This is an optimization exercise on Yosys and OpenROAD, whose aim is small area, a short achievable clock period and few clock cycles, not a production implementation. At most, simulation tests tie the RTL to the original design; equivalence was not proved. Not every run is shown, and edits may drop behaviour that the tests do not exercise. No functional check of the RTL was part of runs 2 to 8 and 15. Treat power and IR drop as tool artefacts here; the default activity estimate runs too high for this design.

File: flow/config.mk
export PLATFORM = sky130hd
export DESIGN_NAME = mult_accelerator
export DESIGN_NICKNAME = mult_accelerator
export VERILOG_FILES = /design/flow/design.v
export SDC_FILE = /design/flow/constraint.sdc
export NUM_CORES = 4
export LEC_CHECK = 0
export CAP_MARGIN = 20
export CORE_MARGIN = 2
export CORE_UTILIZATION = 40
export PLACE_DENSITY = 0.6
export SLEW_MARGIN = 20
File: flow/constraint.sdc
create_clock -name core_clock -period 6.0 [get_ports {clk}]
set_input_delay 1.2000 -clock core_clock [delete_from_list [all_inputs] [get_ports {clk}]]
set_output_delay 1.2000 -clock core_clock [all_outputs]
set_load 0.01 [all_outputs]
File: flow/design.v
module mult_accelerator (
	input clk,
	output reg read_n,
	output reg write_n,
	output chipselect,
	input waitrequest,
	output reg [31:0] address,
	output [1:0] byteenable,
	input readdatavalid,
	input [15:0] readdata,
	output reg [15:0] writedata,
	input reset_n
);
assign byteenable = 2'b11;
assign chipselect = 1'b1;
parameter SDRAM_BASE = 32'hC0000000,
	PIXELS_BASE = SDRAM_BASE + 2,
	WEIGHTS_BASE = PIXELS_BASE + 98,
	RESULTS_BASE = WEIGHTS_BASE + 78400,
	LAYER1_BASE = RESULTS_BASE + 400,
	WEIGHTS2_BASE = LAYER1_BASE + 26,
	RESULTS2_BASE = WEIGHTS2_BASE + 20000;
parameter [4:0] 
	IDLE  = 0,
	LOAD_ADDR = 8,
	READ_PIXELS = 1,
	READ_PIXELS_ACK = 6,
	READ_WEIGHTS = 2,
	READ_WEIGHTS_ACK = 7,
	COMP = 3,
	WRITE  = 4,
	WRITE_DONE = 5;
reg [15:0] weights_in;  
reg [15:0] pixels_in;  
reg [31:0] read_address_w, read_address_p, write_address;
reg signed [15:0] sum0;  
reg signed [15:0] sum1;
reg signed [15:0] sum2;
reg signed [15:0] sum3;
reg [4:0] state, next_state;
reg weights_load, pixels_load;
reg weights_wait, pixels_wait;
reg shift_en;
reg write_en;
reg idle;
reg addr_load;
reg start, done;
reg result_valid;
reg is_layer2;
reg [1:0] shift_count;  
reg [10:0] pixel_count;
reg [9:0] row_count;  
always @ (posedge clk)  
	state <= (!reset_n) ? IDLE: next_state;
always @ (*) begin 
	idle = 0;
	addr_load = 0;
	weights_load = 0;
	pixels_load = 0;
	weights_wait = 0;
	pixels_wait = 0;
	shift_en = 0;
	write_en = 0;
	done = 0;
	address = SDRAM_BASE;
	read_n = 1;
	write_n = 1;
	writedata = 16'b1;
	next_state = IDLE;
	case (state)
		IDLE: begin
			idle = 1;
			address = SDRAM_BASE; 
			read_n = 0;
			next_state = (start) ? LOAD_ADDR: IDLE;
		end
		LOAD_ADDR: begin
			addr_load = 1;
			next_state = READ_PIXELS;
		end
		READ_PIXELS: begin
			pixels_load = 1;
			address = read_address_p;
			read_n = 0;
			next_state = (!waitrequest) ? READ_PIXELS_ACK: READ_PIXELS;
		end
		READ_PIXELS_ACK: begin
			pixels_wait = 1;
			next_state = (readdatavalid) ? READ_WEIGHTS: READ_PIXELS_ACK;
		end
		READ_WEIGHTS: begin
			weights_load = 1;
			address = read_address_w;
			read_n = 0;
			next_state = (!waitrequest) ? READ_WEIGHTS_ACK: READ_WEIGHTS;
		end
		READ_WEIGHTS_ACK: begin
			weights_wait = 1;
			next_state = (readdatavalid) ? COMP: READ_WEIGHTS_ACK;
		end
		COMP: begin
			shift_en = 1;
			if (is_layer2) 
				next_state = (pixel_count >= 196) ? WRITE: ((shift_count >= 3) ? READ_PIXELS: READ_WEIGHTS);
			else
				next_state = (pixel_count >= 780) ? WRITE: ((shift_count >= 3) ? READ_PIXELS: READ_WEIGHTS);
		end
		WRITE: begin
			write_en = 1;
			writedata = $signed(sum0 + sum1 + sum2 + sum3);
			address = write_address;
			write_n = 0;
			next_state = (waitrequest) ? WRITE: ((row_count >= 199) ? WRITE_DONE: READ_PIXELS);
		end
		WRITE_DONE: begin
			done = 1;
			writedata = 16'hFFFF;
			address = SDRAM_BASE;
			write_n = 0;
			next_state = (waitrequest) ? WRITE_DONE: IDLE;
		end
	endcase
end
always @(posedge clk) begin 
	sum0 <= sum0;
	sum1 <= sum1;
	sum2 <= sum2;
	sum3 <= sum3;
	weights_in <= weights_in;
	pixels_in <= pixels_in;
	if (idle) begin
		sum0 <= 0;
		sum1 <= 0;
		sum2 <= 0;
		sum3 <= 0;
		weights_in <= 0;
		pixels_in <= 0;
	end
	if (weights_wait) begin
		weights_in <= (readdatavalid) ? readdata: weights_in;
	end
	if (pixels_wait) begin
		pixels_in <= (readdatavalid) ? readdata: pixels_in;
	end
	if (shift_en) begin 
		sum0 <= (pixels_in[12] == 1) ? (sum0 + $signed(weights_in[3:0])): sum0;
		sum1 <= (pixels_in[13] == 1) ? (sum1 + $signed(weights_in[7:4])): sum1;
		sum2 <= (pixels_in[14] == 1) ? (sum2 + $signed(weights_in[11:8])): sum2;
		sum3 <= (pixels_in[15] == 1) ? (sum3 + $signed(weights_in[15:12])): sum3;
		pixels_in <= pixels_in << 4;
	end
	if (write_en) begin
		sum0 <= (!waitrequest) ? 0: sum0;
		sum1 <= (!waitrequest) ? 0: sum1;
		sum2 <= (!waitrequest) ? 0: sum2;
		sum3 <= (!waitrequest) ? 0: sum3;
	end
end
always @ (posedge clk) begin  
	read_address_p <= read_address_p;
	read_address_w <= read_address_w;
	write_address <= write_address;
	if (idle) begin
		read_address_p <= PIXELS_BASE; 
		read_address_w <= WEIGHTS_BASE; 
		write_address <= RESULTS_BASE; 
	end
	else if (addr_load && is_layer2) begin
		read_address_p <= LAYER1_BASE; 
		read_address_w <= WEIGHTS2_BASE; 
		write_address <= RESULTS2_BASE; 
	end
	else if (pixels_load) begin
		read_address_p <= (!waitrequest) ? read_address_p + 2: read_address_p;
	end
	else if (weights_load) begin
		read_address_w <= (!waitrequest) ? read_address_w + 2: read_address_w;
	end
	else if (write_en) begin
		read_address_p <= (is_layer2) ? LAYER1_BASE: PIXELS_BASE;
		write_address <= (waitrequest) ? write_address: write_address + 2;
	end
end
always @ (posedge clk) begin  
	shift_count <= (idle || write_en) ? 0: ((shift_en) ? shift_count + 1: shift_count);
end
always @ (posedge clk) begin  
	pixel_count <= (idle || write_en) ? 0: ((shift_en) ? pixel_count + 4: pixel_count);
end
always @ (posedge clk) begin  
	row_count <= (idle) ? 0: ((write_en && !waitrequest) ? row_count + 1: row_count);
end
always @ (posedge clk) begin 
	start <= (idle && readdatavalid && (readdata == 16'hFFFE || readdata == 16'hFFFD)) ? 1: 0;
end
always @ (posedge clk) begin
	is_layer2 <= is_layer2;
	if (idle && readdatavalid && readdata == 16'hFFFE)
		is_layer2 <= 0;
	if (idle && readdatavalid && readdata == 16'hFFFD)
		is_layer2 <= 1;
end
endmodule
File: flow/run.sh
#!/bin/bash
# synth_recipe.tcl (not shown) runs the flow's synth.tcl, then flattens the netlist and writes it again
# the make line also repeats each setting of config.mk as NAME=value (left out here)
make -C /OpenROAD-flow-scripts/flow DESIGN_CONFIG=/design/flow/config.mk WORK_HOME=/design/flow/orfs CLKGATE_MAP_FILE= SYNTH_SCRIPT=/design/flow/synth_recipe.tcl finish
==> impl_metrics.json, run 1 <==
{
  "grt_max_degree": 48,
  "cp_max_fo": 3,
  "grt_pass1_vias": 11100,
  "grt_pass1_wl_um": 57200,
  "wl_per_cell_um": 16.8,
  "crit_chain": "inv_1, fa_1, fa_1, inv_1, ha_1, fa_1, a211oi_2, o21ai_0, a41o_1, a31oi_1, xnor2_1, o21ai_0, clkdlybuf4s50_1",
  "die_h_um": 191,
  "drc": 0,
  "cp-endpoint": "writedata[15]",
  "muxShareOfSynthArea": 0.00651,
  "synth_top_area_share": 0.197,
  "synth_xor_area_frac": 0.0867,
  "synth_enable_flop_cells": 92,
  "rows": 68,
  "clock-sinks": 217,
  "synth_fa_ha_area_frac": 0.122,
  "hold_path_end": "shift_count[1]$_SDFFE_PP0P_",
  "post_cts_buffers": 0,
  "outcome": "timing/DRC/antenna clean",
  "synth.largest_area_cell": "edfxtp_1",
  "busiest_layer": "met2",
  "r2r_end": "write_address[30]$_SDFFE_PP1P_",
  "gr-usage-met3": 0.0226,
  "worst_path_largest_cell_delay_ns": 0.56,
  "holdCritPathClass": "register to register",
  "max_freq_mhz": 172,
  "synth_cell_types": 76,
  "ctsResizeCount": 0,
  "dr.pass1.iters": 6,
  "synth_ff_type": "dfxtp_1",
  "ctsHoldBuffers": 0,
  "cp_common_cell": "fa_1",
  "synth_top_family_by_area": "simple AND/OR/NAND/NOR gates",
  "cp-startpoint": "sum1[1]$_SDFFCE_PP0P_",
  "final_util": 0.464,
  "holdPathStages": 2
}
Testbench counts for the RTL of run 1, summed over its fixed seeds: cycles 1,943,510.
## run 1: per-stage QoR
step           setup slack [ns]  cells
2_1_floorplan              1.39   1559
3_3_place_gp              0.723   2033
3_5_place_dp              0.643   2033
4_1_cts                  0.0596   2079
5_1_grt                -0.00870   2079
6_report                  0.184   2079
## run 1: placed cells by master (no fill, tap or decap), types with 44 or more instances in the layout
cell,n
xor2_1,71
xnor2_1,68
nor2_1,151
inv_1,143
clkdlybuf4s50_1,69
nand3_1,44
a21oi_1,88
o21ai_0,81
ha_1,82
nand2_1,106
edfxtp_1,92
dfxtp_1,125
## run 1: layout make-up
cell class | count | area (sq um) | share of cell area
multi-input combinational | 1136 | 8050 | 0.502
sequential | 217 | 5270 | 0.329
timing repair buffer | 82 | 788 | 0.0492
clock buffer | 37 | 732 | 0.0457
tap | 455 | 569 | 0.0355
inverter | 143 | 537 | 0.0335
clock inverter | 9 | 80.1 | 0.00500
## run 1: sequential cells by signal, indices dropped and copies added (netlist names), 16 cells and up
signal / cells
read_address_p: 32
read_address_w: 31
write_address: 31
pixels_in: 16
sum0: 16
sum1: 16
sum2: 16
sum3: 16
weights_in: 16
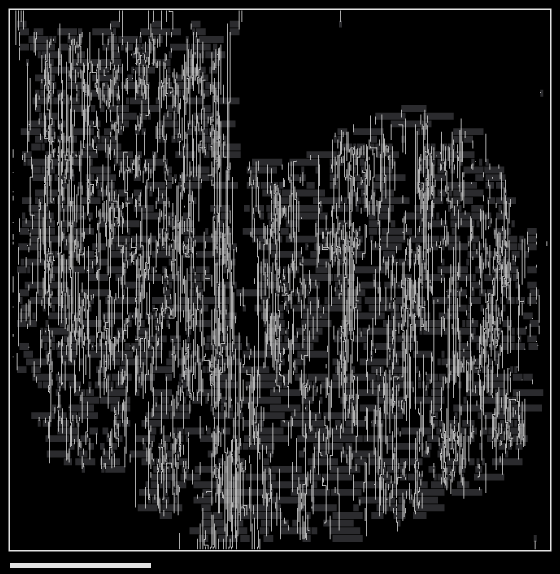
**Above:** run 1 (met2 routing).
The bar under the picture is 50 um long. Cells faint in the background.
The layer holds 47% of the routed length. 1430 nets have wire on it. The longest straight run is 80.6 um.

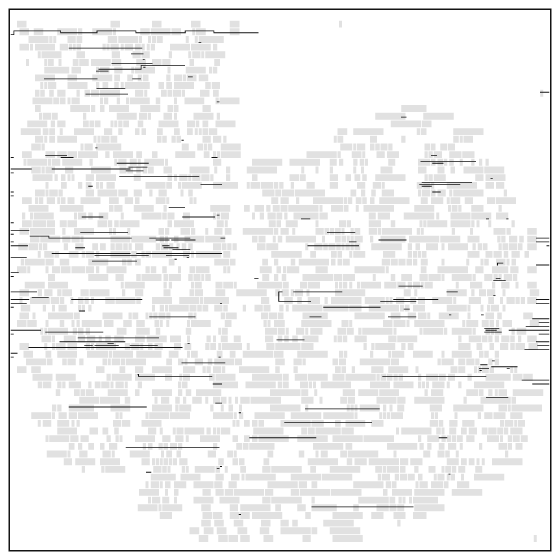
**Above:** run 1 (M3 wires).
Cells faint in the background.
The layer holds 4.1% of the routed length. The layer carries 1440 um of wire.

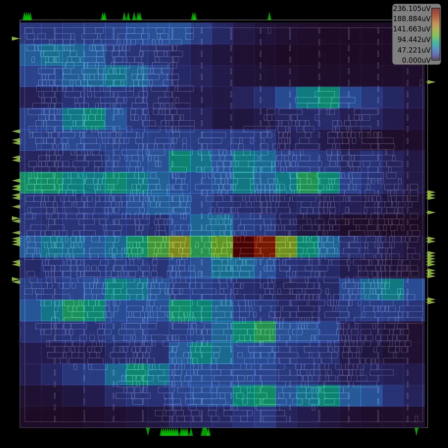
**Above:** run 1 (IR drop over the die).

## Run 2: what changed since run 1
==> flow/design.v (replaced) <==
module mult_accelerator (
	input clk,
	output reg read_n,
	output reg write_n,
	output chipselect,
	input waitrequest,
	output [31:0] address,
	output [1:0] byteenable,
	input readdatavalid,
	input [15:0] readdata,
	output [15:0] writedata,
	input reset_n
);
assign byteenable = 2'b11;
assign chipselect = 1'b1;
localparam [15:0] PIX1 = 16'd1,     W1 = 16'd50,    R1 = 16'd39250,
                  PIX2 = 16'd39450, W2 = 16'd39463, R2 = 16'd49463;
localparam [2:0] S_POLL = 3'd0, S_RUN = 3'd1, S_END = 3'd2, S_WR = 3'd3, S_FLAG = 3'd4;
reg [2:0]  state;
reg        layer2;       
reg        ph;           
reg [7:0]  c;            
reg [7:0]  r;            
reg [15:0] wptr;         
reg [1:0]  t1, t2;       
reg [15:0] pix;          
reg signed [6:0]  sum_q;  
reg signed [13:0] acc;
reg [15:0] waddr;
wire req = !read_n || !write_n;
wire taken = req && !waitrequest;
always @(*) begin
	read_n = 1'b1;
	write_n = 1'b1;
	waddr = 16'd0;
	case (state)
		S_POLL: read_n = 1'b0;
		S_RUN: begin
			read_n = 1'b0;
			waddr = ph ? ((layer2 ? PIX2 : PIX1) + c[7:2]) : wptr;
		end
		S_END: begin
			read_n = !ph;
			waddr = (layer2 ? PIX2 : PIX1) + c[7:2];
		end
		S_WR: begin
			write_n = 1'b0;
			waddr = (layer2 ? R2 : R1) + r;
		end
		S_FLAG: write_n = 1'b0;
		default: ;
	endcase
end
assign address = {2'b11, 13'd0, waddr, 1'b0};
assign writedata = {{2{acc[13]}}, acc};
wire arr_pix = t2[0];
wire arr_wt  = t2[1];
wire is_cmd  = (&readdata[15:2]) && (readdata[1] ^ readdata[0]);
wire start   = (state == S_POLL) && readdatavalid && is_cmd;
wire last_c  = layer2 ? (c == 8'd49) : (c == 8'd195);
wire last_r  = (r == 8'd199);
wire signed [6:0] gsum =
	(pix[12] ? {{3{readdata[3]}},  readdata[3:0]}   : 7'sd0) +
	(pix[13] ? {{3{readdata[7]}},  readdata[7:4]}   : 7'sd0) +
	(pix[14] ? {{3{readdata[11]}}, readdata[11:8]}  : 7'sd0) +
	(pix[15] ? {{3{readdata[15]}}, readdata[15:12]} : 7'sd0);
always @(posedge clk) begin
	if (!reset_n) begin
		state <= S_POLL;
		t1 <= 2'b00;
		t2 <= 2'b00;
	end else begin
		t2 <= t1;
		t1 <= 2'b00;
		case (state)
			S_POLL: if (start) state <= S_RUN;
			S_RUN: if (taken) begin
				t1 <= ph ? 2'b01 : 2'b10;
				if (!ph && last_c) state <= S_END;
			end
			S_END: begin
				if (ph && taken) t1 <= 2'b01;
				if (t1 != 2'b10 && t2 != 2'b10 && (!ph || taken)) state <= S_WR;
			end
			S_WR: if (taken) state <= last_r ? S_FLAG : S_RUN;
			S_FLAG: if (taken) state <= S_POLL;
			default: state <= S_POLL;
		endcase
	end
end
always @(posedge clk) begin
	if (start) begin
		layer2 <= readdata[0];
		ph <= 1'b1;
		c <= 8'd0;
		r <= 8'd0;
		wptr <= readdata[0] ? W2 : W1;
	end
	if ((state == S_RUN || state == S_END) && taken) begin
		if (ph)
			ph <= 1'b0;
		else begin
			wptr <= wptr + 16'd1;
			c <= last_c ? 8'd0 : c + 8'd1;
			ph <= last_c || (c[1:0] == 2'b11);
		end
	end
	if (state == S_WR && taken)
		r <= r + 8'd1;
end
always @(posedge clk) begin
	if (arr_pix)
		pix <= readdata;
	else if (arr_wt)
		pix <= {pix[11:0], 4'b0};
	sum_q <= arr_wt ? gsum : 7'sd0;
	if (start || (state == S_WR && taken))
		acc <= {14{state == S_WR && last_r}};
	else
		acc <= acc + sum_q;
end
endmodule
==> run 2 against run 1 <==
Effect of this change:
- worst hold slack worse by 0.012 ns
- still clean
- utilization up 1.2 points
- sequential cell count down 139
- sequential share of layout area shrank 2.4 points
- synthesized area fell by 63%
- first-iteration DRC count down 72%
- highest routed layer unchanged
- critical path depth is 3 lower
- design area shrank 63%
==> impl_metrics.json, run 2 <==
{
  "outcome": "timing/DRC/antenna clean",
  "non_clock_inverter_count": 33,
  "die_h_um": 117,
  "grt_pass1_wl_um": 19000,
  "worst_path_largest_cell_delay_ns": 0.72,
  "n_clock_buffer": 10,
  "tap_cells": 172,
  "ctsHoldBuffers": 0,
  "place_ws_ns": 1.75,
  "multi_input_comb_cells": 417,
  "clk_share": 0.0485,
  "grt_pass1_vias": 3859,
  "regArea_sq_um": 1820,
  "holdCritPathClass": "register to register",
  "crit_chain": "inv_1, ha_1, inv_1, fa_1, inv_1, a31oi_1, xnor2_1, a22oi_1, nand2_1, clkdlybuf4s50_1",
  "setup_slack_ns": 1.68,
  "multi_input_area_sq_um": 2990,
  "largest_cell_class": "multi-input combinational cells",
  "synth.largest_area_cell": "dfxtp_1",
  "grt_max_degree": 24,
  "dr.pass1.iters": 5,
  "rows": 41,
  "fin_cells": 770,
  "cp-startpoint": "layer2$_DFFE_PP_",
  "synth_cell_types": 67,
  "cp-endpoint": "address[5]",
  "ctsResizeCount": 0,
  "wl_per_cell_um": 14.8,
  "synth_enable_flop_cells": 26,
  "synth_ff_type": "dfxtp_1",
  "top_regs": "pix (16), wptr (16), acc (14)",
  "nFlopsAndLatches": 78,
  "synth_top_area_share": 0.203,
  "buffers": 54,
  "placedCellCount": 754
}
[run 2: cell families (layout without fill, tap and decap cells)]
family / count (synthesis) / in the layout / share of synthesized area
other cells: 2 / 19 / 0.00147
buf+inv: 74 / 103 / 0.0733
flops: 78 / 78 / 0.356
simple gates: 181 / 181 / 0.192
xor+xnor: 30 / 30 / 0.0513
fa+ha+maj: 42 / 42 / 0.119
mux: 17 / 17 / 0.0366
compound gates: 128 / 128 / 0.171
[run 2: per-layer routing]
layer  track usage  routed length (um)  vias up
met3        0.0314                 516       19
met1         0.239                5530     1951
li1              -                   -     2021
met4        0.0949                 260        0
met5             0                   0        -
met2         0.276                5090       98
[run 2: critical path, delay by kind of cell (launching register included)]
kind / cells / cell delay [ns]
AOI/OAI and AO/OA: 2 / 0.40
xor gates and xnor gates: 1 / 0.16
adders and majority gates: 2 / 0.46
buffers and inverters: 4 / 0.89
DFF: 1 / 0.72
and+or+nand+nor: 1 / 0.14
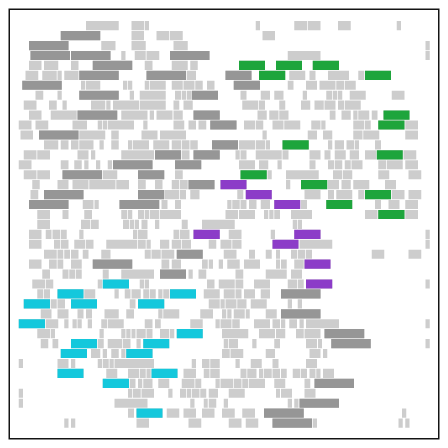
**Above:** run 2 (register map, names as in the netlist).
Key: wptr = cyan [sequential cells 16, where bottom left]; c = purple [sequential cells 8]; acc = green [sequential cells 14]
Another 40 sequential cells are not coloured.

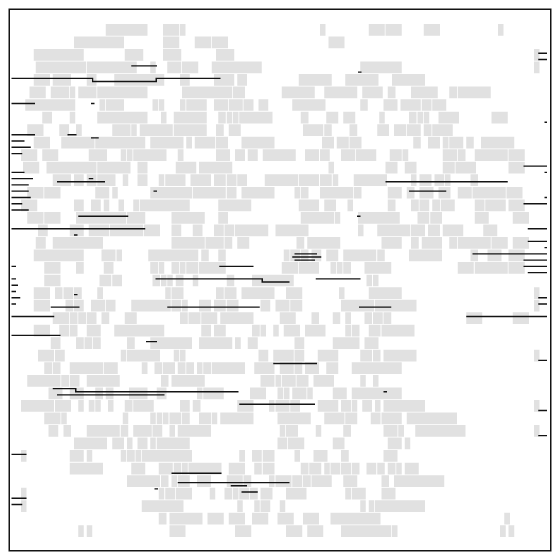
**Above:** run 2 (M3 wires).
Cells faint in the background.
65 nets have wire on it. The layer carries 517 um of wire.

## Run 3: what changed since run 2
--- a/flow/config.mk
+++ b/flow/config.mk
@@ -5,8 +5,10 @@
 export SDC_FILE = /design/flow/constraint.sdc
 export NUM_CORES = 4
 export LEC_CHECK = 0
+export ABC_CLOCK_PERIOD_IN_PS = 2400
 export CAP_MARGIN = 20
 export CORE_MARGIN = 2
 export CORE_UTILIZATION = 40
 export PLACE_DENSITY = 0.6
+export SETUP_SLACK_MARGIN = 3.6
 export SLEW_MARGIN = 20
==> run 3 against run 2 <==
Effect of this change:
- global-route usage is 2.1 points higher
- clock skew up 0.0025 ns
- count of clock-buffer cells in the layout rose by 1
- sequential cell count unchanged
- critical path type unchanged
==> impl_metrics.json, run 3 <==
{
  "antenna_cells": 0,
  "synth_compound_area_frac": 0.171,
  "synth.largest_area_cell": "dfxtp_1",
  "crit_buf_inv": 2,
  "synth_ff_type": "dfxtp_1",
  "outcome": "timing/DRC/antenna clean",
  "dr.pass1.iters": 6,
  "crit_chain": "buf_12, ha_4, o21a_1, o21a_1, o21ai_2, a21boi_2, or3_1, a32o_1, buf_2",
  "design_area_sq_um": 6790,
  "worst_path_largest_cell_delay_ns": 0.44,
  "placedCellCount": 754,
  "path_class": "register to primary output",
  "synth_seq_cells": 78,
  "synth_top_area_share": 0.203,
  "rows": 41,
  "die_h_um": 117,
  "place_ws_ns": 1.88,
  "grt_pass1_vias": 4144,
  "clock-sinks": 78,
  "ctsHoldBuffers": 0,
  "top_regs": "pix (16), wptr (16), acc (14)",
  "synth_top_family_by_area": "simple AND/OR/NAND/NOR gates",
  "numCtsBuffers": 9,
  "cpLargestDelayFamily": "compound AO/OA/AOI/OAI gates",
  "ctsResizeCount": 215,
  "synth_cell_types": 67,
  "max_freq_mhz": 272,
  "synth_xor_area_frac": 0.0513,
  "setup_slack_ns": 2.32,
  "holdCritPathClass": "register to register",
  "synth_cells": 552,
  "fin_cells": 819,
  "muxShareOfSynthArea": 0.0366,
  "synth_enable_flop_cells": 26,
  "wl_per_cell_um": 16.1,
  "yosys.area_share.simple": 0.192,
  "synth_fa_ha_area_frac": 0.119
}
==> run 3: cell counts after synthesis <==
Identical to the previous run, type by type.
==> run 3: path summary, 6_finish.rpt <==
path                     startpoint                   to  cells past startpoint
setup / recovery   layer2$_DFFE_PP_           address[8]                      9
hold / removal     t1[0]$_SDFF_PN0_     t2[0]$_SDFF_PN0_                      1
setup reg to reg  pix[12]$_DFFE_PP_  sum_q[5]$_SDFF_PN0_                      9
hold reg to reg    t1[0]$_SDFF_PN0_     t2[0]$_SDFF_PN0_                      1
==> run 3: routing by layer <==
layer / global-route usage / vias to the layer above / wire length, um
met5: 0 / - / 0
met3: 0.0299 / 28 / 524
met4: 0.0824 / 0 / 308
li1: - / 2127 / -
met1: 0.267 / 2118 / 6070
met2: 0.323 / 104 / 6280
==> run 3: layout make-up <==
cell class | instances | area [sq um]
Clock buffer | 11 | 243
Clock inverter | 5 | 36.3
Fill cell | 1114 | 5780
Inverter | 33 | 131
Multi-Input combinational cell | 420 | 3490
Sequential cell | 78 | 1830
Tap cell | 172 | 215
Timing Repair Buffer | 100 | 842
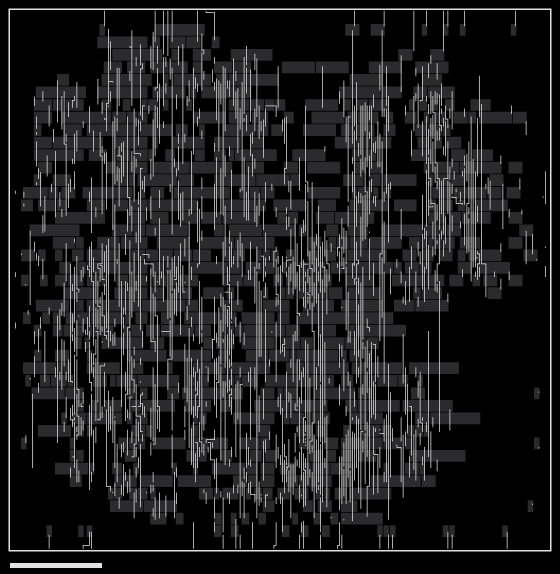
**Above:** run 3 (met2 routing).
The bar under the picture is 20 um long. Cells faint in the background.
Post-Route WL: 13200 um
grt met2 use: 0.323
DR vias: 4377

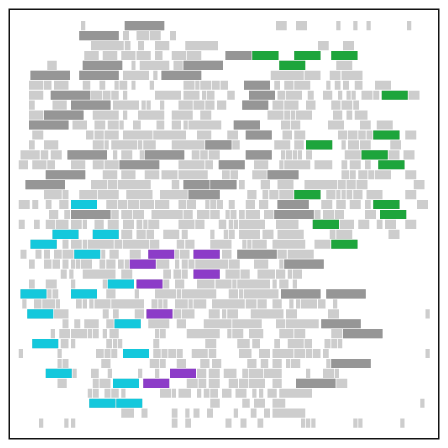
**Above:** run 3 (register map, names as in the netlist).
Key: c = purple [sequential cells 8]; wptr = cyan [sequential cells 16]; acc = green [sequential cells 14]
Another 40 sequential cells are not coloured.

## Run 4: what changed since run 3
==> flow/design.v (replaced) <==
module mult_accelerator (
	input clk,
	output read_n,
	output write_n,
	output chipselect,
	input waitrequest,
	output [31:0] address,
	output [1:0] byteenable,
	input readdatavalid,
	input [15:0] readdata,
	output [15:0] writedata,
	input reset_n
);
assign byteenable = 2'b11;
assign chipselect = 1'b1;
localparam [15:0] PIX1 = 16'd1,     W1 = 16'd50,    R1 = 16'd39250,
                  PIX2 = 16'd39450, W2 = 16'd39463, R2 = 16'd49463;
localparam [5:0] PLAST1 = PIX1[5:0] + 6'd48, PLAST2 = PIX2[5:0] + 6'd12;
localparam [9:0] RLAST1 = R1[9:0] + 10'd199, RLAST2 = R2[9:0] + 10'd199;
localparam [2:0] S_POLL = 3'd0, S_RUN = 3'd1, S_END = 3'd2, S_WR = 3'd3, S_FLAG = 3'd4;
reg [2:0]  state;
reg        layer2;       
reg        cmd;          
reg        ph;           
reg [1:0]  s;            
reg [5:0]  pa;           
reg [9:0]  ra;           
reg [15:0] wptr;         
reg [15:0] aq;           
reg        rd, wr;       
reg [1:0]  t1, t2;       
reg [15:0] pix;          
reg signed [4:0]  s01, s23;  
reg signed [13:0] acc;
assign read_n = !rd;
assign write_n = !wr;
assign address = {2'b11, 13'd0, aq, 1'b0};
assign writedata = {{2{acc[13]}}, acc};
wire taken = (rd || wr) && !waitrequest;
wire [15:0] pix_addr = {layer2 ? PIX2[15:6] : PIX1[15:6], pa};
wire [15:0] pix_first = layer2 ? PIX2 : PIX1;
wire [15:0] res_addr = {layer2 ? R2[15:10] : R1[15:10], ra};
wire row_end = (pa == (layer2 ? PLAST2 : PLAST1)) && (s == (layer2 ? 2'd1 : 2'd3));
wire last_r  = (ra == (layer2 ? RLAST2 : RLAST1));
wire acc_done = (t1 != 2'b10) && (t2 != 2'b10);
wire [15:0] wnext = wptr + 16'd1;
wire [5:0]  pnext = pa + 6'd1;
always @(posedge clk) begin
	if (!reset_n) begin
		state <= S_POLL;
		rd <= 1'b1;
		wr <= 1'b0;
		aq <= 16'd0;
		cmd <= 1'b0;
	end else begin
		cmd <= 1'b0;
		case (state)
			S_POLL: begin
				cmd <= readdatavalid && (&readdata[15:2]) && (readdata[1] ^ readdata[0]);
				if (cmd) begin
					state <= S_RUN;
					aq <= pix_first;
				end
			end
			S_RUN: if (taken) begin
				if (ph)
					aq <= wptr;
				else if (row_end) begin
					state <= S_END;
					aq <= pix_first;
				end else if (s == 2'd3)
					aq <= {pix_addr[15:6], pnext};
				else
					aq <= wnext;
			end
			S_END: begin
				if (taken) rd <= 1'b0;
				if (acc_done && (!ph || taken)) begin
					state <= S_WR;
					aq <= res_addr;
					rd <= 1'b0;
					wr <= 1'b1;
				end
			end
			S_WR: if (taken) begin
				if (last_r) begin
					state <= S_FLAG;
					aq <= 16'd0;
				end else begin
					state <= S_RUN;
					aq <= wptr;
					rd <= 1'b1;
					wr <= 1'b0;
				end
			end
			S_FLAG: if (taken) begin
				state <= S_POLL;
				rd <= 1'b1;
				wr <= 1'b0;
			end
			default: state <= S_POLL;
		endcase
	end
end
always @(posedge clk) begin
	if (!reset_n) begin
		t1 <= 2'b00;
		t2 <= 2'b00;
	end else begin
		t2 <= t1;
		t1 <= (taken && rd && (state == S_RUN || state == S_END)) ? (ph ? 2'b01 : 2'b10) : 2'b00;
	end
end
always @(posedge clk) begin
	if (state == S_POLL) begin
		if (readdatavalid && !cmd)
			layer2 <= readdata[0];
		ph <= 1'b1;
		s <= 2'd0;
		pa <= layer2 ? PIX2[5:0] : PIX1[5:0];
		ra <= layer2 ? R2[9:0] : R1[9:0];
		wptr <= layer2 ? W2 : W1;
	end
	if ((state == S_RUN || state == S_END) && taken) begin
		if (ph)
			ph <= 1'b0;
		else begin
			wptr <= wnext;
			s <= row_end ? 2'd0 : s + 2'd1;
			if (row_end) begin
				ph <= 1'b1;
				pa <= layer2 ? PIX2[5:0] : PIX1[5:0];
			end else if (s == 2'd3) begin
				ph <= 1'b1;
				pa <= pnext;
			end
		end
	end
	if (state == S_WR && taken)
		ra <= ra + 10'd1;
end
wire arr_pix = t2[0];
wire arr_wt  = t2[1];
wire [3:0] g = pix[15:12] & {4{arr_wt}};
always @(posedge clk) begin
	if (arr_pix)
		pix <= readdata;
	else if (arr_wt)
		pix <= {pix[11:0], 4'b0};
	s01 <= (g[0] ? {readdata[3],  readdata[3:0]}   : 5'sd0) +
	       (g[1] ? {readdata[7],  readdata[7:4]}   : 5'sd0);
	s23 <= (g[2] ? {readdata[11], readdata[11:8]}  : 5'sd0) +
	       (g[3] ? {readdata[15], readdata[15:12]} : 5'sd0);
	if (state == S_POLL || (state == S_WR && taken))
		acc <= {14{state == S_WR && last_r}};
	else
		acc <= acc + s01 + s23;
end
endmodule
==> run 4 against run 3 <==
Effect of this change:
- still clean
- non-clock buffer count shrank 11
- register-to-register slack gained 0.46 ns
- first-iteration DRC count grew 50%
- sequential cell count grew 24
- critical path depth shrank 1
- setup slack gained 1.3 ns
- global-route usage grew 0.083 points
- synthesized cell count grew 23%
- die area grew 22%
- clock skew is essentially flat
==> impl_metrics.json, run 4 <==
{
  "synth_fa_ha_area_frac": 0.101,
  "use_met2": 0.303,
  "rows": 45,
  "synth_enable_flop_cells": 27,
  "fin_cells": 962,
  "synth_top_family_by_area": "simple AND/OR/NAND/NOR gates",
  "path_class": "register to register",
  "synth_cells": 681,
  "hold_path_end": "aq[2]$_SDFFE_PN0P_",
  "synth_top_area_share": 0.239,
  "met1_usage": 0.277,
  "placedCellCount": 910,
  "wl_met3_um": 882,
  "design_area_sq_um": 7660,
  "grt_pass1_vias": 4967,
  "wl_met1_um": 7670,
  "r2r_end": "acc[12]$_DFF_P_",
  "cp-startpoint": "s23[4]$_DFF_P_",
  "synth_seq_cells": 102,
  "dr.pass1.iters": 5,
  "nFillCells": 1429,
  "synth_compound_area_frac": 0.178,
  "muxShareOfSynthArea": 0.0317,
  "top_regs": "aq (16), pix (16), wptr (16)",
  "outcome": "timing/DRC/antenna clean",
  "crit_chain": "fa_1, ha_4, nand3_2, o2111ai_2, a31o_4, a311oi_2, or3_1, a31oi_1",
  "wl_per_cell_um": 17.2,
  "timing.rr.start": "s23[4]$_DFF_P_",
  "gr-usage-met3": 0.0339
}
==> run 4: cell types whose count changed in the layout (fill, tap and decap cells not counted), moves of 7 or more <==
cell	previous run	this run
o21ai_0	8	47
buf_2	19	1
a21oi_1	10	37
o21ai_1	26	11
buf_6	16	2
nand2_1	32	58
dfxtp_2	0	8
dfxtp_1	49	65
and3_1	4	16
xor2_1	8	15
clkdlybuf4s50_1	1	9
dlygate4sd2_1	20	37
==> run 4: area by class of cell <==
class	count	area, sq um	share of cell area
clock buffers	12	258	0.0336
multi-input cells	514	3900	0.508
well taps	211	264	0.0344
repair inverters	1	7.51	0.000979
inverters	29	113	0.0147
repair buffers	89	767	0.100
flip-flops and latches	102	2330	0.304
clock inverters	4	30.0	0.00392
==> run 4: repair_timing <==
action | 4_1_cts | 5_1_grt
pin swaps | 24 | 17
setup buffers | 22 | 12
hold endpoints to repair | 0 | 0
setup endpoints to repair | 103 | 46
gates cloned | 2 | 0
gates resized for setup | 94 | 36
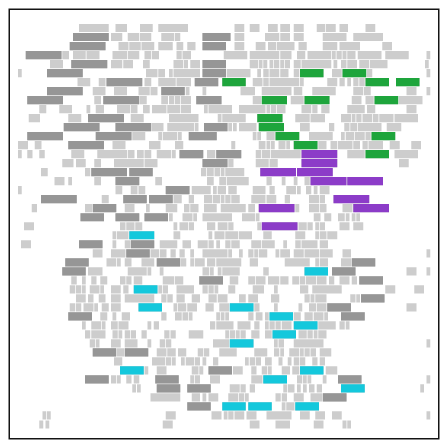
**Above:** run 4 (register map, names as in the netlist).
Seq/total area: 0.304
FF+latch area: 2330 sq um
post-layout util: 0.502

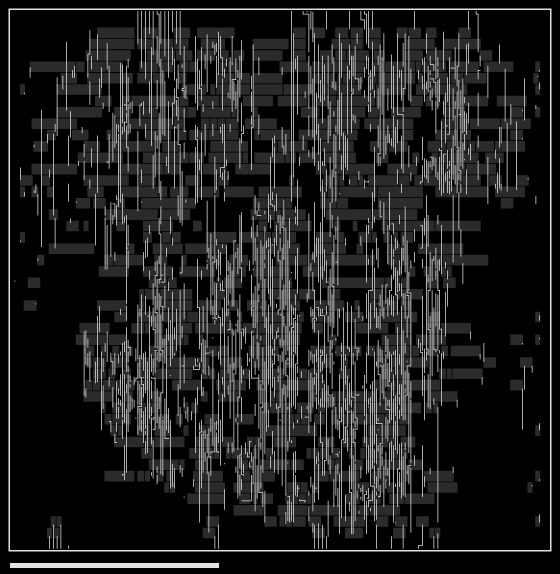
**Above:** run 4 (met2 routing).
The bar under the picture is 50 um long. Cells faint in the background.
The longest straight run is 45.4 um. The wires run mostly vertical. 685 nets have wire on it. The layer carries 7530 um of wire. The layer holds 45% of the routed length.

## Run 5: files that changed since run 4, shown whole
removed: flow/run.sh
==> flow/design.v <==
module mult_accelerator (
	input clk,
	output read_n,
	output write_n,
	output chipselect,
	input waitrequest,
	output [31:0] address,
	output [1:0] byteenable,
	input readdatavalid,
	input [15:0] readdata,
	output [15:0] writedata,
	input reset_n
);
assign byteenable = 2'b11;
assign chipselect = 1'b1;
localparam [15:0] PIX1 = 16'd1,     W1 = 16'd50,    R1 = 16'd39250,
                  PIX2 = 16'd39450, W2 = 16'd39463, R2 = 16'd49463;
localparam [5:0] PEND1 = PIX1[5:0] + 6'd49, PEND2 = PIX2[5:0] + 6'd13;
localparam [9:0] REND1 = R1[9:0] + 10'd200, REND2 = R2[9:0] + 10'd200;
localparam [13:0] OFS1 = -14'sd6272, OFS2 = -14'sd1600;
localparam [2:0] S_POLL = 3'd0, S_RUN = 3'd1, S_END = 3'd2, S_WR = 3'd3, S_FLAG = 3'd4;
reg [2:0]  state;
reg        layer2;       
reg        cmd;          
reg        ph;           
reg [1:0]  s;            
reg [5:0]  pa;           
reg [9:0]  ra;           
reg [15:0] wptr;         
reg [15:0] aq;           
reg        rd, wr;       
reg [1:0]  t1, t2;       
reg [15:0] pix;          
reg [1:0]  q;            
reg [4:0]  y01, y23;     
reg        yv;           
reg        cy;           
reg [5:0]  acc_lo;
reg [7:0]  acc_hi;
assign read_n = !rd;
assign write_n = !wr;
assign address = {2'b11, 13'd0, aq, 1'b0};
assign writedata = {{2{acc_hi[7]}}, acc_hi, acc_lo};
wire taken = (rd || wr) && !waitrequest;
wire [9:0] phi = layer2 ? PIX2[15:6] : PIX1[15:6];
wire [5:0] plo = layer2 ? PIX2[5:0] : PIX1[5:0];
wire row_end = (pa == (layer2 ? PEND2 : PEND1)) && (s == (layer2 ? 2'd1 : 2'd3));
wire last_r  = (ra == (layer2 ? REND2 : REND1));
wire acc_done = (t1 != 2'b10) && (t2 != 2'b10) && !yv;
always @(posedge clk) begin
	if (!reset_n) begin
		state <= S_POLL;
		rd <= 1'b1;
		wr <= 1'b0;
		aq <= 16'd0;
		cmd <= 1'b0;
	end else begin
		cmd <= 1'b0;
		case (state)
			S_POLL: begin
				cmd <= readdatavalid && (&readdata[15:2]) && (readdata[1] ^ readdata[0]);
				if (cmd) begin
					state <= S_RUN;
					aq <= {phi, plo};
				end
			end
			S_RUN: if (taken) begin
				if (ph || s != 2'd3)
					aq <= wptr;
				if (!ph && row_end) begin
					state <= S_END;
					aq <= {phi, plo};
				end else if (!ph && s == 2'd3)
					aq <= {phi, pa};
			end
			S_END: begin
				if (taken) rd <= 1'b0;
				if (acc_done && (!ph || taken)) begin
					state <= S_WR;
					aq <= {layer2 ? R2[15:10] : R1[15:10], ra};
					rd <= 1'b0;
					wr <= 1'b1;
				end
			end
			S_WR: if (taken) begin
				if (last_r) begin
					state <= S_FLAG;
					aq <= 16'd0;
				end else begin
					state <= S_RUN;
					aq <= wptr;
					rd <= 1'b1;
					wr <= 1'b0;
				end
			end
			S_FLAG: if (taken) begin
				state <= S_POLL;
				rd <= 1'b1;
				wr <= 1'b0;
			end
			default: state <= S_POLL;
		endcase
	end
end
always @(posedge clk) begin
	if (!reset_n) begin
		t1 <= 2'b00;
		t2 <= 2'b00;
	end else begin
		t2 <= t1;
		t1 <= (taken && rd && (state == S_RUN || state == S_END)) ? (ph ? 2'b01 : 2'b10) : 2'b00;
	end
end
wire wnext_load = ((state == S_RUN) && taken && (ph || (s != 2'd3 && !row_end))) ||
                  ((state == S_WR) && taken && !last_r);
always @(posedge clk) begin
	if (state == S_POLL) begin
		if (readdatavalid && !cmd)
			layer2 <= readdata[0];
		ph <= 1'b1;
		s <= 2'd0;
		pa <= plo + 6'd1;
		ra <= layer2 ? R2[9:0] : R1[9:0];
		wptr <= layer2 ? W2 : W1;
	end
	if (wnext_load)
		wptr <= wptr + 16'd1;
	if (state == S_RUN && taken) begin
		if (ph)
			ph <= 1'b0;
		else begin
			s <= row_end ? 2'd0 : s + 2'd1;
			if (row_end) begin
				ph <= 1'b1;
				pa <= plo + 6'd1;
			end else if (s == 2'd3) begin
				ph <= 1'b1;
				pa <= pa + 6'd1;
			end
		end
	end
	if (state == S_END && taken)
		ph <= 1'b0;
	if (state == S_END && acc_done && (!ph || taken))
		ra <= ra + 10'd1;
end
wire arr_pix = t2[0];
wire arr_wt  = t2[1];
reg [3:0] g;
always @(*)
	case (q)
		2'd0: g = pix[15:12];
		2'd1: g = pix[11:8];
		2'd2: g = pix[7:4];
		default: g = pix[3:0];
	endcase
wire [3:0] o0 = g[0] ? {~readdata[3],  readdata[2:0]}   : 4'd8;
wire [3:0] o1 = g[1] ? {~readdata[7],  readdata[6:4]}   : 4'd8;
wire [3:0] o2 = g[2] ? {~readdata[11], readdata[10:8]}  : 4'd8;
wire [3:0] o3 = g[3] ? {~readdata[15], readdata[14:12]} : 4'd8;
wire [6:0] lo_sum = acc_lo + y01 + y23;
always @(posedge clk) begin
	if (arr_pix)
		pix <= readdata;
	if (arr_pix)
		q <= 2'd0;
	else if (arr_wt)
		q <= q + 2'd1;
	y01 <= arr_wt ? o0 + o1 : 5'd0;
	y23 <= arr_wt ? o2 + o3 : 5'd0;
	yv <= arr_wt;
	if (state == S_POLL || (state == S_WR && taken)) begin
		acc_lo <= {6{state == S_WR && last_r}};
		acc_hi <= (state == S_WR && last_r) ? 8'hFF : (layer2 ? OFS2[13:6] : OFS1[13:6]);
		cy <= 1'b0;
	end else begin
		acc_lo <= lo_sum[5:0];
		acc_hi <= acc_hi + cy;
		cy <= lo_sum[6];
	end
end
endmodule
==> flow/flow/run.sh <==
#!/bin/bash
# Standard layout, with plain buffers on the ports.
set -e
echo 'export BUFFER_PORTS_ARGS = -buffer_cell sky130_fd_sc_hd__buf_1' >> config.mk
bash standard.sh > standard.log 2>&1
==> flow/standard.sh <==
#!/bin/bash
# synth_recipe.tcl (not shown) runs the flow's synth.tcl, then flattens the netlist and writes it again
# the make line also repeats each setting of config.mk as NAME=value (left out here)
make -C /OpenROAD-flow-scripts/flow DESIGN_CONFIG=/design/flow/config.mk WORK_HOME=/design/flow/orfs CLKGATE_MAP_FILE= SYNTH_SCRIPT=/design/flow/synth_recipe.tcl "${@:-finish}"
==> flow/config.mk <==
export PLATFORM = sky130hd
export DESIGN_NAME = mult_accelerator
export DESIGN_NICKNAME = mult_accelerator
export VERILOG_FILES = /design/flow/design.v
export SDC_FILE = /design/flow/constraint.sdc
export NUM_CORES = 4
export LEC_CHECK = 0
export CAP_MARGIN = 20
export CORE_MARGIN = 2
export CORE_UTILIZATION = 40
export CTS_BUF_LIST = sky130_fd_sc_hd__clkbuf_8
export PLACE_DENSITY = 0.6
export SETUP_SLACK_MARGIN = 3.6
export SLEW_MARGIN = 20
export BUFFER_PORTS_ARGS = -buffer_cell sky130_fd_sc_hd__buf_1
==> run 5 against run 4 <==
Effect of this change:
- count of clock-buffer cells in the layout fell by 2
- worst hold slack better by 0.0036 ns
- non-clock buffer count shrank 7
- setup slack got worse by 0.040 ns
- utilization down 1.9 points
- first-iteration DRC count down 15%
- clock skew rose by 0.0060 ns
- sequential share of layout area up 7.9 points
- critical path type is now primary input to register
==> impl_metrics.json, run 5 <==
{
  "outcome": "timing/DRC/antenna clean",
  "nFillCells": 1297,
  "top_regs": "aq (16), pix (16), wptr (16)",
  "crit_chain": "buf_8, o21bai_4, a2111oi_4, buf_4, o211a_4, buf_4, nor2_1, o32ai_1",
  "synth_fa_ha_area_frac": 0.0793,
  "cp_max_fo": 5,
  "final_util": 0.483,
  "synth_ff_type": "dfxtp_1",
  "htreeDepth": 3,
  "synth_top_area_share": 0.229,
  "fin_cells": 846,
  "synth_cells": 592,
  "critPathArrivalTime_ns": 2.73,
  "synth_compound_area_frac": 0.149,
  "placed_area_sq_um": 5920,
  "muxShareOfSynthArea": 0.0128,
  "wl_per_cell_um": 16.0,
  "synth_seq_cells": 106,
  "start_util": 0.409,
  "overflow": 0,
  "cap_viol_max_count": 0,
  "core_area_sq_um": 13800,
  "ant_nets": 0,
  "synth_area_leaders": "edfxtp_1 (23%), dfxtp_1 (22%), ha_1 (5.1%), nand2_1 (4.8%), a21oi_1 (3.3%)",
  "clk_pin_slew_ns": 0.10,
  "maxSlewViolCount": 0,
  "dr.pass1.iters": 4,
  "synth_top_family_by_area": "simple AND/OR/NAND/NOR gates",
  "design_area_sq_um": 6690,
  "tightest_slew_ns": 0.836,
  "rows": 43,
  "placedCellCount": 799,
  "synth.largest_area_cell": "edfxtp_1",
  "wirelength_um": 13500,
  "synth_enable_flop_cells": 43,
  "path_class": "primary input to register",
  "grt_pass1_vias": 4345
}
-- run 5: final timing paths --
path	from	to	slack, ns	depth (start not counted)
hold reg to reg	t1[1]$_SDFF_PN0_	t2[1]$_SDFF_PN0_	0.46	1
setup / recovery	waitrequest	aq[8]$_SDFFE_PN0P_	3.55	8
setup reg to reg	q[1]$_SDFFE_PP0P_	y01[3]$_SDFF_PN0_	3.61	11
hold / removal	t1[1]$_SDFF_PN0_	t2[1]$_SDFF_PN0_	0.46	1
-- run 5: area by class of cell --
cell class / instances / area (sq um) / share of cell area
Clock buffer: 10 / 138 / 0.0206
Clock inverter: 6 / 65.1 / 0.00973
Multi-Input combinational cell: 436 / 3120 / 0.467
Timing Repair Buffer: 82 / 473 / 0.0707
Inverter: 26 / 103 / 0.0153
Sequential cell: 106 / 2560 / 0.383
Tap cell: 180 / 225 / 0.0337
-- run 5: timing repair --
item                                    4_1_cts  5_1_grt
endpoints found under the setup margin       84       80
pin swaps                                    15       15
buffers inserted                             18       10
gates resized for setup                      34       37
cloned                                        2        1
-- run 5: routing by layer --
metal  vias up  track usage  share of wire
li1       2200            -              -
met1      2150        0.257           0.47
met2       133        0.291           0.47
met3        16       0.0344          0.051
met4         0       0.0596          0.013
met5         -            0              0
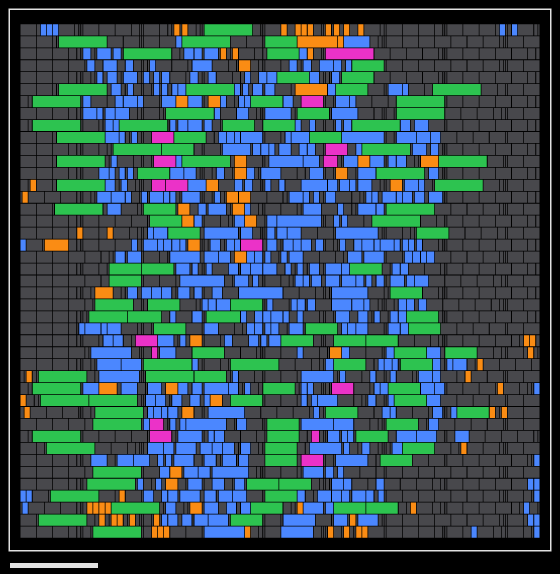
**Above:** run 5 (placement by cell class).
The bar under the picture is 20 um long. Fill, decap, tap and diode cells in grey.
Key: other buffers and delay cells = orange [cells 82, share of their area 7.3%]; clock drivers and dummy loads = magenta [cells 16, share of their area 3.1%]; flip-flops = green [cells 106, share of their area 40%]; all other logic = blue [cells 462, share of their area 50%]

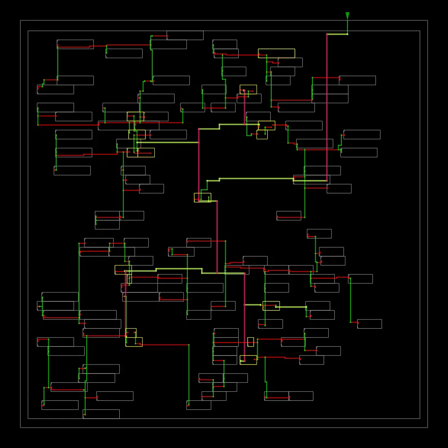
**Above:** run 5 (clock wiring as the flow saved it).
CTS sink count: 106
clk_skew: 0.0152 ns
clock buffer count: 10

## Run 6: what changed since run 5
==> flow/flow/run.sh (replaced) <==
#!/bin/bash
# Standard layout, with plain buffers on the ports.
set -e
echo 'export BUFFER_PORTS_ARGS = -buffer_cell sky130_fd_sc_hd__buf_2' >> config.mk
bash standard.sh > standard.log 2>&1
--- a/flow/config.mk
+++ b/flow/config.mk
@@ -7,9 +7,9 @@
 export LEC_CHECK = 0
 export CAP_MARGIN = 20
 export CORE_MARGIN = 2
-export CORE_UTILIZATION = 40
+export CORE_UTILIZATION = 65
 export CTS_BUF_LIST = sky130_fd_sc_hd__clkbuf_8
-export PLACE_DENSITY = 0.6
+export PLACE_DENSITY = 0.75
 export SETUP_SLACK_MARGIN = 3.6
 export SLEW_MARGIN = 20
-export BUFFER_PORTS_ARGS = -buffer_cell sky130_fd_sc_hd__buf_1
+export BUFFER_PORTS_ARGS = -buffer_cell sky130_fd_sc_hd__buf_2
==> run 6 against run 5 <==
Effect of this change:
- still clean
- register-to-register slack improved by 0.02 ns
- non-clock buffer count decreased by 10
- utilization increased by 27 points
- setup slack improved by 0.053 ns
- first-iteration DRC count increased by 7.8%
- design area decreased by 3.3%
- synthesized cell count unchanged
- global-route usage increased by 8.5 points
- die area decreased by 37%
- critical path depth decreased by 6
- critical path type is now register to primary output
- largest cell class unchanged
- highest routed layer unchanged
==> impl_metrics.json, run 6 <==
{
  "r2r_end": "wptr[0]$_DFFE_PP_",
  "cap_viol_max_count": 0,
  "wl_per_cell_um": 17.1,
  "dr.pass1.iters": 5,
  "overflow": 0,
  "multi_input_comb_cells": 436,
  "ant_nets": 0,
  "cp-endpoint": "read_n",
  "ff2ff_path_depth": 6,
  "synth_enable_flop_cells": 43,
  "r2r_setup_slack_ns": 3.63,
  "cp_max_fo": 4,
  "path_class": "register to primary output",
  "outcome": "timing/DRC/antenna clean",
  "start_util": 0.657,
  "synth_area_leaders": "edfxtp_1 (23%), dfxtp_1 (22%), ha_1 (5.1%), nand2_1 (4.8%), a21oi_1 (3.3%)",
  "htreeDepth": 3,
  "rows": 34,
  "synth_ff_type": "dfxtp_1",
  "multi_input_area_sq_um": 3030,
  "holdPathStages": 1,
  "multi_input_area_share": 0.469,
  "buffers": 72,
  "cp-startpoint": "rd$_SDFFE_PN1P_",
  "grt_pass1_vias": 4248
}
run 6: logic make-up after synthesis:
| group | after synthesis | share of synthesized area |
|---|---|---|
| DFF | 106 | 0.452 |
| adders and majority gates | 31 | 0.0793 |
| and+or+nand+nor | 217 | 0.187 |
| muxes | 6 | 0.0128 |
| buffers and inverters | 69 | 0.0625 |
| AOI/OAI and AO/OA | 125 | 0.149 |
| other | 2 | 0.00133 |
| xor gates and xnor gates | 36 | 0.0558 |
run 6: what timing repair did:
item | CTS | global route
setup endpoints to repair | 70 | 65
setup buffers | 11 | 7
pin swaps | 6 | 10
cloned | 2 | 0
gates resized for setup | 21 | 26
hold buffers | 0 | 0
run 6: layer usage:
| metal | track usage | wire, um | vias up |
|---|---|---|---|
| met3 | 0.0518 | 971 | 25 |
| met1 | 0.384 | 5650 | 2127 |
| met2 | 0.431 | 6300 | 196 |
| met5 | 0 | 0 | - |
| met4 | 0.0705 | 162 | 0 |
| li1 | - | - | 2173 |
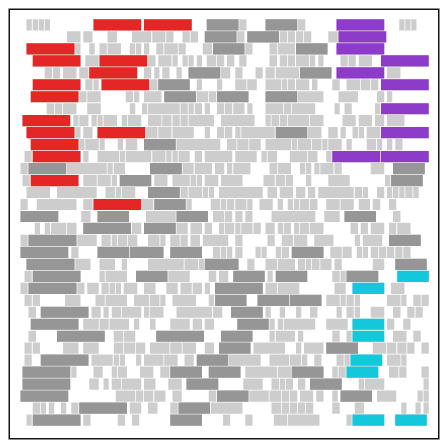
**Above:** run 6 (register map, names as in the netlist).
FF+latch area: 2560 sq um
post-layout util: 0.753
Seq/total area: 0.396

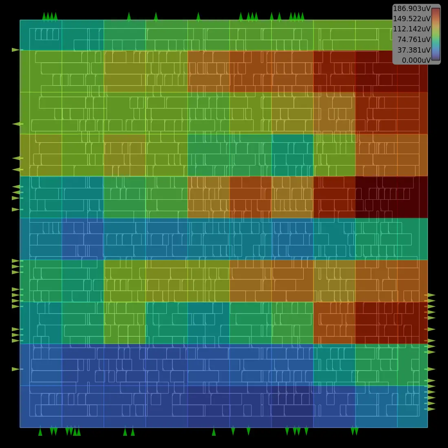
**Above:** run 6 (IR drop over the die).

==> run 7: a larger rewrite; changed files in full <==
==> flow/design.v <==
module mult_accelerator (
	input clk,
	output read_n,
	output write_n,
	output chipselect,
	input waitrequest,
	output [31:0] address,
	output [1:0] byteenable,
	input readdatavalid,
	input [15:0] readdata,
	output [15:0] writedata,
	input reset_n
);
assign byteenable = 2'b11;
assign chipselect = 1'b1;
localparam [15:0] PIX1 = 16'd1,     W1 = 16'd50,    R1 = 16'd39250,
                  PIX2 = 16'd39450, W2 = 16'd39463, R2 = 16'd49463;
localparam [5:0] PEND1 = PIX1[5:0] + 6'd49, PEND2 = PIX2[5:0] + 6'd13;
localparam [9:0] REND1 = R1[9:0] + 10'd200, REND2 = R2[9:0] + 10'd200;
localparam [13:0] OFS1 = -14'sd6272, OFS2 = -14'sd1600;
localparam [2:0] S_POLL = 3'd0, S_RUN = 3'd1, S_END = 3'd2, S_WR = 3'd3,
                 S_FL0 = 3'd4, S_FLAG = 3'd5;
reg [2:0]  state;
reg        layer2;       
reg        cmd;          
reg        ph;           
reg [1:0]  s;            
reg [5:0]  pa;           
reg [9:0]  ra;           
reg [15:0] wptr;         
reg [15:0] aq;           
reg        rd, wr;       
reg [1:0]  t1, t2;       
reg [15:0] pix;          
reg [1:0]  q;            
reg [4:0]  y01, y23;     
reg        yv;           
reg        cy;           
reg [5:0]  acc_lo;
reg [7:0]  acc_hi;
assign read_n = !rd;
assign write_n = !wr;
assign address = {2'b11, 13'd0, aq, 1'b0};
assign writedata = {{2{acc_hi[7]}}, acc_hi, acc_lo};
wire adv = !(rd || wr) || !waitrequest;
wire [9:0] phi = layer2 ? PIX2[15:6] : PIX1[15:6];
wire [5:0] plo = layer2 ? PIX2[5:0] : PIX1[5:0];
wire row_end = (pa == (layer2 ? PEND2 : PEND1)) && (s == (layer2 ? 2'd1 : 2'd3));
wire last_r  = (ra == (layer2 ? REND2 : REND1));
wire acc_done = (t1 != 2'b10) && (t2 != 2'b10) && !yv;
wire row_first = (state == S_RUN) && !ph && (s == 2'd0) && (pa == plo + 6'd1);
always @(posedge clk) begin
	if (!reset_n) begin
		state <= S_POLL;
		rd <= 1'b0;
		wr <= 1'b0;
	end else if (state == S_POLL && cmd) begin
		state <= S_RUN;
		rd <= 1'b1;
		aq <= {phi, plo};
	end else if (adv) begin
		case (state)
			S_POLL: begin
				rd <= 1'b1;
				aq <= 16'd0;
			end
			S_RUN: begin
				if (ph || s != 2'd3)
					aq <= wptr;
				if (!ph && row_end) begin
					state <= S_END;
					aq <= {phi, plo};
				end else if (!ph && s == 2'd3)
					aq <= {phi, pa};
			end
			S_END: begin
				rd <= 1'b0;
				if (acc_done) begin
					state <= S_WR;
					aq <= {layer2 ? R2[15:10] : R1[15:10], ra};
					wr <= 1'b1;
				end
			end
			S_WR: begin
				wr <= 1'b0;
				if (last_r)
					state <= S_FL0;
				else begin
					state <= S_RUN;
					aq <= wptr;
					rd <= 1'b1;
				end
			end
			S_FL0: begin
				state <= S_FLAG;
				aq <= 16'd0;
				wr <= 1'b1;
			end
			default: begin
				state <= S_POLL;
				wr <= 1'b0;
			end
		endcase
	end
end
always @(posedge clk) begin
	if (!reset_n)
		cmd <= 1'b0;
	else
		cmd <= (state == S_POLL) && !cmd && readdatavalid &&
		       (&readdata[15:2]) && (readdata[1] ^ readdata[0]);
end
always @(posedge clk) begin
	if (!reset_n) begin
		t1 <= 2'b00;
		t2 <= 2'b00;
	end else begin
		t2 <= t1;
		t1 <= (!waitrequest && rd && (state == S_RUN || state == S_END)) ? {!ph, ph} : 2'b00;
	end
end
always @(posedge clk) begin
	if (state == S_POLL) begin
		if (readdatavalid && !cmd)
			layer2 <= readdata[0];
		ph <= 1'b1;
		s <= 2'd0;
		pa <= plo + 6'd1;
		ra <= layer2 ? R2[9:0] : R1[9:0];
		wptr <= layer2 ? W2 : W1;
	end else if (adv) begin
		if ((state == S_RUN && (ph || (s != 2'd3 && !row_end))) ||
		    (state == S_WR && !last_r))
			wptr <= wptr + 16'd1;
		if (state == S_RUN) begin
			if (ph)
				ph <= 1'b0;
			else begin
				s <= row_end ? 2'd0 : s + 2'd1;
				if (row_end) begin
					ph <= 1'b1;
					pa <= plo + 6'd1;
				end else if (s == 2'd3) begin
					ph <= 1'b1;
					pa <= pa + 6'd1;
				end
			end
		end
		if (state == S_END) begin
			ph <= 1'b0;
			if (acc_done)
				ra <= ra + 10'd1;
		end
	end
end
wire arr_pix = t2[0];
wire arr_wt  = t2[1];
reg [3:0] g;
always @(*)
	case (q)
		2'd0: g = pix[15:12];
		2'd1: g = pix[11:8];
		2'd2: g = pix[7:4];
		default: g = pix[3:0];
	endcase
wire [3:0] o0 = g[0] ? {~readdata[3],  readdata[2:0]}   : 4'd8;
wire [3:0] o1 = g[1] ? {~readdata[7],  readdata[6:4]}   : 4'd8;
wire [3:0] o2 = g[2] ? {~readdata[11], readdata[10:8]}  : 4'd8;
wire [3:0] o3 = g[3] ? {~readdata[15], readdata[14:12]} : 4'd8;
wire [6:0] lo_sum = acc_lo + y01 + y23;
always @(posedge clk) begin
	if (arr_pix)
		pix <= readdata;
	if (arr_pix)
		q <= 2'd0;
	else if (arr_wt)
		q <= q + 2'd1;
	y01 <= arr_wt ? o0 + o1 : 5'd0;
	y23 <= arr_wt ? o2 + o3 : 5'd0;
	yv <= arr_wt;
	if (row_first || state == S_FL0) begin
		acc_lo <= {6{state == S_FL0}};
		acc_hi <= (state == S_FL0) ? 8'hFF : (layer2 ? OFS2[13:6] : OFS1[13:6]);
		cy <= 1'b0;
	end else begin
		acc_lo <= lo_sum[5:0];
		acc_hi <= acc_hi + cy;
		cy <= lo_sum[6];
	end
end
endmodule
==> run 7 against run 6 <==
Effect of this change:
- synthesized area up 3.6%
- first-iteration DRC count down 24%
- setup slack better by 0.075 ns
- critical path type is now register to register
==> impl_metrics.json, run 7 <==
{
  "muxShareOfSynthArea": 0.0231,
  "path_class": "register to register",
  "synth_compound_area_frac": 0.120,
  "cap_viol_max_count": 0,
  "use_met2": 0.369,
  "synth_ff_type": "edfxtp_1",
  "synth_seq_cells": 106,
  "top_layer": "met4",
  "grt_pass1_vias": 3976,
  "ff2ff_path_depth": 4,
  "synth_fa_ha_area_frac": 0.0787,
  "regArea_sq_um": 2780,
  "dr.pass1.iters": 5,
  "start_util": 0.671,
  "outcome": "timing/DRC/antenna clean",
  "ant_nets": 0,
  "grt_max_degree": 30,
  "wl_met1_um": 5840,
  "synth_area_leaders": "edfxtp_1 (33%), dfxtp_1 (14%), ha_1 (5.1%), xor2_1 (3.3%), nand2_1 (3.2%)",
  "wirelength_um": 12200,
  "multi_input_area_sq_um": 2930,
  "met1_usage": 0.389,
  "synth_top_family_by_area": "simple AND/OR/NAND/NOR gates",
  "htreeDepth": 3,
  "cp-endpoint": "aq[5]$_SDFFCE_PP0P_",
  "rows": 34,
  "synth_enable_flop_cells": 65,
  "overflow": 0,
  "critPathArrivalTime_ns": 2.45,
  "wl_met3_um": 811,
  "wl_per_cell_um": 16.5,
  "busiest_layer": "met1",
  "wl_met2_um": 5450,
  "yosys.area_share.simple": 0.180,
  "r2r_end": "aq[5]$_SDFFCE_PP0P_",
  "synth_xor_area_frac": 0.0614
}
==> run 7: cell families (layout without fill, tap and decap cells) <==
kind of cell,Yosys count,count (layout)
flops,106,106
other cells,2,19
mux,13,13
simple gates,203,203
xor+xnor,41,41
buf+inv,73,109
compound gates,109,109
fa+ha+maj,32,32
==> run 7: cell type report <==
class	instances	area share
sequential	106	0.428
multi-input combinational	417	0.451
timing repair buffer	61	0.0500
clock buffer	9	0.0190
tap	108	0.0208
inverter	32	0.0189
clock inverter	7	0.0125
==> run 7: worst min path at each step <==
stage                             endpoint  cells past startpoint
after floorplan                 yv$_DFF_P_                      0
after global placement    t2[1]$_SDFF_PN0_                      1
after detailed placement  t2[1]$_SDFF_PN0_                      1
after CTS                 t2[1]$_SDFF_PN0_                      1
after global routing      t2[0]$_SDFF_PN0_                      1
final                     t2[0]$_SDFF_PN0_                      1
==> run 7: what timing repair did <==
item,CTS,global route
gates cloned,0,0
hold buffers,0,0
gates resized for setup,6,29
setup buffers,1,2
pin swaps,3,11
endpoints found under the setup margin,45,71
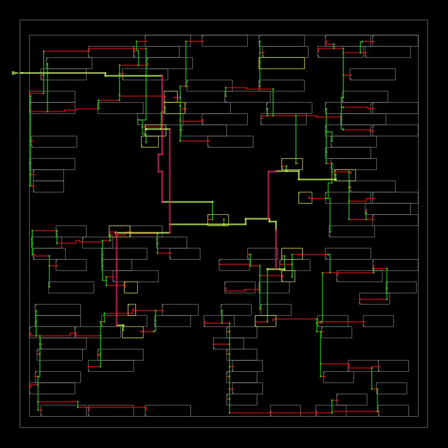
**Above:** run 7 (clock wiring as the flow saved it).
clk_skew: 0.0152 ns
CTS buffer count: 9
clock buffer count: 9
Worst-Skew Late Latency: 0.38 ns

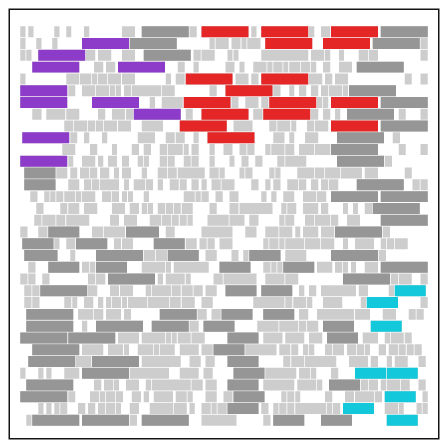
**Above:** run 7 (register map, names as in the netlist).
Key: wptr = red [sequential cells 16]; acc_hi = cyan [sequential cells 8, where bottom right]; ra = purple [sequential cells 10, where top left]
Another 72 sequential cells are not coloured.

## Run 8: files that changed since run 7, shown whole
==> flow/design.v <==
module mult_accelerator (
	input clk,
	output read_n,
	output write_n,
	output chipselect,
	input waitrequest,
	output [31:0] address,
	output [1:0] byteenable,
	input readdatavalid,
	input [15:0] readdata,
	output [15:0] writedata,
	input reset_n
);
assign byteenable = 2'b11;
assign chipselect = 1'b1;
localparam [15:0] PIX1 = 16'd1,     W1 = 16'd50,    R1 = 16'd39250,
                  PIX2 = 16'd39450, W2 = 16'd39463, R2 = 16'd49463;
localparam [5:0] PLAST1 = PIX1[5:0] + 6'd48, PLAST2 = PIX2[5:0] + 6'd12;
localparam [9:0] RLAST1 = R1[9:0] + 10'd199, RLAST2 = R2[9:0] + 10'd199;
localparam [13:0] OFS1 = -14'sd6272, OFS2 = -14'sd1600;
localparam [2:0] S_POLL = 3'd0, S_RUN = 3'd1, S_END = 3'd2, S_WR = 3'd3,
                 S_FL0 = 3'd4, S_FLAG = 3'd5;
reg [2:0]  state;
reg        layer2;       
reg        cmd;          
reg        ph;           
reg [1:0]  sd;           
reg        gl;           
reg        rl;           
reg [5:0]  pa;           
reg [9:0]  ra;           
reg [15:0] wptr;         
reg [15:0] aq;           
reg        rd, wr;       
reg [1:0]  t1, t2;       
reg        clr;          
reg [15:0] pix;          
reg [1:0]  q;            
reg [4:0]  y01, y23;     
reg        yv;           
reg        cy;           
reg [5:0]  acc_lo;
reg [7:0]  acc_hi;
assign read_n = !rd;
assign write_n = !wr;
assign address = {2'b11, 13'd0, aq, 1'b0};
assign writedata = {{2{acc_hi[7]}}, acc_hi, acc_lo};
wire adv = !(rd || wr) || !waitrequest;
wire [9:0] phi = layer2 ? PIX2[15:6] : PIX1[15:6];
wire [5:0] plo = layer2 ? PIX2[5:0] : PIX1[5:0];
wire wl = (sd == 2'd0);                
wire acc_done = !t1[1] && !t2[1] && !yv;
always @(posedge clk) begin
	if (!reset_n) begin
		state <= S_POLL;
		rd <= 1'b0;
		wr <= 1'b0;
	end else if (state == S_POLL && cmd) begin
		state <= S_RUN;
		rd <= 1'b1;
		aq <= {phi, plo};
	end else if (adv) begin
		case (state)
			S_POLL: begin
				rd <= 1'b1;
				aq <= 16'd0;
			end
			S_RUN: begin
				if (ph || !wl)
					aq <= wptr;
				else if (gl) begin
					state <= S_END;
					aq <= {phi, plo};
				end else
					aq <= {phi, pa};
			end
			S_END: begin
				rd <= 1'b0;
				if (acc_done) begin
					state <= S_WR;
					aq <= {layer2 ? R2[15:10] : R1[15:10], ra};
					wr <= 1'b1;
				end
			end
			S_WR: begin
				wr <= 1'b0;
				if (rl)
					state <= S_FL0;
				else begin
					state <= S_RUN;
					aq <= wptr;
					rd <= 1'b1;
				end
			end
			S_FL0: begin
				state <= S_FLAG;
				aq <= 16'd0;
				wr <= 1'b1;
			end
			default: begin
				state <= S_POLL;
				wr <= 1'b0;
			end
		endcase
	end
end
always @(posedge clk) begin
	if (!reset_n) begin
		cmd <= 1'b0;
		t1 <= 2'b00;
		t2 <= 2'b00;
	end else begin
		cmd <= (state == S_POLL) && !cmd && readdatavalid &&
		       (&readdata[15:2]) && (readdata[1] ^ readdata[0]);
		t2 <= t1;
		t1 <= (!waitrequest && rd && (state == S_RUN || state == S_END)) ? {!ph, ph} : 2'b00;
	end
end
always @(posedge clk) begin
	if (state == S_POLL) begin
		if (readdatavalid && !cmd)
			layer2 <= readdata[0];
		ph <= 1'b1;
		gl <= 1'b0;
		pa <= plo + 6'd1;
		ra <= layer2 ? R2[9:0] : R1[9:0];
		wptr <= layer2 ? W2 : W1;
	end else if (adv) begin
		if ((state == S_RUN && (ph || !wl)) || (state == S_WR && !rl))
			wptr <= wptr + 16'd1;
		if ((state == S_RUN || state == S_END) && ph) begin
			ph <= 1'b0;
			sd <= (layer2 && gl) ? 2'd1 : 2'd3;
		end
		if (state == S_RUN && !ph) begin
			sd <= sd - 2'd1;
			if (wl) begin
				ph <= 1'b1;
				if (gl) begin
					pa <= plo + 6'd1;
					gl <= 1'b0;
				end else begin
					pa <= pa + 6'd1;
					gl <= (pa == (layer2 ? PLAST2 : PLAST1));
				end
			end
		end
		if (state == S_END && acc_done) begin
			ra <= ra + 10'd1;
			rl <= (ra == (layer2 ? RLAST2 : RLAST1));
		end
	end
end
wire arr_pix = t2[0];
wire arr_wt  = t2[1];
reg [3:0] g;
always @(*)
	case (q)
		2'd0: g = pix[15:12];
		2'd1: g = pix[11:8];
		2'd2: g = pix[7:4];
		default: g = pix[3:0];
	endcase
wire [3:0] o0 = g[0] ? {~readdata[3],  readdata[2:0]}   : 4'd8;
wire [3:0] o1 = g[1] ? {~readdata[7],  readdata[6:4]}   : 4'd8;
wire [3:0] o2 = g[2] ? {~readdata[11], readdata[10:8]}  : 4'd8;
wire [3:0] o3 = g[3] ? {~readdata[15], readdata[14:12]} : 4'd8;
wire [6:0] lo_sum = acc_lo + y01 + y23;
always @(posedge clk) begin
	clr <= (state == S_POLL && cmd) || (state == S_WR && adv);
	if (arr_pix)
		pix <= readdata;
	if (arr_pix)
		q <= 2'd0;
	else if (arr_wt)
		q <= q + 2'd1;
	y01 <= arr_wt ? o0 + o1 : 5'd0;
	y23 <= arr_wt ? o2 + o3 : 5'd0;
	yv <= arr_wt;
	if (clr || state == S_FL0) begin
		acc_lo <= {6{state == S_FL0}};
		acc_hi <= (state == S_FL0) ? 8'hFF : (layer2 ? OFS2[13:6] : OFS1[13:6]);
		cy <= 1'b0;
	end else begin
		acc_lo <= lo_sum[5:0];
		acc_hi <= acc_hi + cy;
		cy <= lo_sum[6];
	end
end
endmodule
==> run 8 against run 7 <==
Effect of this change:
- critical path type unchanged
- still clean
- critical endpoint is now y01[4]$_SDFF_PN0_
- via count grew 1.7%
- wire length rose by 5.6%
- count of clock-buffer cells in the layout unchanged
==> impl_metrics.json, run 8 <==
{
  "ctsHoldBuffers": 0,
  "wl_per_cell_um": 17.6,
  "path_class": "register to register",
  "synth_seq_cells": 109,
  "synth_compound_area_frac": 0.136,
  "outcome": "timing/DRC/antenna clean",
  "met1_usage": 0.313,
  "synth_xor_area_frac": 0.0473,
  "busiest_layer": "met2",
  "ant_nets": 0,
  "htreeDepth": 3,
  "synth_ff_type": "edfxtp_1",
  "muxShareOfSynthArea": 0.0199,
  "cap_viol_max_count": 0,
  "wl_met3_um": 731,
  "use_met2": 0.439,
  "grt_max_degree": 26,
  "multi_input_area_sq_um": 2860,
  "overflow": 0,
  "synth_enable_flop_cells": 68,
  "wirelength_um": 12900,
  "regArea_sq_um": 2870,
  "finalClockSkew_ns": 0.0167,
  "insertion_delay_ns": 0.38,
  "yosys.area_share.simple": 0.172,
  "grt_pass1_vias": 4145,
  "synth_area_leaders": "edfxtp_1 (33%), dfxtp_1 (13%), ha_1 (4.7%), xnor2_1 (3.0%), fa_1 (2.6%)",
  "synth_fa_ha_area_frac": 0.0734
}
-- run 8: cell types whose count changed in the layout (fill, tap and decap cells not counted), sizes merged, moves of 8 or more --
cell   change
nor3      +10
and3       -8
nand2     -15
nand3      -8
xor2      -10
-- run 8: timing repair --
item	in CTS	in global routing
gates resized for setup	3	14
hold endpoints to repair	0	0
endpoints found under the setup margin	13	23
pin swaps	0	8
buffers inserted	1	4
-- run 8: layout make-up --
| cell class | instances | area share |
|---|---|---|
| Sequential cell | 109 | 0.439 |
| Multi-Input combinational cell | 402 | 0.437 |
| Timing Repair Buffer | 60 | 0.0486 |
| Tap cell | 111 | 0.0213 |
| Inverter | 36 | 0.0207 |
| Clock buffer | 9 | 0.0190 |
| Clock inverter | 7 | 0.0136 |
-- run 8: worst paths after layout --
kind	start	slack [ns]	end	depth (start not counted)
max	q[1]$_SDFFE_PP0P_	3.61	y01[4]$_SDFF_PN0_	11
min	t1[0]$_SDFF_PN0_	0.45	t2[0]$_SDFF_PN0_	1
max reg2reg	q[1]$_SDFFE_PP0P_	3.61	y01[4]$_SDFF_PN0_	11
min reg2reg	t1[0]$_SDFF_PN0_	0.45	t2[0]$_SDFF_PN0_	1
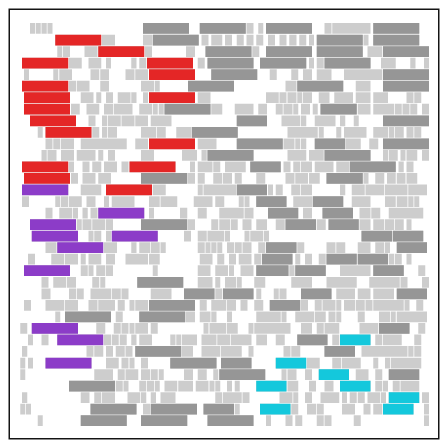
**Above:** run 8 (register map, names as in the netlist).
Key: acc_hi = cyan [sequential cells 8, where bottom right]; wptr = red [sequential cells 16, where top left]; ra = purple [sequential cells 10, where left middle]

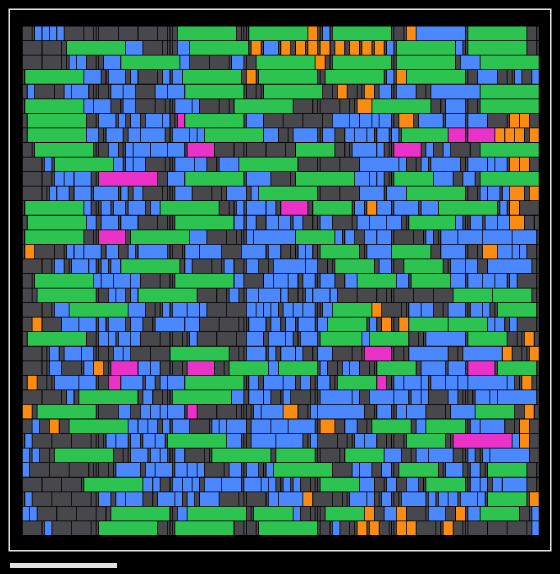
**Above:** run 8 (placement by cell class).
The bar under the picture is 20 um long. Fill, decap, tap and diode cells in grey.
Site Rows: 35
Seq/total area: 0.439
post-layout util: 0.710
final instance area: 6530 sq um
Core Box Area: 9200 sq um

## Run 9: what changed since run 8
--- a/flow/design.v
+++ b/flow/design.v
@@ -35,7 +35,6 @@
 reg [1:0]  t1, t2;       
 reg        clr;          
 reg [15:0] pix;          
-reg [1:0]  q;            
 reg [4:0]  y01, y23;     
 reg        yv;           
 reg        cy;           
@@ -153,14 +152,7 @@
 end
 wire arr_pix = t2[0];
 wire arr_wt  = t2[1];
-reg [3:0] g;
-always @(*)
-	case (q)
-		2'd0: g = pix[15:12];
-		2'd1: g = pix[11:8];
-		2'd2: g = pix[7:4];
-		default: g = pix[3:0];
-	endcase
+wire [3:0] g = pix[15:12];
 wire [3:0] o0 = g[0] ? {~readdata[3],  readdata[2:0]}   : 4'd8;
 wire [3:0] o1 = g[1] ? {~readdata[7],  readdata[6:4]}   : 4'd8;
 wire [3:0] o2 = g[2] ? {~readdata[11], readdata[10:8]}  : 4'd8;
@@ -170,10 +162,8 @@
 	clr <= (state == S_POLL && cmd) || (state == S_WR && adv);
 	if (arr_pix)
 		pix <= readdata;
-	if (arr_pix)
-		q <= 2'd0;
 	else if (arr_wt)
-		q <= q + 2'd1;
+		pix <= {pix[11:0], 4'd0};
 	y01 <= arr_wt ? o0 + o1 : 5'd0;
 	y23 <= arr_wt ? o2 + o3 : 5'd0;
 	yv <= arr_wt;
==> run 9 against run 8 <==
Effect of this change:
- critical endpoint is now wptr[8]$_SDFFCE_PP0P_
- design area down 3.6%
- highest routed layer unchanged
==> impl_metrics.json, run 9 <==
{
  "insertion_delay_ns": 0.38,
  "path_class": "primary input to register",
  "post_cts_buffers": 0,
  "design_area_sq_um": 6300,
  "ff2ff_path_depth": 5,
  "multi_input_area_share": 0.439,
  "max_freq_mhz": 448,
  "n_clock_buffer": 9,
  "r2r_end": "aq[9]$_DFFE_PP_",
  "buf_share": 0.0445,
  "synth_enable_flop_cells": 68,
  "met1_usage": 0.388,
  "ant_nets": 0,
  "htreeDepth": 3,
  "ctsHoldBuffers": 0,
  "final_util": 0.722,
  "wl_per_cell_um": 16.6,
  "regArea_sq_um": 2820,
  "seq-cell-share": 0.448,
  "use_met2": 0.373,
  "synth_area_leaders": "edfxtp_1 (35%), dfxtp_1 (13%), ha_1 (4.1%), a21oi_1 (3.4%), xor2_1 (2.8%)",
  "busiest_layer": "met1",
  "r2r_setup_slack_ns": 3.78,
  "multi_input_area_sq_um": 2760,
  "multi_input_comb_cells": 414,
  "buffers": 55,
  "ctsResizeCount": 3,
  "wirelength_um": 12000,
  "cap_viol_max_count": 0,
  "synthToLayoutAreaGrowth_pct": 7.56,
  "grt_max_degree": 24,
  "outcome": "timing/DRC/antenna clean",
  "core_area_sq_um": 8720,
  "synth_ff_type": "edfxtp_1",
  "rows": 34,
  "min_from": "t1[0]$_SDFF_PN0_",
  "clk_share": 0.0342,
  "synth_seq_cells": 107,
  "yosysMostFrequentCell": "edfxtp_1",
  "overflow": 0,
  "fin_cells": 722
}
Testbench counts for the RTL of run 9, summed over its fixed seeds: cycles 573,099.
## run 9: cells by family (layout without fill, tap and decap cells)
group           Yosys count  count (layout)  synth area share
buf+inv                  70              93            0.0622
flops                   107             107             0.482
other cells               2              19           0.00128
simple gates            199             199             0.180
xor+xnor                 32              32            0.0479
compound gates          122             122             0.130
fa+ha+maj                27              27            0.0679
mux                      15              15            0.0286
## run 9: how the worst max path moves through the flow
stage / from / end / depth (start not counted)
4_1_cts: state[0]$_SDFFE_PN0P_ / wptr[4]$_DFFE_PP_ / 4
5_1_grt: sd[0]$_SDFFCE_PN1P_ / aq[5]$_SDFFCE_PP0P_ / 6
3_3_place_gp: waitrequest / wptr[10]$_SDFFCE_PP0P_ / 4
6_report: waitrequest / wptr[8]$_SDFFCE_PP0P_ / 4
2_1_floorplan: waitrequest / wptr[0]$_DFFE_PP_ / 3
3_5_place_dp: waitrequest / wptr[9]$_DFFE_PP_ / 4
## run 9: critical path, stage by stage
cell	delay, ns
buf_2	0.13
o21ai_1	0.30
a21oi_1	0.20
nor2_4	0.42
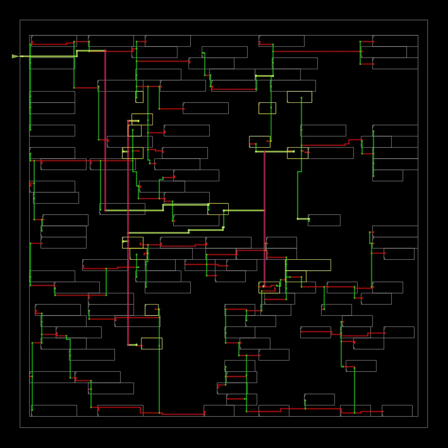
**Above:** run 9 (clock wiring as the flow saved it).
CTS sink count: 107
seq_cells: 107
clk_skew: 0.0176 ns

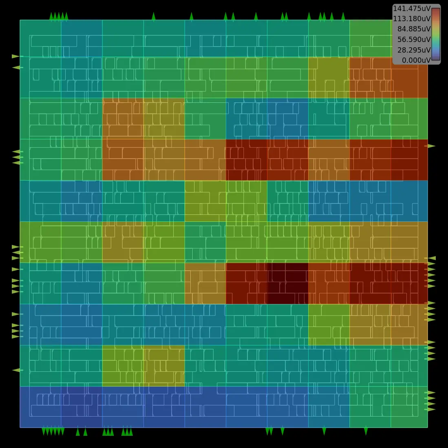
**Above:** run 9 (IR drop over the die).

## Run 10: what changed since run 9
--- a/flow/config.mk
+++ b/flow/config.mk
@@ -10,6 +10,6 @@
 export CORE_UTILIZATION = 65
 export CTS_BUF_LIST = sky130_fd_sc_hd__clkbuf_8
 export PLACE_DENSITY = 0.75
-export SETUP_SLACK_MARGIN = 3.6
+export SETUP_SLACK_MARGIN = 4.0
 export SLEW_MARGIN = 20
 export BUFFER_PORTS_ARGS = -buffer_cell sky130_fd_sc_hd__buf_2
==> run 10 against run 9 <==
Effect of this change:
- still clean
- synthesized cell count stayed put
- maximum frequency is 5.0% higher
- worst hold slack better by 0.00075 ns
- non-clock buffer count is 21 higher
- critical path depth is 3 lower
- critical path type is now register to primary output
- highest routed layer unchanged
==> impl_metrics.json, run 10 <==
{
  "ff2ff_path_depth": 8,
  "synthToLayoutAreaGrowth_pct": 17.0,
  "design_area_sq_um": 6850,
  "wirelength_um": 13100,
  "clk_share": 0.0265,
  "hold_violations": 0,
  "final_util": 0.786,
  "seq-cell-share": 0.417,
  "core_area_sq_um": 8720,
  "use_met2": 0.404,
  "worst_path_largest_cell_delay_ns": 0.40,
  "rows": 34,
  "multi_input_comb_cells": 415,
  "cpLargestDelayFamily": "flip-flops",
  "crit_buf_inv": 1,
  "synth_enable_flop_cells": 68,
  "n_clock_buffer": 9,
  "multi_input_area_share": 0.434,
  "outcome": "timing/DRC/antenna clean",
  "buffers": 76,
  "synth_area_leaders": "edfxtp_1 (35%), dfxtp_1 (13%), ha_1 (4.1%), a21oi_1 (3.4%), xor2_1 (2.8%)",
  "r2r_end": "acc_lo[5]$_DFF_P_",
  "synth.largest_area_cell": "edfxtp_1",
  "htreeDepth": 3,
  "r2r_setup_slack_ns": 3.91,
  "finalSetupViolCount": 0,
  "met1_usage": 0.395,
  "regArea_sq_um": 2860,
  "busiest_layer": "met2",
  "insertion_delay_ns": 0.38,
  "fin_cells": 744,
  "synth_seq_cells": 107,
  "nFlopsAndLatches": 107,
  "finalClockSkew_ns": 0.0130,
  "path_class": "register to primary output",
  "buf_share": 0.0904,
  "finalCritPeriodShare": 0.354,
  "cap_viol_max_count": 0,
  "crit_chain": "buf_2",
  "min_from": "t1[0]$_SDFF_PN0_",
  "synth_ff_type": "edfxtp_1",
  "wl_per_cell_um": 17.7,
  "ctsHoldBuffers": 0,
  "ant_nets": 0,
  "grt_max_degree": 24,
  "clock-sinks": 107
}
run 10: kinds of logic after synthesis:
kind of cell | Yosys count | share of synthesized area
multiplexers | 15 | 0.0286
AND/OR/NAND/NOR | 199 | 0.180
other | 2 | 0.00128
adder cells (fa/ha/maj) | 27 | 0.0679
XOR/XNOR | 32 | 0.0479
AO/OA/AOI/OAI | 122 | 0.130
buffers and inverters | 70 | 0.0622
flip-flops | 107 | 0.482
run 10: what timing repair did:
action / CTS / global route
setup endpoints to repair: 119 / 85
pin swaps: 14 / 13
resized for setup: 61 / 22
hold endpoints to repair: 0 / 0
setup buffers: 15 / 6
cloned: 0 / 2
run 10: worst max-delay path by stage:
stage                           from           endpoint  slack (ns)  cells after the start
6_report            aq[15]$_DFFE_PP_        address[16]        3.88                      1
5_1_grt            y23[1]$_SDFF_PN0_  acc_lo[5]$_DFF_P_        3.79                      8
4_1_cts             aq[15]$_DFFE_PP_        address[16]        3.87                      1
3_5_place_dp   state[2]$_SDFFE_PP0P_    ra[6]$_DFFE_PP_        3.53                      5
3_3_place_gp   state[2]$_SDFFE_PP0P_    ra[6]$_DFFE_PP_        3.54                      5
2_1_floorplan            readdata[4]  y01[4]$_SDFF_PN0_        3.76                      7
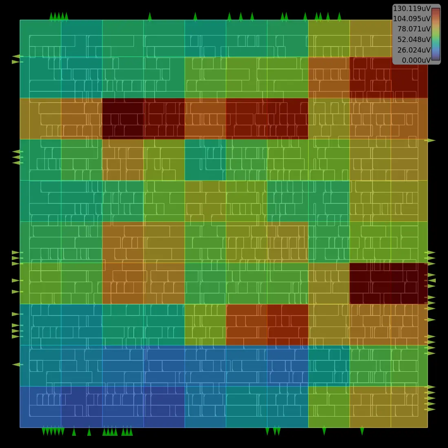
**Above:** run 10 (IR drop over the die).

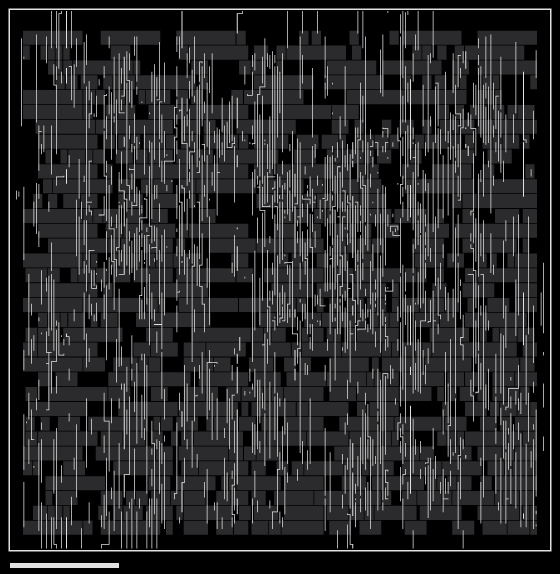
**Above:** run 10 (met2 routing).
The bar under the picture is 20 um long. Cells faint in the background.
The layer carries 6080 um of wire. The longest straight run is 40.8 um.

## Run 11: what changed since run 10
--- a/flow/config.mk
+++ b/flow/config.mk
@@ -10,6 +10,6 @@
 export CORE_UTILIZATION = 65
 export CTS_BUF_LIST = sky130_fd_sc_hd__clkbuf_8
 export PLACE_DENSITY = 0.75
-export SETUP_SLACK_MARGIN = 4.0
+export SETUP_SLACK_MARGIN = 3.8
 export SLEW_MARGIN = 20
 export BUFFER_PORTS_ARGS = -buffer_cell sky130_fd_sc_hd__buf_2
==> run 11 against run 10 <==
Effect of this change:
- critical path type unchanged
- maximum frequency down 1.5%
- synthesized area stayed put
- critical path depth is the same
- sequential share of layout area increased by 2.6 points
- register-to-register slack about the same
- still clean on timing, DRC and antenna
- first-iteration DRC count decreased by 31%
==> impl_metrics.json, run 11 <==
{
  "outcome": "timing/DRC/antenna clean",
  "ctsHoldBuffers": 0,
  "grt_max_degree": 30,
  "crit_chain": "buf_2",
  "cap_viol_max_count": 0,
  "r2r_end": "acc_lo[5]$_DFF_P_",
  "wirelength_um": 12200,
  "busiest_layer": "met2",
  "insertion_delay_ns": 0.37,
  "ctsResizeCount": 6,
  "min_from": "t1[0]$_SDFF_PN0_",
  "hold_violations": 0,
  "cpLargestDelayFamily": "flip-flops",
  "finalCritPeriodShare": 0.360,
  "path_class": "register to primary output",
  "cp-endpoint": "address[7]",
  "htreeDepth": 3,
  "synth_enable_flop_cells": 68,
  "r2r_setup_slack_ns": 3.92,
  "synthToLayoutAreaGrowth_pct": 8.95,
  "ant_nets": 0,
  "use_met2": 0.405,
  "synth.largest_area_cell": "edfxtp_1",
  "ff2ff_path_depth": 8,
  "worst_path_largest_cell_delay_ns": 0.43,
  "rows": 34,
  "wl_per_cell_um": 16.9,
  "synth_ff_type": "edfxtp_1"
}
==> run 11: cell counts after synthesis <==
Identical to the previous run, type by type.
==> run 11: logic make-up (layout without fill, tap and decap cells) <==
logic type	after synthesis	count (layout)	share of synthesized area
xor+xnor	32	32	0.0479
simple gates	199	199	0.180
flops	107	107	0.482
buf+inv	70	94	0.0622
other cells	2	19	0.00128
compound gates	122	122	0.130
fa+ha+maj	27	27	0.0679
mux	15	15	0.0286
==> run 11: per-stage QoR <==
| step | hold slack, ns | instances | instance area [sq um] | setup WS (ns) |
|---|---|---|---|---|
| 6_report | 0.462 | 723 | 6380 | 3.84 |
| 5_1_grt | 0.490 | 723 | 6380 | 3.80 |
| 4_1_cts | 0.461 | 723 | 6360 | 3.82 |
| 3_5_place_dp | 0.423 | 706 | 6120 | 3.39 |
| 3_3_place_gp | 0.425 | 706 | 6120 | 3.41 |
| 2_1_floorplan | 0.358 | 591 | 5980 | 3.76 |
==> run 11: area by class of cell <==
cell class	instances	area, sq um
inverter	22	86.3
clock buffer	9	124
fill	633	2340
tap	108	135
sequential	107	2830
clock inverter	7	88.8
timing repair buffer	56	300
multi-input combinational	414	2820
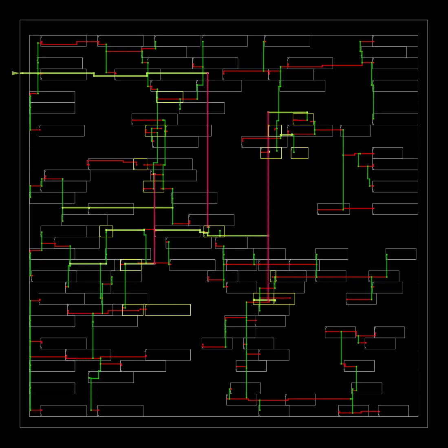
**Above:** run 11 (clock wiring as the flow saved it).
clk_skew: 0.00923 ns

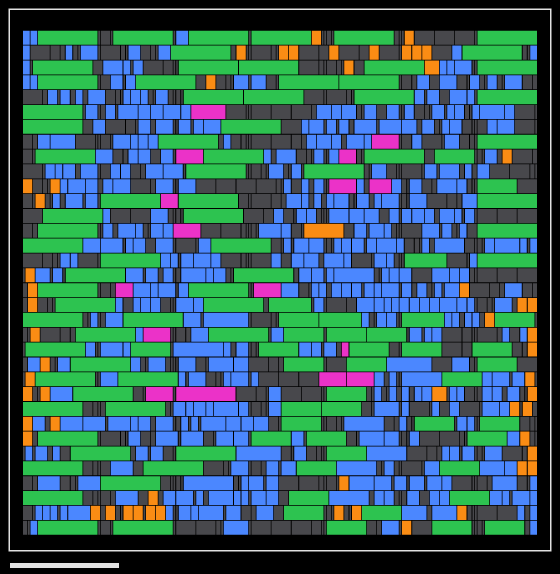
**Above:** run 11 (placement by cell class).
The bar under the picture is 20 um long. Fill, decap, tap and diode cells in grey.
Key: other buffers and delay cells = orange [cells 56, share of their area 4.8%]; all other logic = blue [cells 436, share of their area 47%]; clock drivers and dummy loads = magenta [cells 16, share of their area 3.4%]; flip-flops = green [cells 107, share of their area 45%]

## Run 12: what changed since run 11
--- a/flow/config.mk
+++ b/flow/config.mk
@@ -5,6 +5,7 @@
 export SDC_FILE = /design/flow/constraint.sdc
 export NUM_CORES = 4
 export LEC_CHECK = 0
+export ABC_CLOCK_PERIOD_IN_PS = 2200
 export CAP_MARGIN = 20
 export CORE_MARGIN = 2
 export CORE_UTILIZATION = 65
==> run 12 against run 11 <==
Effect of this change:
- utilization did not move
- design area did not move
- critical path depth stayed put
- setup slack stayed put
- sequential cell count stayed put
- global-route usage stayed put
- maximum frequency stayed put
- clock skew did not move
==> impl_metrics.json, run 12 <==
{
  "fin_nets": 657,
  "muxShareOfSynthArea": 0.0286,
  "synth_fa_ha_area_frac": 0.0679,
  "grt_pass1_vias": 4247,
  "synth_ff_type": "edfxtp_1",
  "whs_ns": 0.462,
  "placedCellCount": 706,
  "insertion_delay_ns": 0.37,
  "outcome": "timing/DRC/antenna clean",
  "path_class": "register to primary output",
  "synth.largest_area_cell": "edfxtp_1",
  "finalSetupViolCount": 0,
  "startpoint_type": "register",
  "wirelength_um": 12200,
  "placed_area_sq_um": 6120,
  "async_reset_ff_frac": 0,
  "grt_max_degree": 30,
  "finalClockSkew_ns": 0.00923,
  "rsz0062_at_grt": "false",
  "busiest_layer": "met2",
  "cpLargestDelayFamily": "flip-flops",
  "avgSynthCellArea_sq_um": 10.2,
  "setup_slack_ns": 3.84,
  "yosys.area_share.simple": 0.180,
  "fin_cells": 723,
  "use_met2": 0.405,
  "start_util": 0.672,
  "synth_top_area_share": 0.349,
  "clock-sinks": 107,
  "design_area_sq_um": 6380,
  "drc": 0,
  "synth_enable_flop_cells": 68,
  "synth_cell_types": 62,
  "dieArea_sq_um": 9790,
  "synth_xor_area_frac": 0.0479,
  "ctsHoldBuffers": 0,
  "place_ws_ns": 3.39,
  "die_h_um": 98.9,
  "finalCritPeriodShare": 0.360,
  "synthToLayoutAreaGrowth_pct": 8.95,
  "final_util": 0.732,
  "synth_top_family_by_area": "simple AND/OR/NAND/NOR gates",
  "maxSlewHeadroom": 0.540,
  "hold_violations": 0,
  "worst_path_largest_cell_delay_ns": 0.43,
  "wl_per_cell_um": 16.9,
  "drive_gt1_frac": 0.197,
  "rows": 34,
  "htreeDepth": 3,
  "synth_compound_area_frac": 0.130,
  "top_layer": "met4",
  "ctsResizeCount": 6
}
run 12: area by class of cell:
type	count	area (sq um)
Multi-Input combinational cell	414	2820
Clock inverter	7	88.8
Tap cell	108	135
Timing Repair Buffer	56	300
Inverter	22	86.3
Sequential cell	107	2830
Fill cell	633	2340
Clock buffer	9	124
run 12: path summary, 6_finish.rpt:
path | startpoint | endpoint | slack [ns] | depth (start not counted)
setup / recovery | aq[6]$_SDFFCE_PP0P_ | address[7] | 3.84 | 1
hold / removal | t1[0]$_SDFF_PN0_ | t2[0]$_SDFF_PN0_ | 0.46 | 1
setup reg to reg | acc_lo[1]$_DFF_P_ | acc_lo[5]$_DFF_P_ | 3.92 | 8
hold reg to reg | t1[0]$_SDFF_PN0_ | t2[0]$_SDFF_PN0_ | 0.46 | 1
run 12: cells by family (layout without fill, tap and decap cells):
logic type / after synthesis / count (layout)
muxes: 15 / 15
DFF: 107 / 107
AOI/OAI and AO/OA: 122 / 122
xor gates and xnor gates: 32 / 32
other: 2 / 19
buffers and inverters: 70 / 94
adders and majority gates: 27 / 27
and+or+nand+nor: 199 / 199
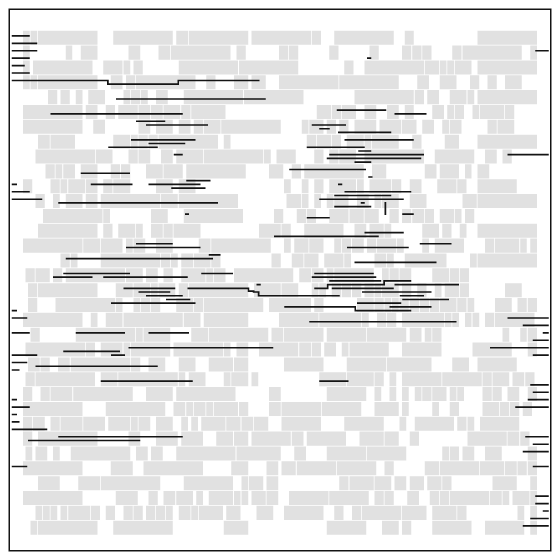
**Above:** run 12 (M3 wires).
Cells faint in the background.
The longest straight run is 29.0 um. 100 nets have wire on it.

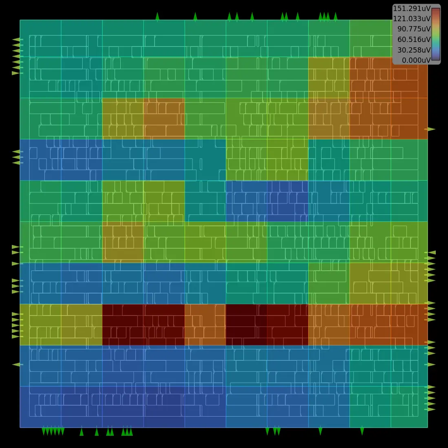
**Above:** run 12 (IR drop over the die).

## Run 13: what changed since run 12
--- a/flow/config.mk
+++ b/flow/config.mk
@@ -5,11 +5,10 @@
 export SDC_FILE = /design/flow/constraint.sdc
 export NUM_CORES = 4
 export LEC_CHECK = 0
-export ABC_CLOCK_PERIOD_IN_PS = 2200
 export CAP_MARGIN = 20
 export CORE_MARGIN = 2
 export CORE_UTILIZATION = 65
-export CTS_BUF_LIST = sky130_fd_sc_hd__clkbuf_8
+export CTS_BUF_LIST = sky130_fd_sc_hd__clkbuf_4 sky130_fd_sc_hd__clkbuf_8
 export PLACE_DENSITY = 0.75
 export SETUP_SLACK_MARGIN = 3.8
 export SLEW_MARGIN = 20
==> run 13 against run 12 <==
Effect of this change:
- still clean on timing, DRC and antenna
- sequential share of layout area about the same
- utilization is essentially flat
- synthesized area unchanged
- register-to-register slack is essentially flat
- critical endpoint unchanged
- largest cell class unchanged
==> impl_metrics.json, run 13 <==
{
  "busiest_layer": "met2",
  "placed_area_sq_um": 6120,
  "async_reset_ff_frac": 0,
  "synth_cell_types": 62,
  "synth_top_area_share": 0.349,
  "drc": 0,
  "top_layer": "met4",
  "regArea_sq_um": 2830,
  "hold_violations": 0,
  "ff2ff_path_depth": 8,
  "grt_pass1_vias": 4248,
  "grt_max_degree": 30,
  "clock-sinks": 107,
  "maxSlewHeadroom": 0.541,
  "whs_ns": 0.463,
  "startpoint_type": "register",
  "r2r_setup_slack_ns": 3.91,
  "dieArea_sq_um": 9790,
  "worst_path_largest_cell_delay_ns": 0.44,
  "synth_ff_type": "edfxtp_1",
  "rsz0062_at_grt": "false",
  "place_ws_ns": 3.39,
  "synth.largest_area_cell": "edfxtp_1",
  "drive_gt1_frac": 0.198,
  "cp-startpoint": "aq[6]$_SDFFCE_PP0P_",
  "r2r_end": "acc_lo[5]$_DFF_P_",
  "htreeDepth": 3,
  "cpLargestDelayFamily": "flip-flops",
  "synthToLayoutAreaGrowth_pct": 9.02,
  "nFillCells": 634,
  "min_from": "t1[0]$_SDFF_PN0_",
  "hold_path_end": "t2[0]$_SDFF_PN0_",
  "timing.rr.start": "acc_lo[1]$_DFF_P_",
  "fin_cells": 723,
  "finalSetupViolCount": 0,
  "outcome": "timing/DRC/antenna clean",
  "start_util": 0.672,
  "placedCellCount": 706,
  "avgSynthCellArea_sq_um": 10.2,
  "path_class": "register to primary output",
  "ctsHoldBuffers": 0,
  "multi_input_area_sq_um": 2820,
  "fin_nets": 657
}
-- run 13: cell counts after synthesis --
No cell type changed its count.
-- run 13: timing repair --
action | 4_1_cts | 5_1_grt
setup buffers | 1 | 0
resized for setup | 6 | 7
pin swaps | 1 | 0
endpoints found under the setup margin | 45 | 47
endpoints found under the hold margin | 0 | 0
-- run 13: kinds of logic (layout without fill, tap and decap cells) --
| kind of cell | Yosys count | in the layout | synth area share |
|---|---|---|---|
| simple gates | 199 | 199 | 0.180 |
| compound gates | 122 | 122 | 0.130 |
| flops | 107 | 107 | 0.482 |
| buf+inv | 70 | 94 | 0.0622 |
| xor+xnor | 32 | 32 | 0.0479 |
| fa+ha+maj | 27 | 27 | 0.0679 |
| mux | 15 | 15 | 0.0286 |
| other cells | 2 | 19 | 0.00128 |
-- run 13: area by class of cell --
cell class	count	share of cell area
Clock buffer	10	0.0206
Clock inverter	6	0.0133
Inverter	22	0.0135
Multi-Input combinational cell	414	0.442
Sequential cell	107	0.443
Tap cell	108	0.0212
Timing Repair Buffer	56	0.0470
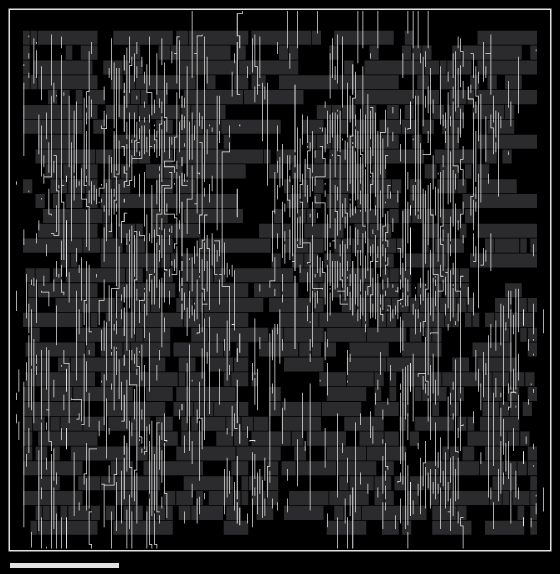
**Above:** run 13 (met2 routing).
The bar under the picture is 20 um long. Cells faint in the background.
DR vias: 4415
grt met2 use: 0.405

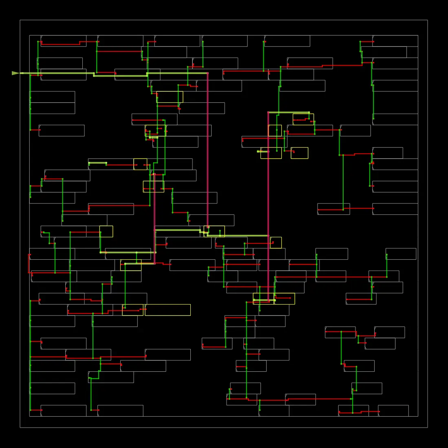
**Above:** run 13 (clock wiring as the flow saved it).
clock buffer count: 10
Worst-Skew Late Latency: 0.37 ns
clk_skew: 0.0102 ns

## Run 14: what changed since run 13
--- a/flow/config.mk
+++ b/flow/config.mk
@@ -7,9 +7,9 @@
 export LEC_CHECK = 0
 export CAP_MARGIN = 20
 export CORE_MARGIN = 2
-export CORE_UTILIZATION = 65
-export CTS_BUF_LIST = sky130_fd_sc_hd__clkbuf_4 sky130_fd_sc_hd__clkbuf_8
-export PLACE_DENSITY = 0.75
+export CORE_UTILIZATION = 75
+export CTS_BUF_LIST = sky130_fd_sc_hd__clkbuf_8
+export PLACE_DENSITY = 0.85
 export SETUP_SLACK_MARGIN = 3.8
 export SLEW_MARGIN = 20
 export BUFFER_PORTS_ARGS = -buffer_cell sky130_fd_sc_hd__buf_2
==> run 14 against run 13 <==
Effect of this change:
- still clean on timing, DRC and antenna
- non-clock buffer count is the same
- maximum frequency shrank 0.20%
- die area shrank 13%
- worst hold slack gained 0.017 ns
- design area shrank 0.51%
- global-route usage grew 5.5 points
- critical path type unchanged
- register-to-register slack lost 0.02 ns
- synthesized area is the same
==> impl_metrics.json, run 14 <==
{
  "vias": 4533,
  "place_ws_ns": 3.40,
  "insertion_delay_ns": 0.37,
  "placedCellCount": 700,
  "finalClockSkew_ns": 0.00865,
  "clk_share": 0.0303,
  "async_reset_ff_frac": 0,
  "synth_cell_types": 62,
  "seq-cell-share": 0.445,
  "non_clock_inverter_count": 22,
  "ff2ff_path_depth": 8,
  "busiest_layer": "met2",
  "fin_nets": 657,
  "clock-sinks": 107,
  "multi_input_area_share": 0.443,
  "drc": 0,
  "synth_top_area_share": 0.349,
  "synthToLayoutAreaGrowth_pct": 8.46,
  "whs_ns": 0.480,
  "outcome": "timing/DRC/antenna clean",
  "timing.rr.start": "acc_lo[1]$_DFF_P_",
  "path_class": "register to primary output",
  "ctsHoldBuffers": 0,
  "regArea_sq_um": 2830,
  "grt_max_degree": 30,
  "multi_input_area_sq_um": 2820,
  "use_met2": 0.502,
  "r2r_setup_slack_ns": 3.89,
  "drive_gt1_frac": 0.198,
  "synth.largest_area_cell": "edfxtp_1",
  "multi_input_comb_cells": 414,
  "r2r_end": "acc_lo[5]$_DFF_P_",
  "top_layer": "met4",
  "nFillCells": 459,
  "min_from": "t1[0]$_SDFF_PN0_",
  "grt_pass1_vias": 4328,
  "hold_path_end": "t2[0]$_SDFF_PN0_",
  "buf_share": 0.0473,
  "cpLargestDelayFamily": "flip-flops",
  "tap_cells": 102,
  "avgSynthCellArea_sq_um": 10.2,
  "hold_violations": 0,
  "startpoint_type": "register"
}
[run 14: worst max path at each step]
stage	start	to	slack, ns	depth (start not counted)
2_1_floorplan	readdata[4]	y01[4]$_SDFF_PN0_	3.76	7
3_3_place_gp	waitrequest	wptr[0]$_DFFE_PP_	3.45	4
3_5_place_dp	waitrequest	wptr[10]$_SDFFCE_PP0P_	3.40	4
4_1_cts	waitrequest	wptr[7]$_SDFFCE_PP0P_	3.80	4
5_1_grt	rd$_SDFFE_PN0P_	read_n	3.79	2
6_report	aq[6]$_SDFFCE_PP0P_	address[7]	3.83	1
[run 14: cell families (layout without fill, tap and decap cells)]
logic type / after synthesis / count (layout) / synth area share
AO/OA/AOI/OAI: 122 / 122 / 0.130
XOR/XNOR: 32 / 32 / 0.0479
AND/OR/NAND/NOR: 199 / 199 / 0.180
multiplexers: 15 / 15 / 0.0286
adder cells (fa/ha/maj): 27 / 27 / 0.0679
other: 2 / 19 / 0.00128
buffers and inverters: 70 / 94 / 0.0622
flip-flops: 107 / 107 / 0.482
[run 14: timing repair]
item / in CTS / in global routing
resized for setup: 6 / 7
setup endpoints to repair: 30 / 60
setup buffers: 0 / 1
gates cloned: 0 / 0
pin swaps: 0 / 1
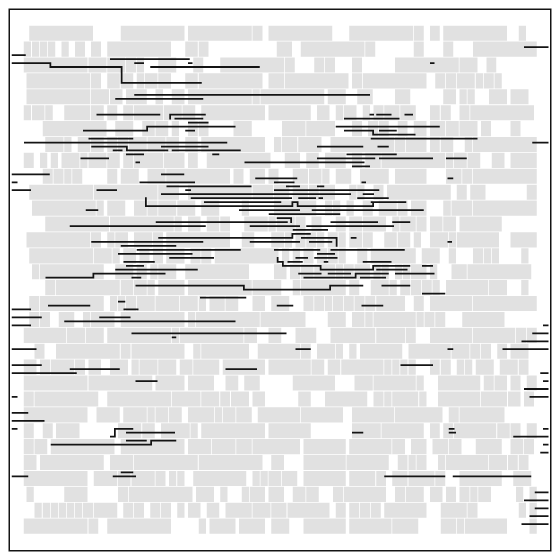
**Above:** run 14 (M3 wires).
Cells faint in the background.
The longest straight run is 40.0 um. The layer carries 1290 um of wire. 116 nets have wire on it. The layer holds 9.9% of the routed length. The wires run mostly horizontal.

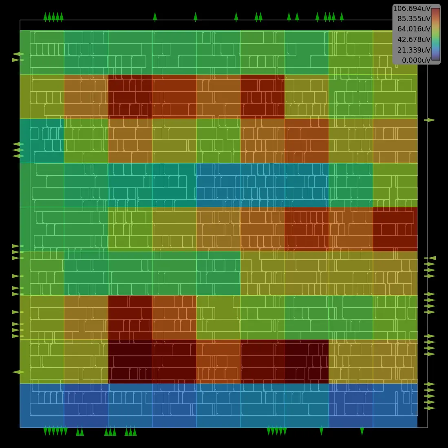
**Above:** run 14 (IR drop over the die).

## Run 15: what changed since run 14
--- a/flow/design.v
+++ b/flow/design.v
@@ -35,6 +35,7 @@
 reg [1:0]  t1, t2;       
 reg        clr;          
 reg [15:0] pix;          
+reg [1:0]  q;            
 reg [4:0]  y01, y23;     
 reg        yv;           
 reg        cy;           
@@ -152,7 +153,14 @@
 end
 wire arr_pix = t2[0];
 wire arr_wt  = t2[1];
-wire [3:0] g = pix[15:12];
+reg [3:0] g;
+always @(*)
+	case (q)
+		2'd0: g = pix[15:12];
+		2'd1: g = pix[11:8];
+		2'd2: g = pix[7:4];
+		default: g = pix[3:0];
+	endcase
 wire [3:0] o0 = g[0] ? {~readdata[3],  readdata[2:0]}   : 4'd8;
 wire [3:0] o1 = g[1] ? {~readdata[7],  readdata[6:4]}   : 4'd8;
 wire [3:0] o2 = g[2] ? {~readdata[11], readdata[10:8]}  : 4'd8;
@@ -162,8 +170,10 @@
 	clr <= (state == S_POLL && cmd) || (state == S_WR && adv);
 	if (arr_pix)
 		pix <= readdata;
+	if (arr_pix)
+		q <= 2'd0;
 	else if (arr_wt)
-		pix <= {pix[11:0], 4'd0};
+		q <= q + 2'd1;
 	y01 <= arr_wt ? o0 + o1 : 5'd0;
 	y23 <= arr_wt ? o2 + o3 : 5'd0;
 	yv <= arr_wt;
--- a/flow/config.mk
+++ b/flow/config.mk
@@ -7,9 +7,9 @@
 export LEC_CHECK = 0
 export CAP_MARGIN = 20
 export CORE_MARGIN = 2
-export CORE_UTILIZATION = 75
+export CORE_UTILIZATION = 65
 export CTS_BUF_LIST = sky130_fd_sc_hd__clkbuf_8
-export PLACE_DENSITY = 0.85
+export PLACE_DENSITY = 0.75
 export SETUP_SLACK_MARGIN = 3.8
 export SLEW_MARGIN = 20
 export BUFFER_PORTS_ARGS = -buffer_cell sky130_fd_sc_hd__buf_2
==> run 15 against run 14 <==
Effect of this change:
- still clean
- cell count increased by 4.0%
- maximum frequency decreased by 9.3%
==> impl_metrics.json, run 15 <==
{
  "outcome": "timing/DRC/antenna clean",
  "muxShareOfSynthArea": 0.0199,
  "startpoint_type": "register",
  "clock-sinks": 109,
  "synthToLayoutAreaGrowth_pct": 11.2,
  "finalClockSkew_ns": 0.0129,
  "cp-startpoint": "q[1]$_SDFFE_PP0P_",
  "hold_violations": 0,
  "ff2ff_path_depth": 11,
  "synth_top_family_by_area": "simple AND/OR/NAND/NOR gates",
  "synth_xor_area_frac": 0.0473,
  "path_class": "register to register",
  "ctsHoldBuffers": 0,
  "critPathSlowestCell": "a222oi_1",
  "placedCellCount": 712,
  "grt_pass1_vias": 4168,
  "drive_gt1_frac": 0.244,
  "synth.largest_area_cell": "edfxtp_1",
  "grt_max_degree": 36,
  "whs_ns": 0.443,
  "cpLargestDelayFamily": "compound AO/OA/AOI/OAI gates",
  "synth_fa_ha_area_frac": 0.0734,
  "min_from": "t1[0]$_SDFF_PN0_",
  "hold_path_end": "t2[0]$_SDFF_PN0_",
  "viasPerCell": 6.17,
  "synth_compound_area_frac": 0.136,
  "insertion_delay_ns": 0.39,
  "yosys.area_share.simple": 0.172,
  "r2r_end": "y01[4]$_SDFF_PN0_",
  "core_area_sq_um": 9200,
  "async_reset_ff_frac": 0,
  "synth_top_area_share": 0.334,
  "rsz0062_at_grt": "true",
  "r2r_setup_slack_ns": 3.61,
  "place_ws_ns": 3.42,
  "avgSynthCellArea_sq_um": 10.6,
  "fin_nets": 681
}
-- run 15: routing by layer --
layer	track usage	wire length, um	vias up
met4	0.115	403	0
li1	-	-	2144
met1	0.327	5380	2223
met5	0	0	-
met2	0.443	6850	202
met3	0.0562	817	35
-- run 15: what timing repair did --
item / 4_1_cts / 5_1_grt
pin swaps: 23 / 6
gates resized for setup: 33 / 6
setup endpoints to repair: 79 / 40
hold endpoints to repair: 0 / 0
buffers inserted: 11 / 7
-- run 15: layout make-up --
cell class / instances / area, sq um
Inverter: 36 / 140
Multi-Input combinational cell: 402 / 3030
Fill cell: 656 / 2410
Tap cell: 111 / 139
Sequential cell: 109 / 2880
Clock inverter: 7 / 55.1
Timing Repair Buffer: 72 / 424
Clock buffer: 9 / 124
-- run 15: how the worst max path moves through the flow --
stage | end | slack, ns | depth (start not counted)
final | y01[4]$_SDFF_PN0_ | 3.61 | 11
after global routing | y01[4]$_SDFF_PN0_ | 3.50 | 11
after CTS | y01[4]$_SDFF_PN0_ | 3.67 | 11
after detailed placement | wptr[8]$_SDFFCE_PP0P_ | 3.42 | 5
after global placement | wptr[7]$_SDFFCE_PP0P_ | 3.44 | 5
after floorplan | wptr[0]$_DFFE_PP_ | 3.74 | 5
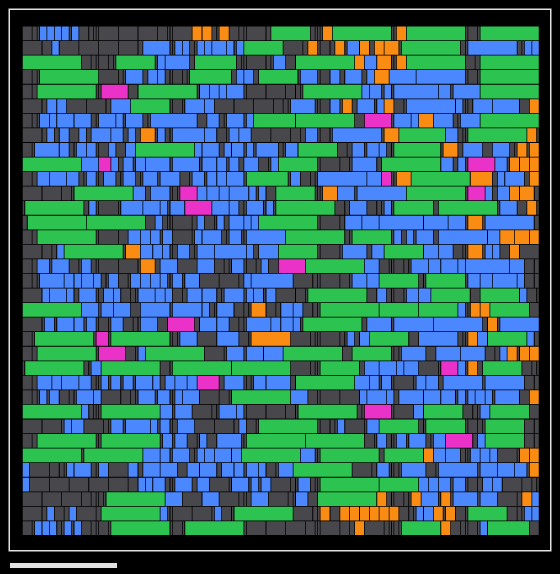
**Above:** run 15 (placement by cell class).
The bar under the picture is 20 um long. Fill, decap, tap and diode cells in grey.
Seq/total area: 0.424
post-layout util: 0.738
final instance area: 6790 sq um

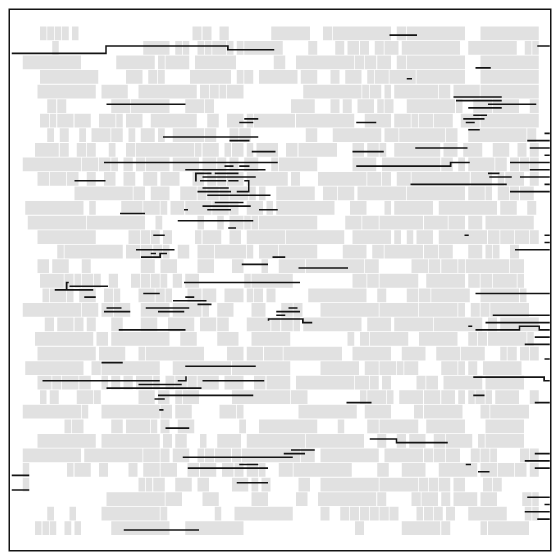
**Above:** run 15 (M3 wires).
Cells faint in the background.
Post-Route WL: 13500 um
GR Util met3: 0.0562
DR vias: 4604

## Run 16: what changed since run 15
--- a/flow/design.v
+++ b/flow/design.v
@@ -35,7 +35,6 @@
 reg [1:0]  t1, t2;       
 reg        clr;          
 reg [15:0] pix;          
-reg [1:0]  q;            
 reg [4:0]  y01, y23;     
 reg        yv;           
 reg        cy;           
@@ -153,14 +152,7 @@
 end
 wire arr_pix = t2[0];
 wire arr_wt  = t2[1];
-reg [3:0] g;
-always @(*)
-	case (q)
-		2'd0: g = pix[15:12];
-		2'd1: g = pix[11:8];
-		2'd2: g = pix[7:4];
-		default: g = pix[3:0];
-	endcase
+wire [3:0] g = pix[15:12];
 wire [3:0] o0 = g[0] ? {~readdata[3],  readdata[2:0]}   : 4'd8;
 wire [3:0] o1 = g[1] ? {~readdata[7],  readdata[6:4]}   : 4'd8;
 wire [3:0] o2 = g[2] ? {~readdata[11], readdata[10:8]}  : 4'd8;
@@ -170,10 +162,8 @@
 	clr <= (state == S_POLL && cmd) || (state == S_WR && adv);
 	if (arr_pix)
 		pix <= readdata;
-	if (arr_pix)
-		q <= 2'd0;
 	else if (arr_wt)
-		q <= q + 2'd1;
+		pix <= {pix[11:0], 4'd0};
 	y01 <= arr_wt ? o0 + o1 : 5'd0;
 	y23 <= arr_wt ? o2 + o3 : 5'd0;
 	yv <= arr_wt;
==> flow/flow/run.sh (replaced) <==
#!/bin/bash
# Standard layout, with plain buffers on the ports and a clock tree without
# dummy balancing loads.
set -e
cat >> config.mk <<'CFG'
export BUFFER_PORTS_ARGS = -buffer_cell sky130_fd_sc_hd__buf_2
export CTS_ARGS = -repair_clock_nets -buf_list sky130_fd_sc_hd__clkbuf_8 -dont_use_dummy_load
CFG
bash standard.sh > standard.log 2>&1
--- a/flow/config.mk
+++ b/flow/config.mk
@@ -13,3 +13,4 @@
 export SETUP_SLACK_MARGIN = 3.8
 export SLEW_MARGIN = 20
 export BUFFER_PORTS_ARGS = -buffer_cell sky130_fd_sc_hd__buf_2
+export CTS_ARGS = -repair_clock_nets -buf_list sky130_fd_sc_hd__clkbuf_8 -dont_use_dummy_load
==> run 16 against run 15 <==
Effect of this change:
- maximum frequency up 11%
- design area down 7.3%
- synthesized cell count down 0.69%
- first-iteration DRC count down 17%
- non-clock buffer count down 16
- synthesized area down 4.1%
- sequential cell count down 2
- sequential share of layout area up 2.6 points
- die area down 3.9%
- global-route usage down 0.46 points
- cell count down 4.0%
- largest cell class is now registers
==> impl_metrics.json, run 16 <==
{
  "outcome": "timing/DRC/antenna clean",
  "met1_usage": 0.381,
  "grt_max_degree": 30,
  "path_depth": 1,
  "startpoint_type": "register",
  "grt_pass1_vias": 4194,
  "wl_met1_um": 5540,
  "place_ws_ns": 3.39,
  "ff2ff_path_depth": 8,
  "wirelength_um": 12200,
  "core_area_sq_um": 8720,
  "fin_nets": 657,
  "vias": 4367,
  "final_util": 0.722,
  "viasPerCell": 6.10,
  "cp-endpoint": "address[7]",
  "clock-sinks": 107,
  "hold_violations": 0,
  "min_from": "t1[0]$_SDFF_PN0_",
  "whs_ns": 0.461,
  "rsz0062_at_grt": "false",
  "finalClockSkew_ns": 0.0336,
  "wl_met2_um": 5670,
  "avgSynthCellArea_sq_um": 10.2,
  "design_area_sq_um": 6290,
  "use_met2": 0.403,
  "drive_gt1_frac": 0.188,
  "top_layer": "met4",
  "gr-usage-met3": 0.0376,
  "cp-startpoint": "aq[6]$_SDFFCE_PP0P_",
  "r2r_setup_slack_ns": 3.92
}
Testbench counts for the RTL of run 16, summed over its fixed seeds: cycles 573,099.
-- run 16: changes by cell type in the layout (fill, tap and decap cells not counted), moves of 5 or more --
cell	delta
ha_4	-7
inv_1	-12
buf_4	-15
mux2_2	+13
a31o_1	-5
o21ai_0	+7
xor2_1	+7
xnor2_1	-8
a21oi_1	+14
nand2_1	+11
nor2_1	-6
-- run 16: kinds of logic after synthesis --
group / Yosys count / synth area share
and+or+nand+nor: 199 / 0.180
AOI/OAI and AO/OA: 122 / 0.130
DFF: 107 / 0.482
buffers and inverters: 70 / 0.0622
xor gates and xnor gates: 32 / 0.0479
adders and majority gates: 27 / 0.0679
muxes: 15 / 0.0286
other: 2 / 0.00128
-- run 16: final cells by class --
cell class	count	area, sq um
multi-input cells	414	2820
inverters	22	86.3
flip-flops and latches	107	2830
well taps	108	135
repair buffers	56	300
fillers	648	2430
clock buffers	9	124
-- run 16: timing repair --
action,4_1_cts,5_1_grt
buffers inserted,1,0
hold buffers,0,0
pin swaps,1,0
setup endpoints to repair,42,66
gates resized for setup,4,9
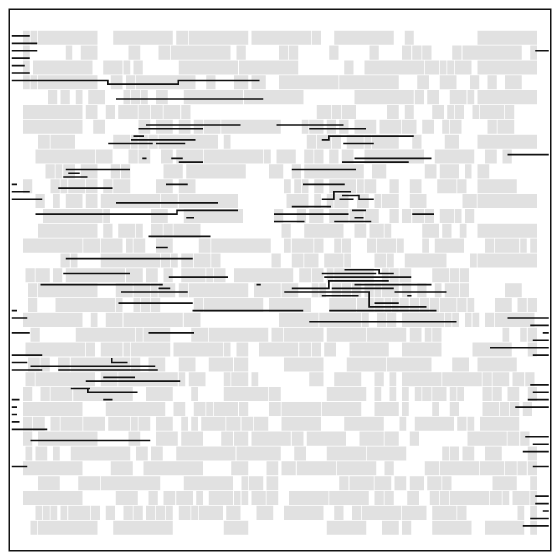
**Above:** run 16 (M3 wires).
Cells faint in the background.
94 nets have wire on it. The layer carries 914 um of wire. The longest straight run is 26.7 um.

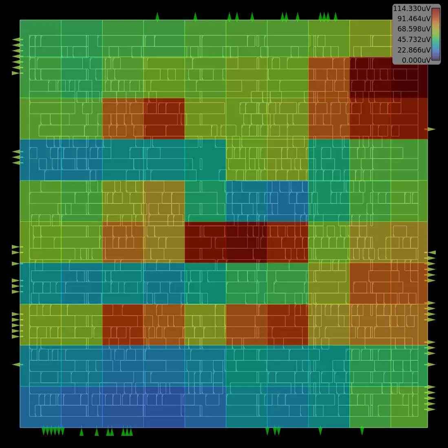
**Above:** run 16 (IR drop over the die).


==> layout pictures side by side <==
IR drop over the die.
image #1
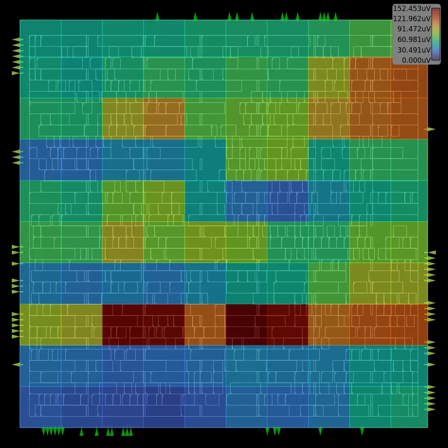
image #2
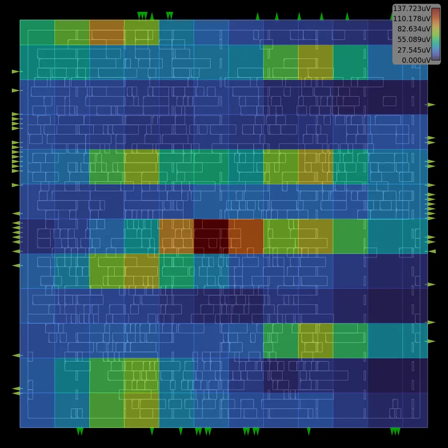
image #3
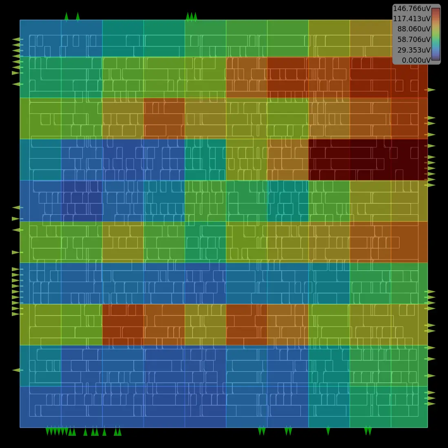
image #4
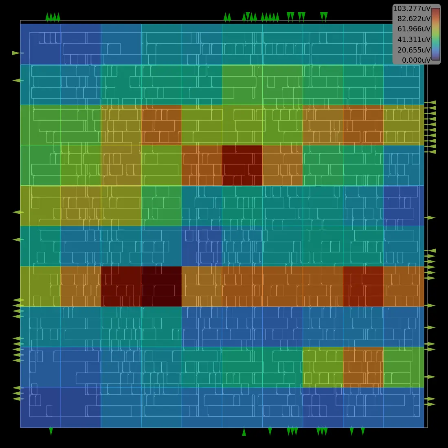
image #5
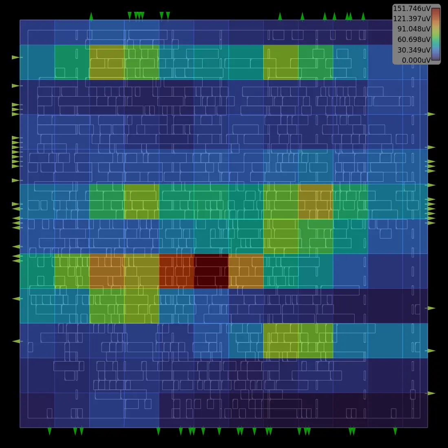
image #6
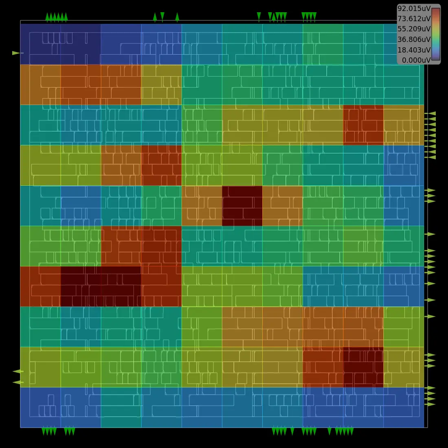
- image #5 = run 3
- image #3 = run 7
- image #6 = run 15
- image #2 = run 2
- image #1 = run 13
- image #4 = run 8


==> layout pictures side by side <==
Placement by cell class.
Plate I
The bar under the picture is 20 um long. Fill, decap, tap and diode cells in grey.
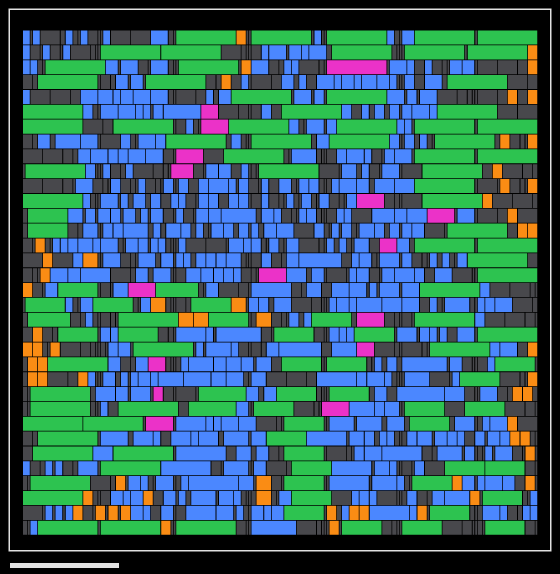
Plate II
The bar under the picture is 20 um long. Fill, decap, tap and diode cells in grey.
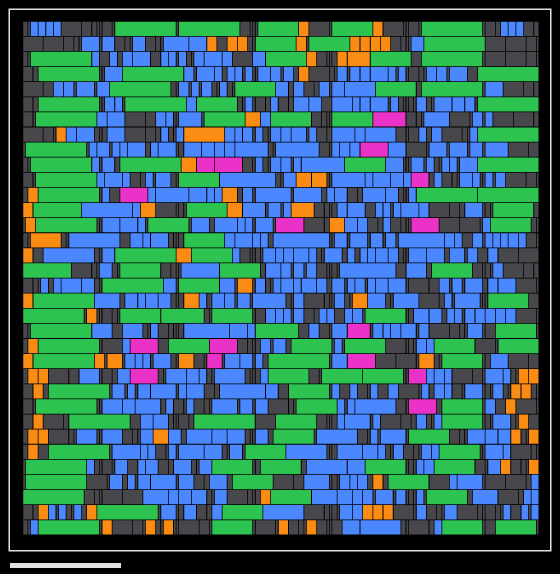
Plate III
The bar under the picture is 50 um long. Fill, decap, tap and diode cells in grey.
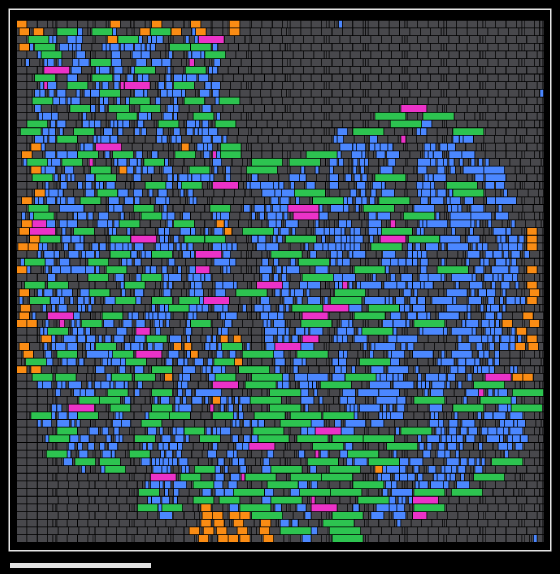
Plate IV
The bar under the picture is 20 um long. Fill, decap, tap and diode cells in grey.
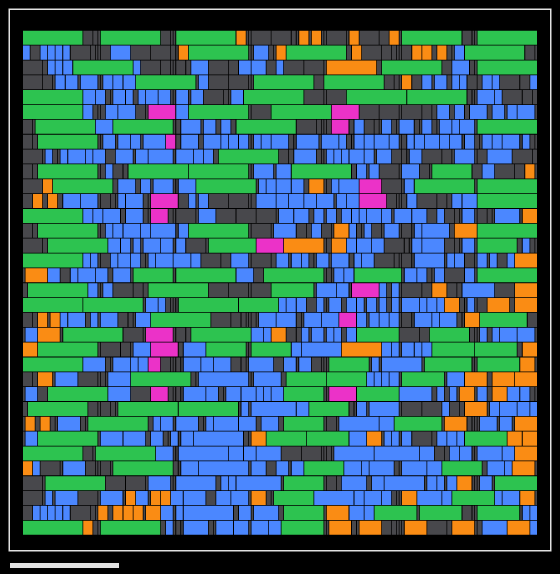
Plate V
The bar under the picture is 20 um long. Fill, decap, tap and diode cells in grey.
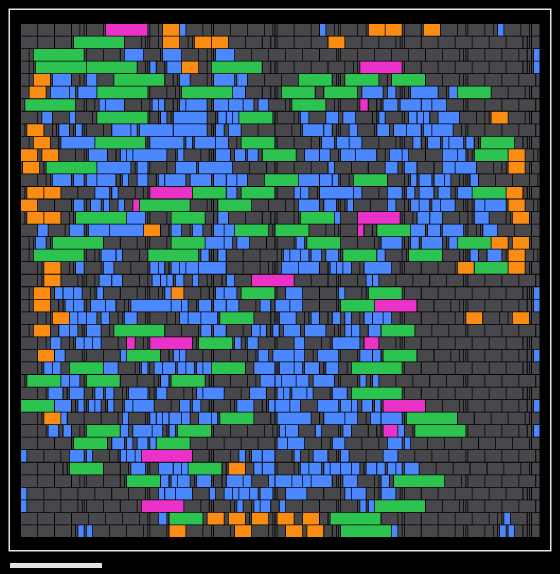
Plate VI
The bar under the picture is 50 um long. Fill, decap, tap and diode cells in grey.
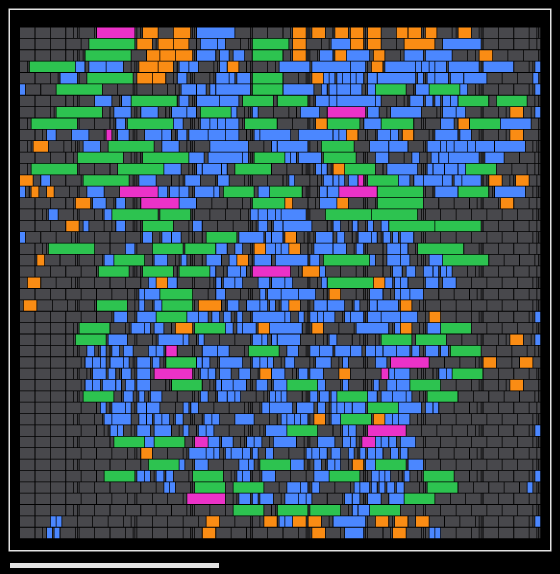
run 10 -> Plate IV
run 1 -> Plate III
run 7 -> Plate I
run 6 -> Plate II
run 2 -> Plate V
run 4 -> Plate VI

Key to Plate III:
Key: all other logic = blue [cells 1279, share of their area 56%]; flip-flops = green [cells 217, share of their area 34%]; clock drivers and dummy loads = magenta [cells 46, share of their area 5.3%]; other buffers and delay cells = orange [cells 82, share of their area 5.1%]

[separate check: timing with driven ports]
In the flow no input, the clock included, has a driving cell. The finished layouts below were timed again as built, in two steps. Step 1: set_driving_cell puts a clkbuf_16 on clk and a buf_2 on each other input, an assumption about the parent block. Step 2 times the ports against the registers' clock, not the clock port: input delays grow and output delays shrink by t, the midpoint of the rising clock arrivals with the driver on. Three values: no drivers, after step 1, after step 2; two values: the first two.
| run | t, ns | setup WS [ns] | worst setup path after step 2 | slew at the worst register clock pin (ns) |
|---|---|---|---|---|
| run 1 | 0.583 | 0.184 / 0.133 / 0.716 | register to output | 0.06 / 0.06 |
| run 2 | 0.383 | 1.683 / 1.643 / 1.767 | input to register | 0.06 / 0.06 |
| run 3 | 0.385 | 2.321 / 2.279 / 2.297 | input to register | 0.06 / 0.06 |
| run 4 | 0.401 | 3.590 / 3.590 / 3.245 | input to register | 0.07 / 0.07 |
| run 5 | 0.413 | 3.550 / 3.545 / 3.131 | input to register | 0.11 / 0.11 |
| run 6 | 0.401 | 3.603 / 3.571 / 3.199 | input to register | 0.11 / 0.11 |
| run 7 | 0.400 | 3.678 / 3.678 / 3.338 | input to register | 0.11 / 0.11 |
| run 8 | 0.404 | 3.610 / 3.610 / 3.372 | input to register | 0.11 / 0.11 |
| run 9 | 0.401 | 3.768 / 3.776 / 3.378 | input to register | 0.11 / 0.11 |
| run 10 | 0.401 | 3.875 / 3.843 / 3.589 | input to register | 0.11 / 0.11 |
| run 11 | 0.393 | 3.843 / 3.811 / 3.520 | input to register | 0.10 / 0.10 |
| run 12 | 0.393 | 3.843 / 3.811 / 3.520 | input to register | 0.10 / 0.10 |
| run 13 | 0.395 | 3.834 / 3.802 / 3.522 | input to register | 0.10 / 0.10 |
| run 14 | 0.403 | 3.830 / 3.796 / 3.472 | input to register | 0.11 / 0.11 |
| run 15 | 0.417 | 3.609 / 3.609 / 3.496 | input to register | 0.11 / 0.11 |
| run 16 | 0.379 | 3.850 / 3.819 / 3.545 | input to register | 0.10 / 0.10 |
After both steps every run listed still meets setup and hold. For run 5, which loses most, drivers alone change the setup slack by -0.005 ns; drivers and shift together by -0.419 ns.
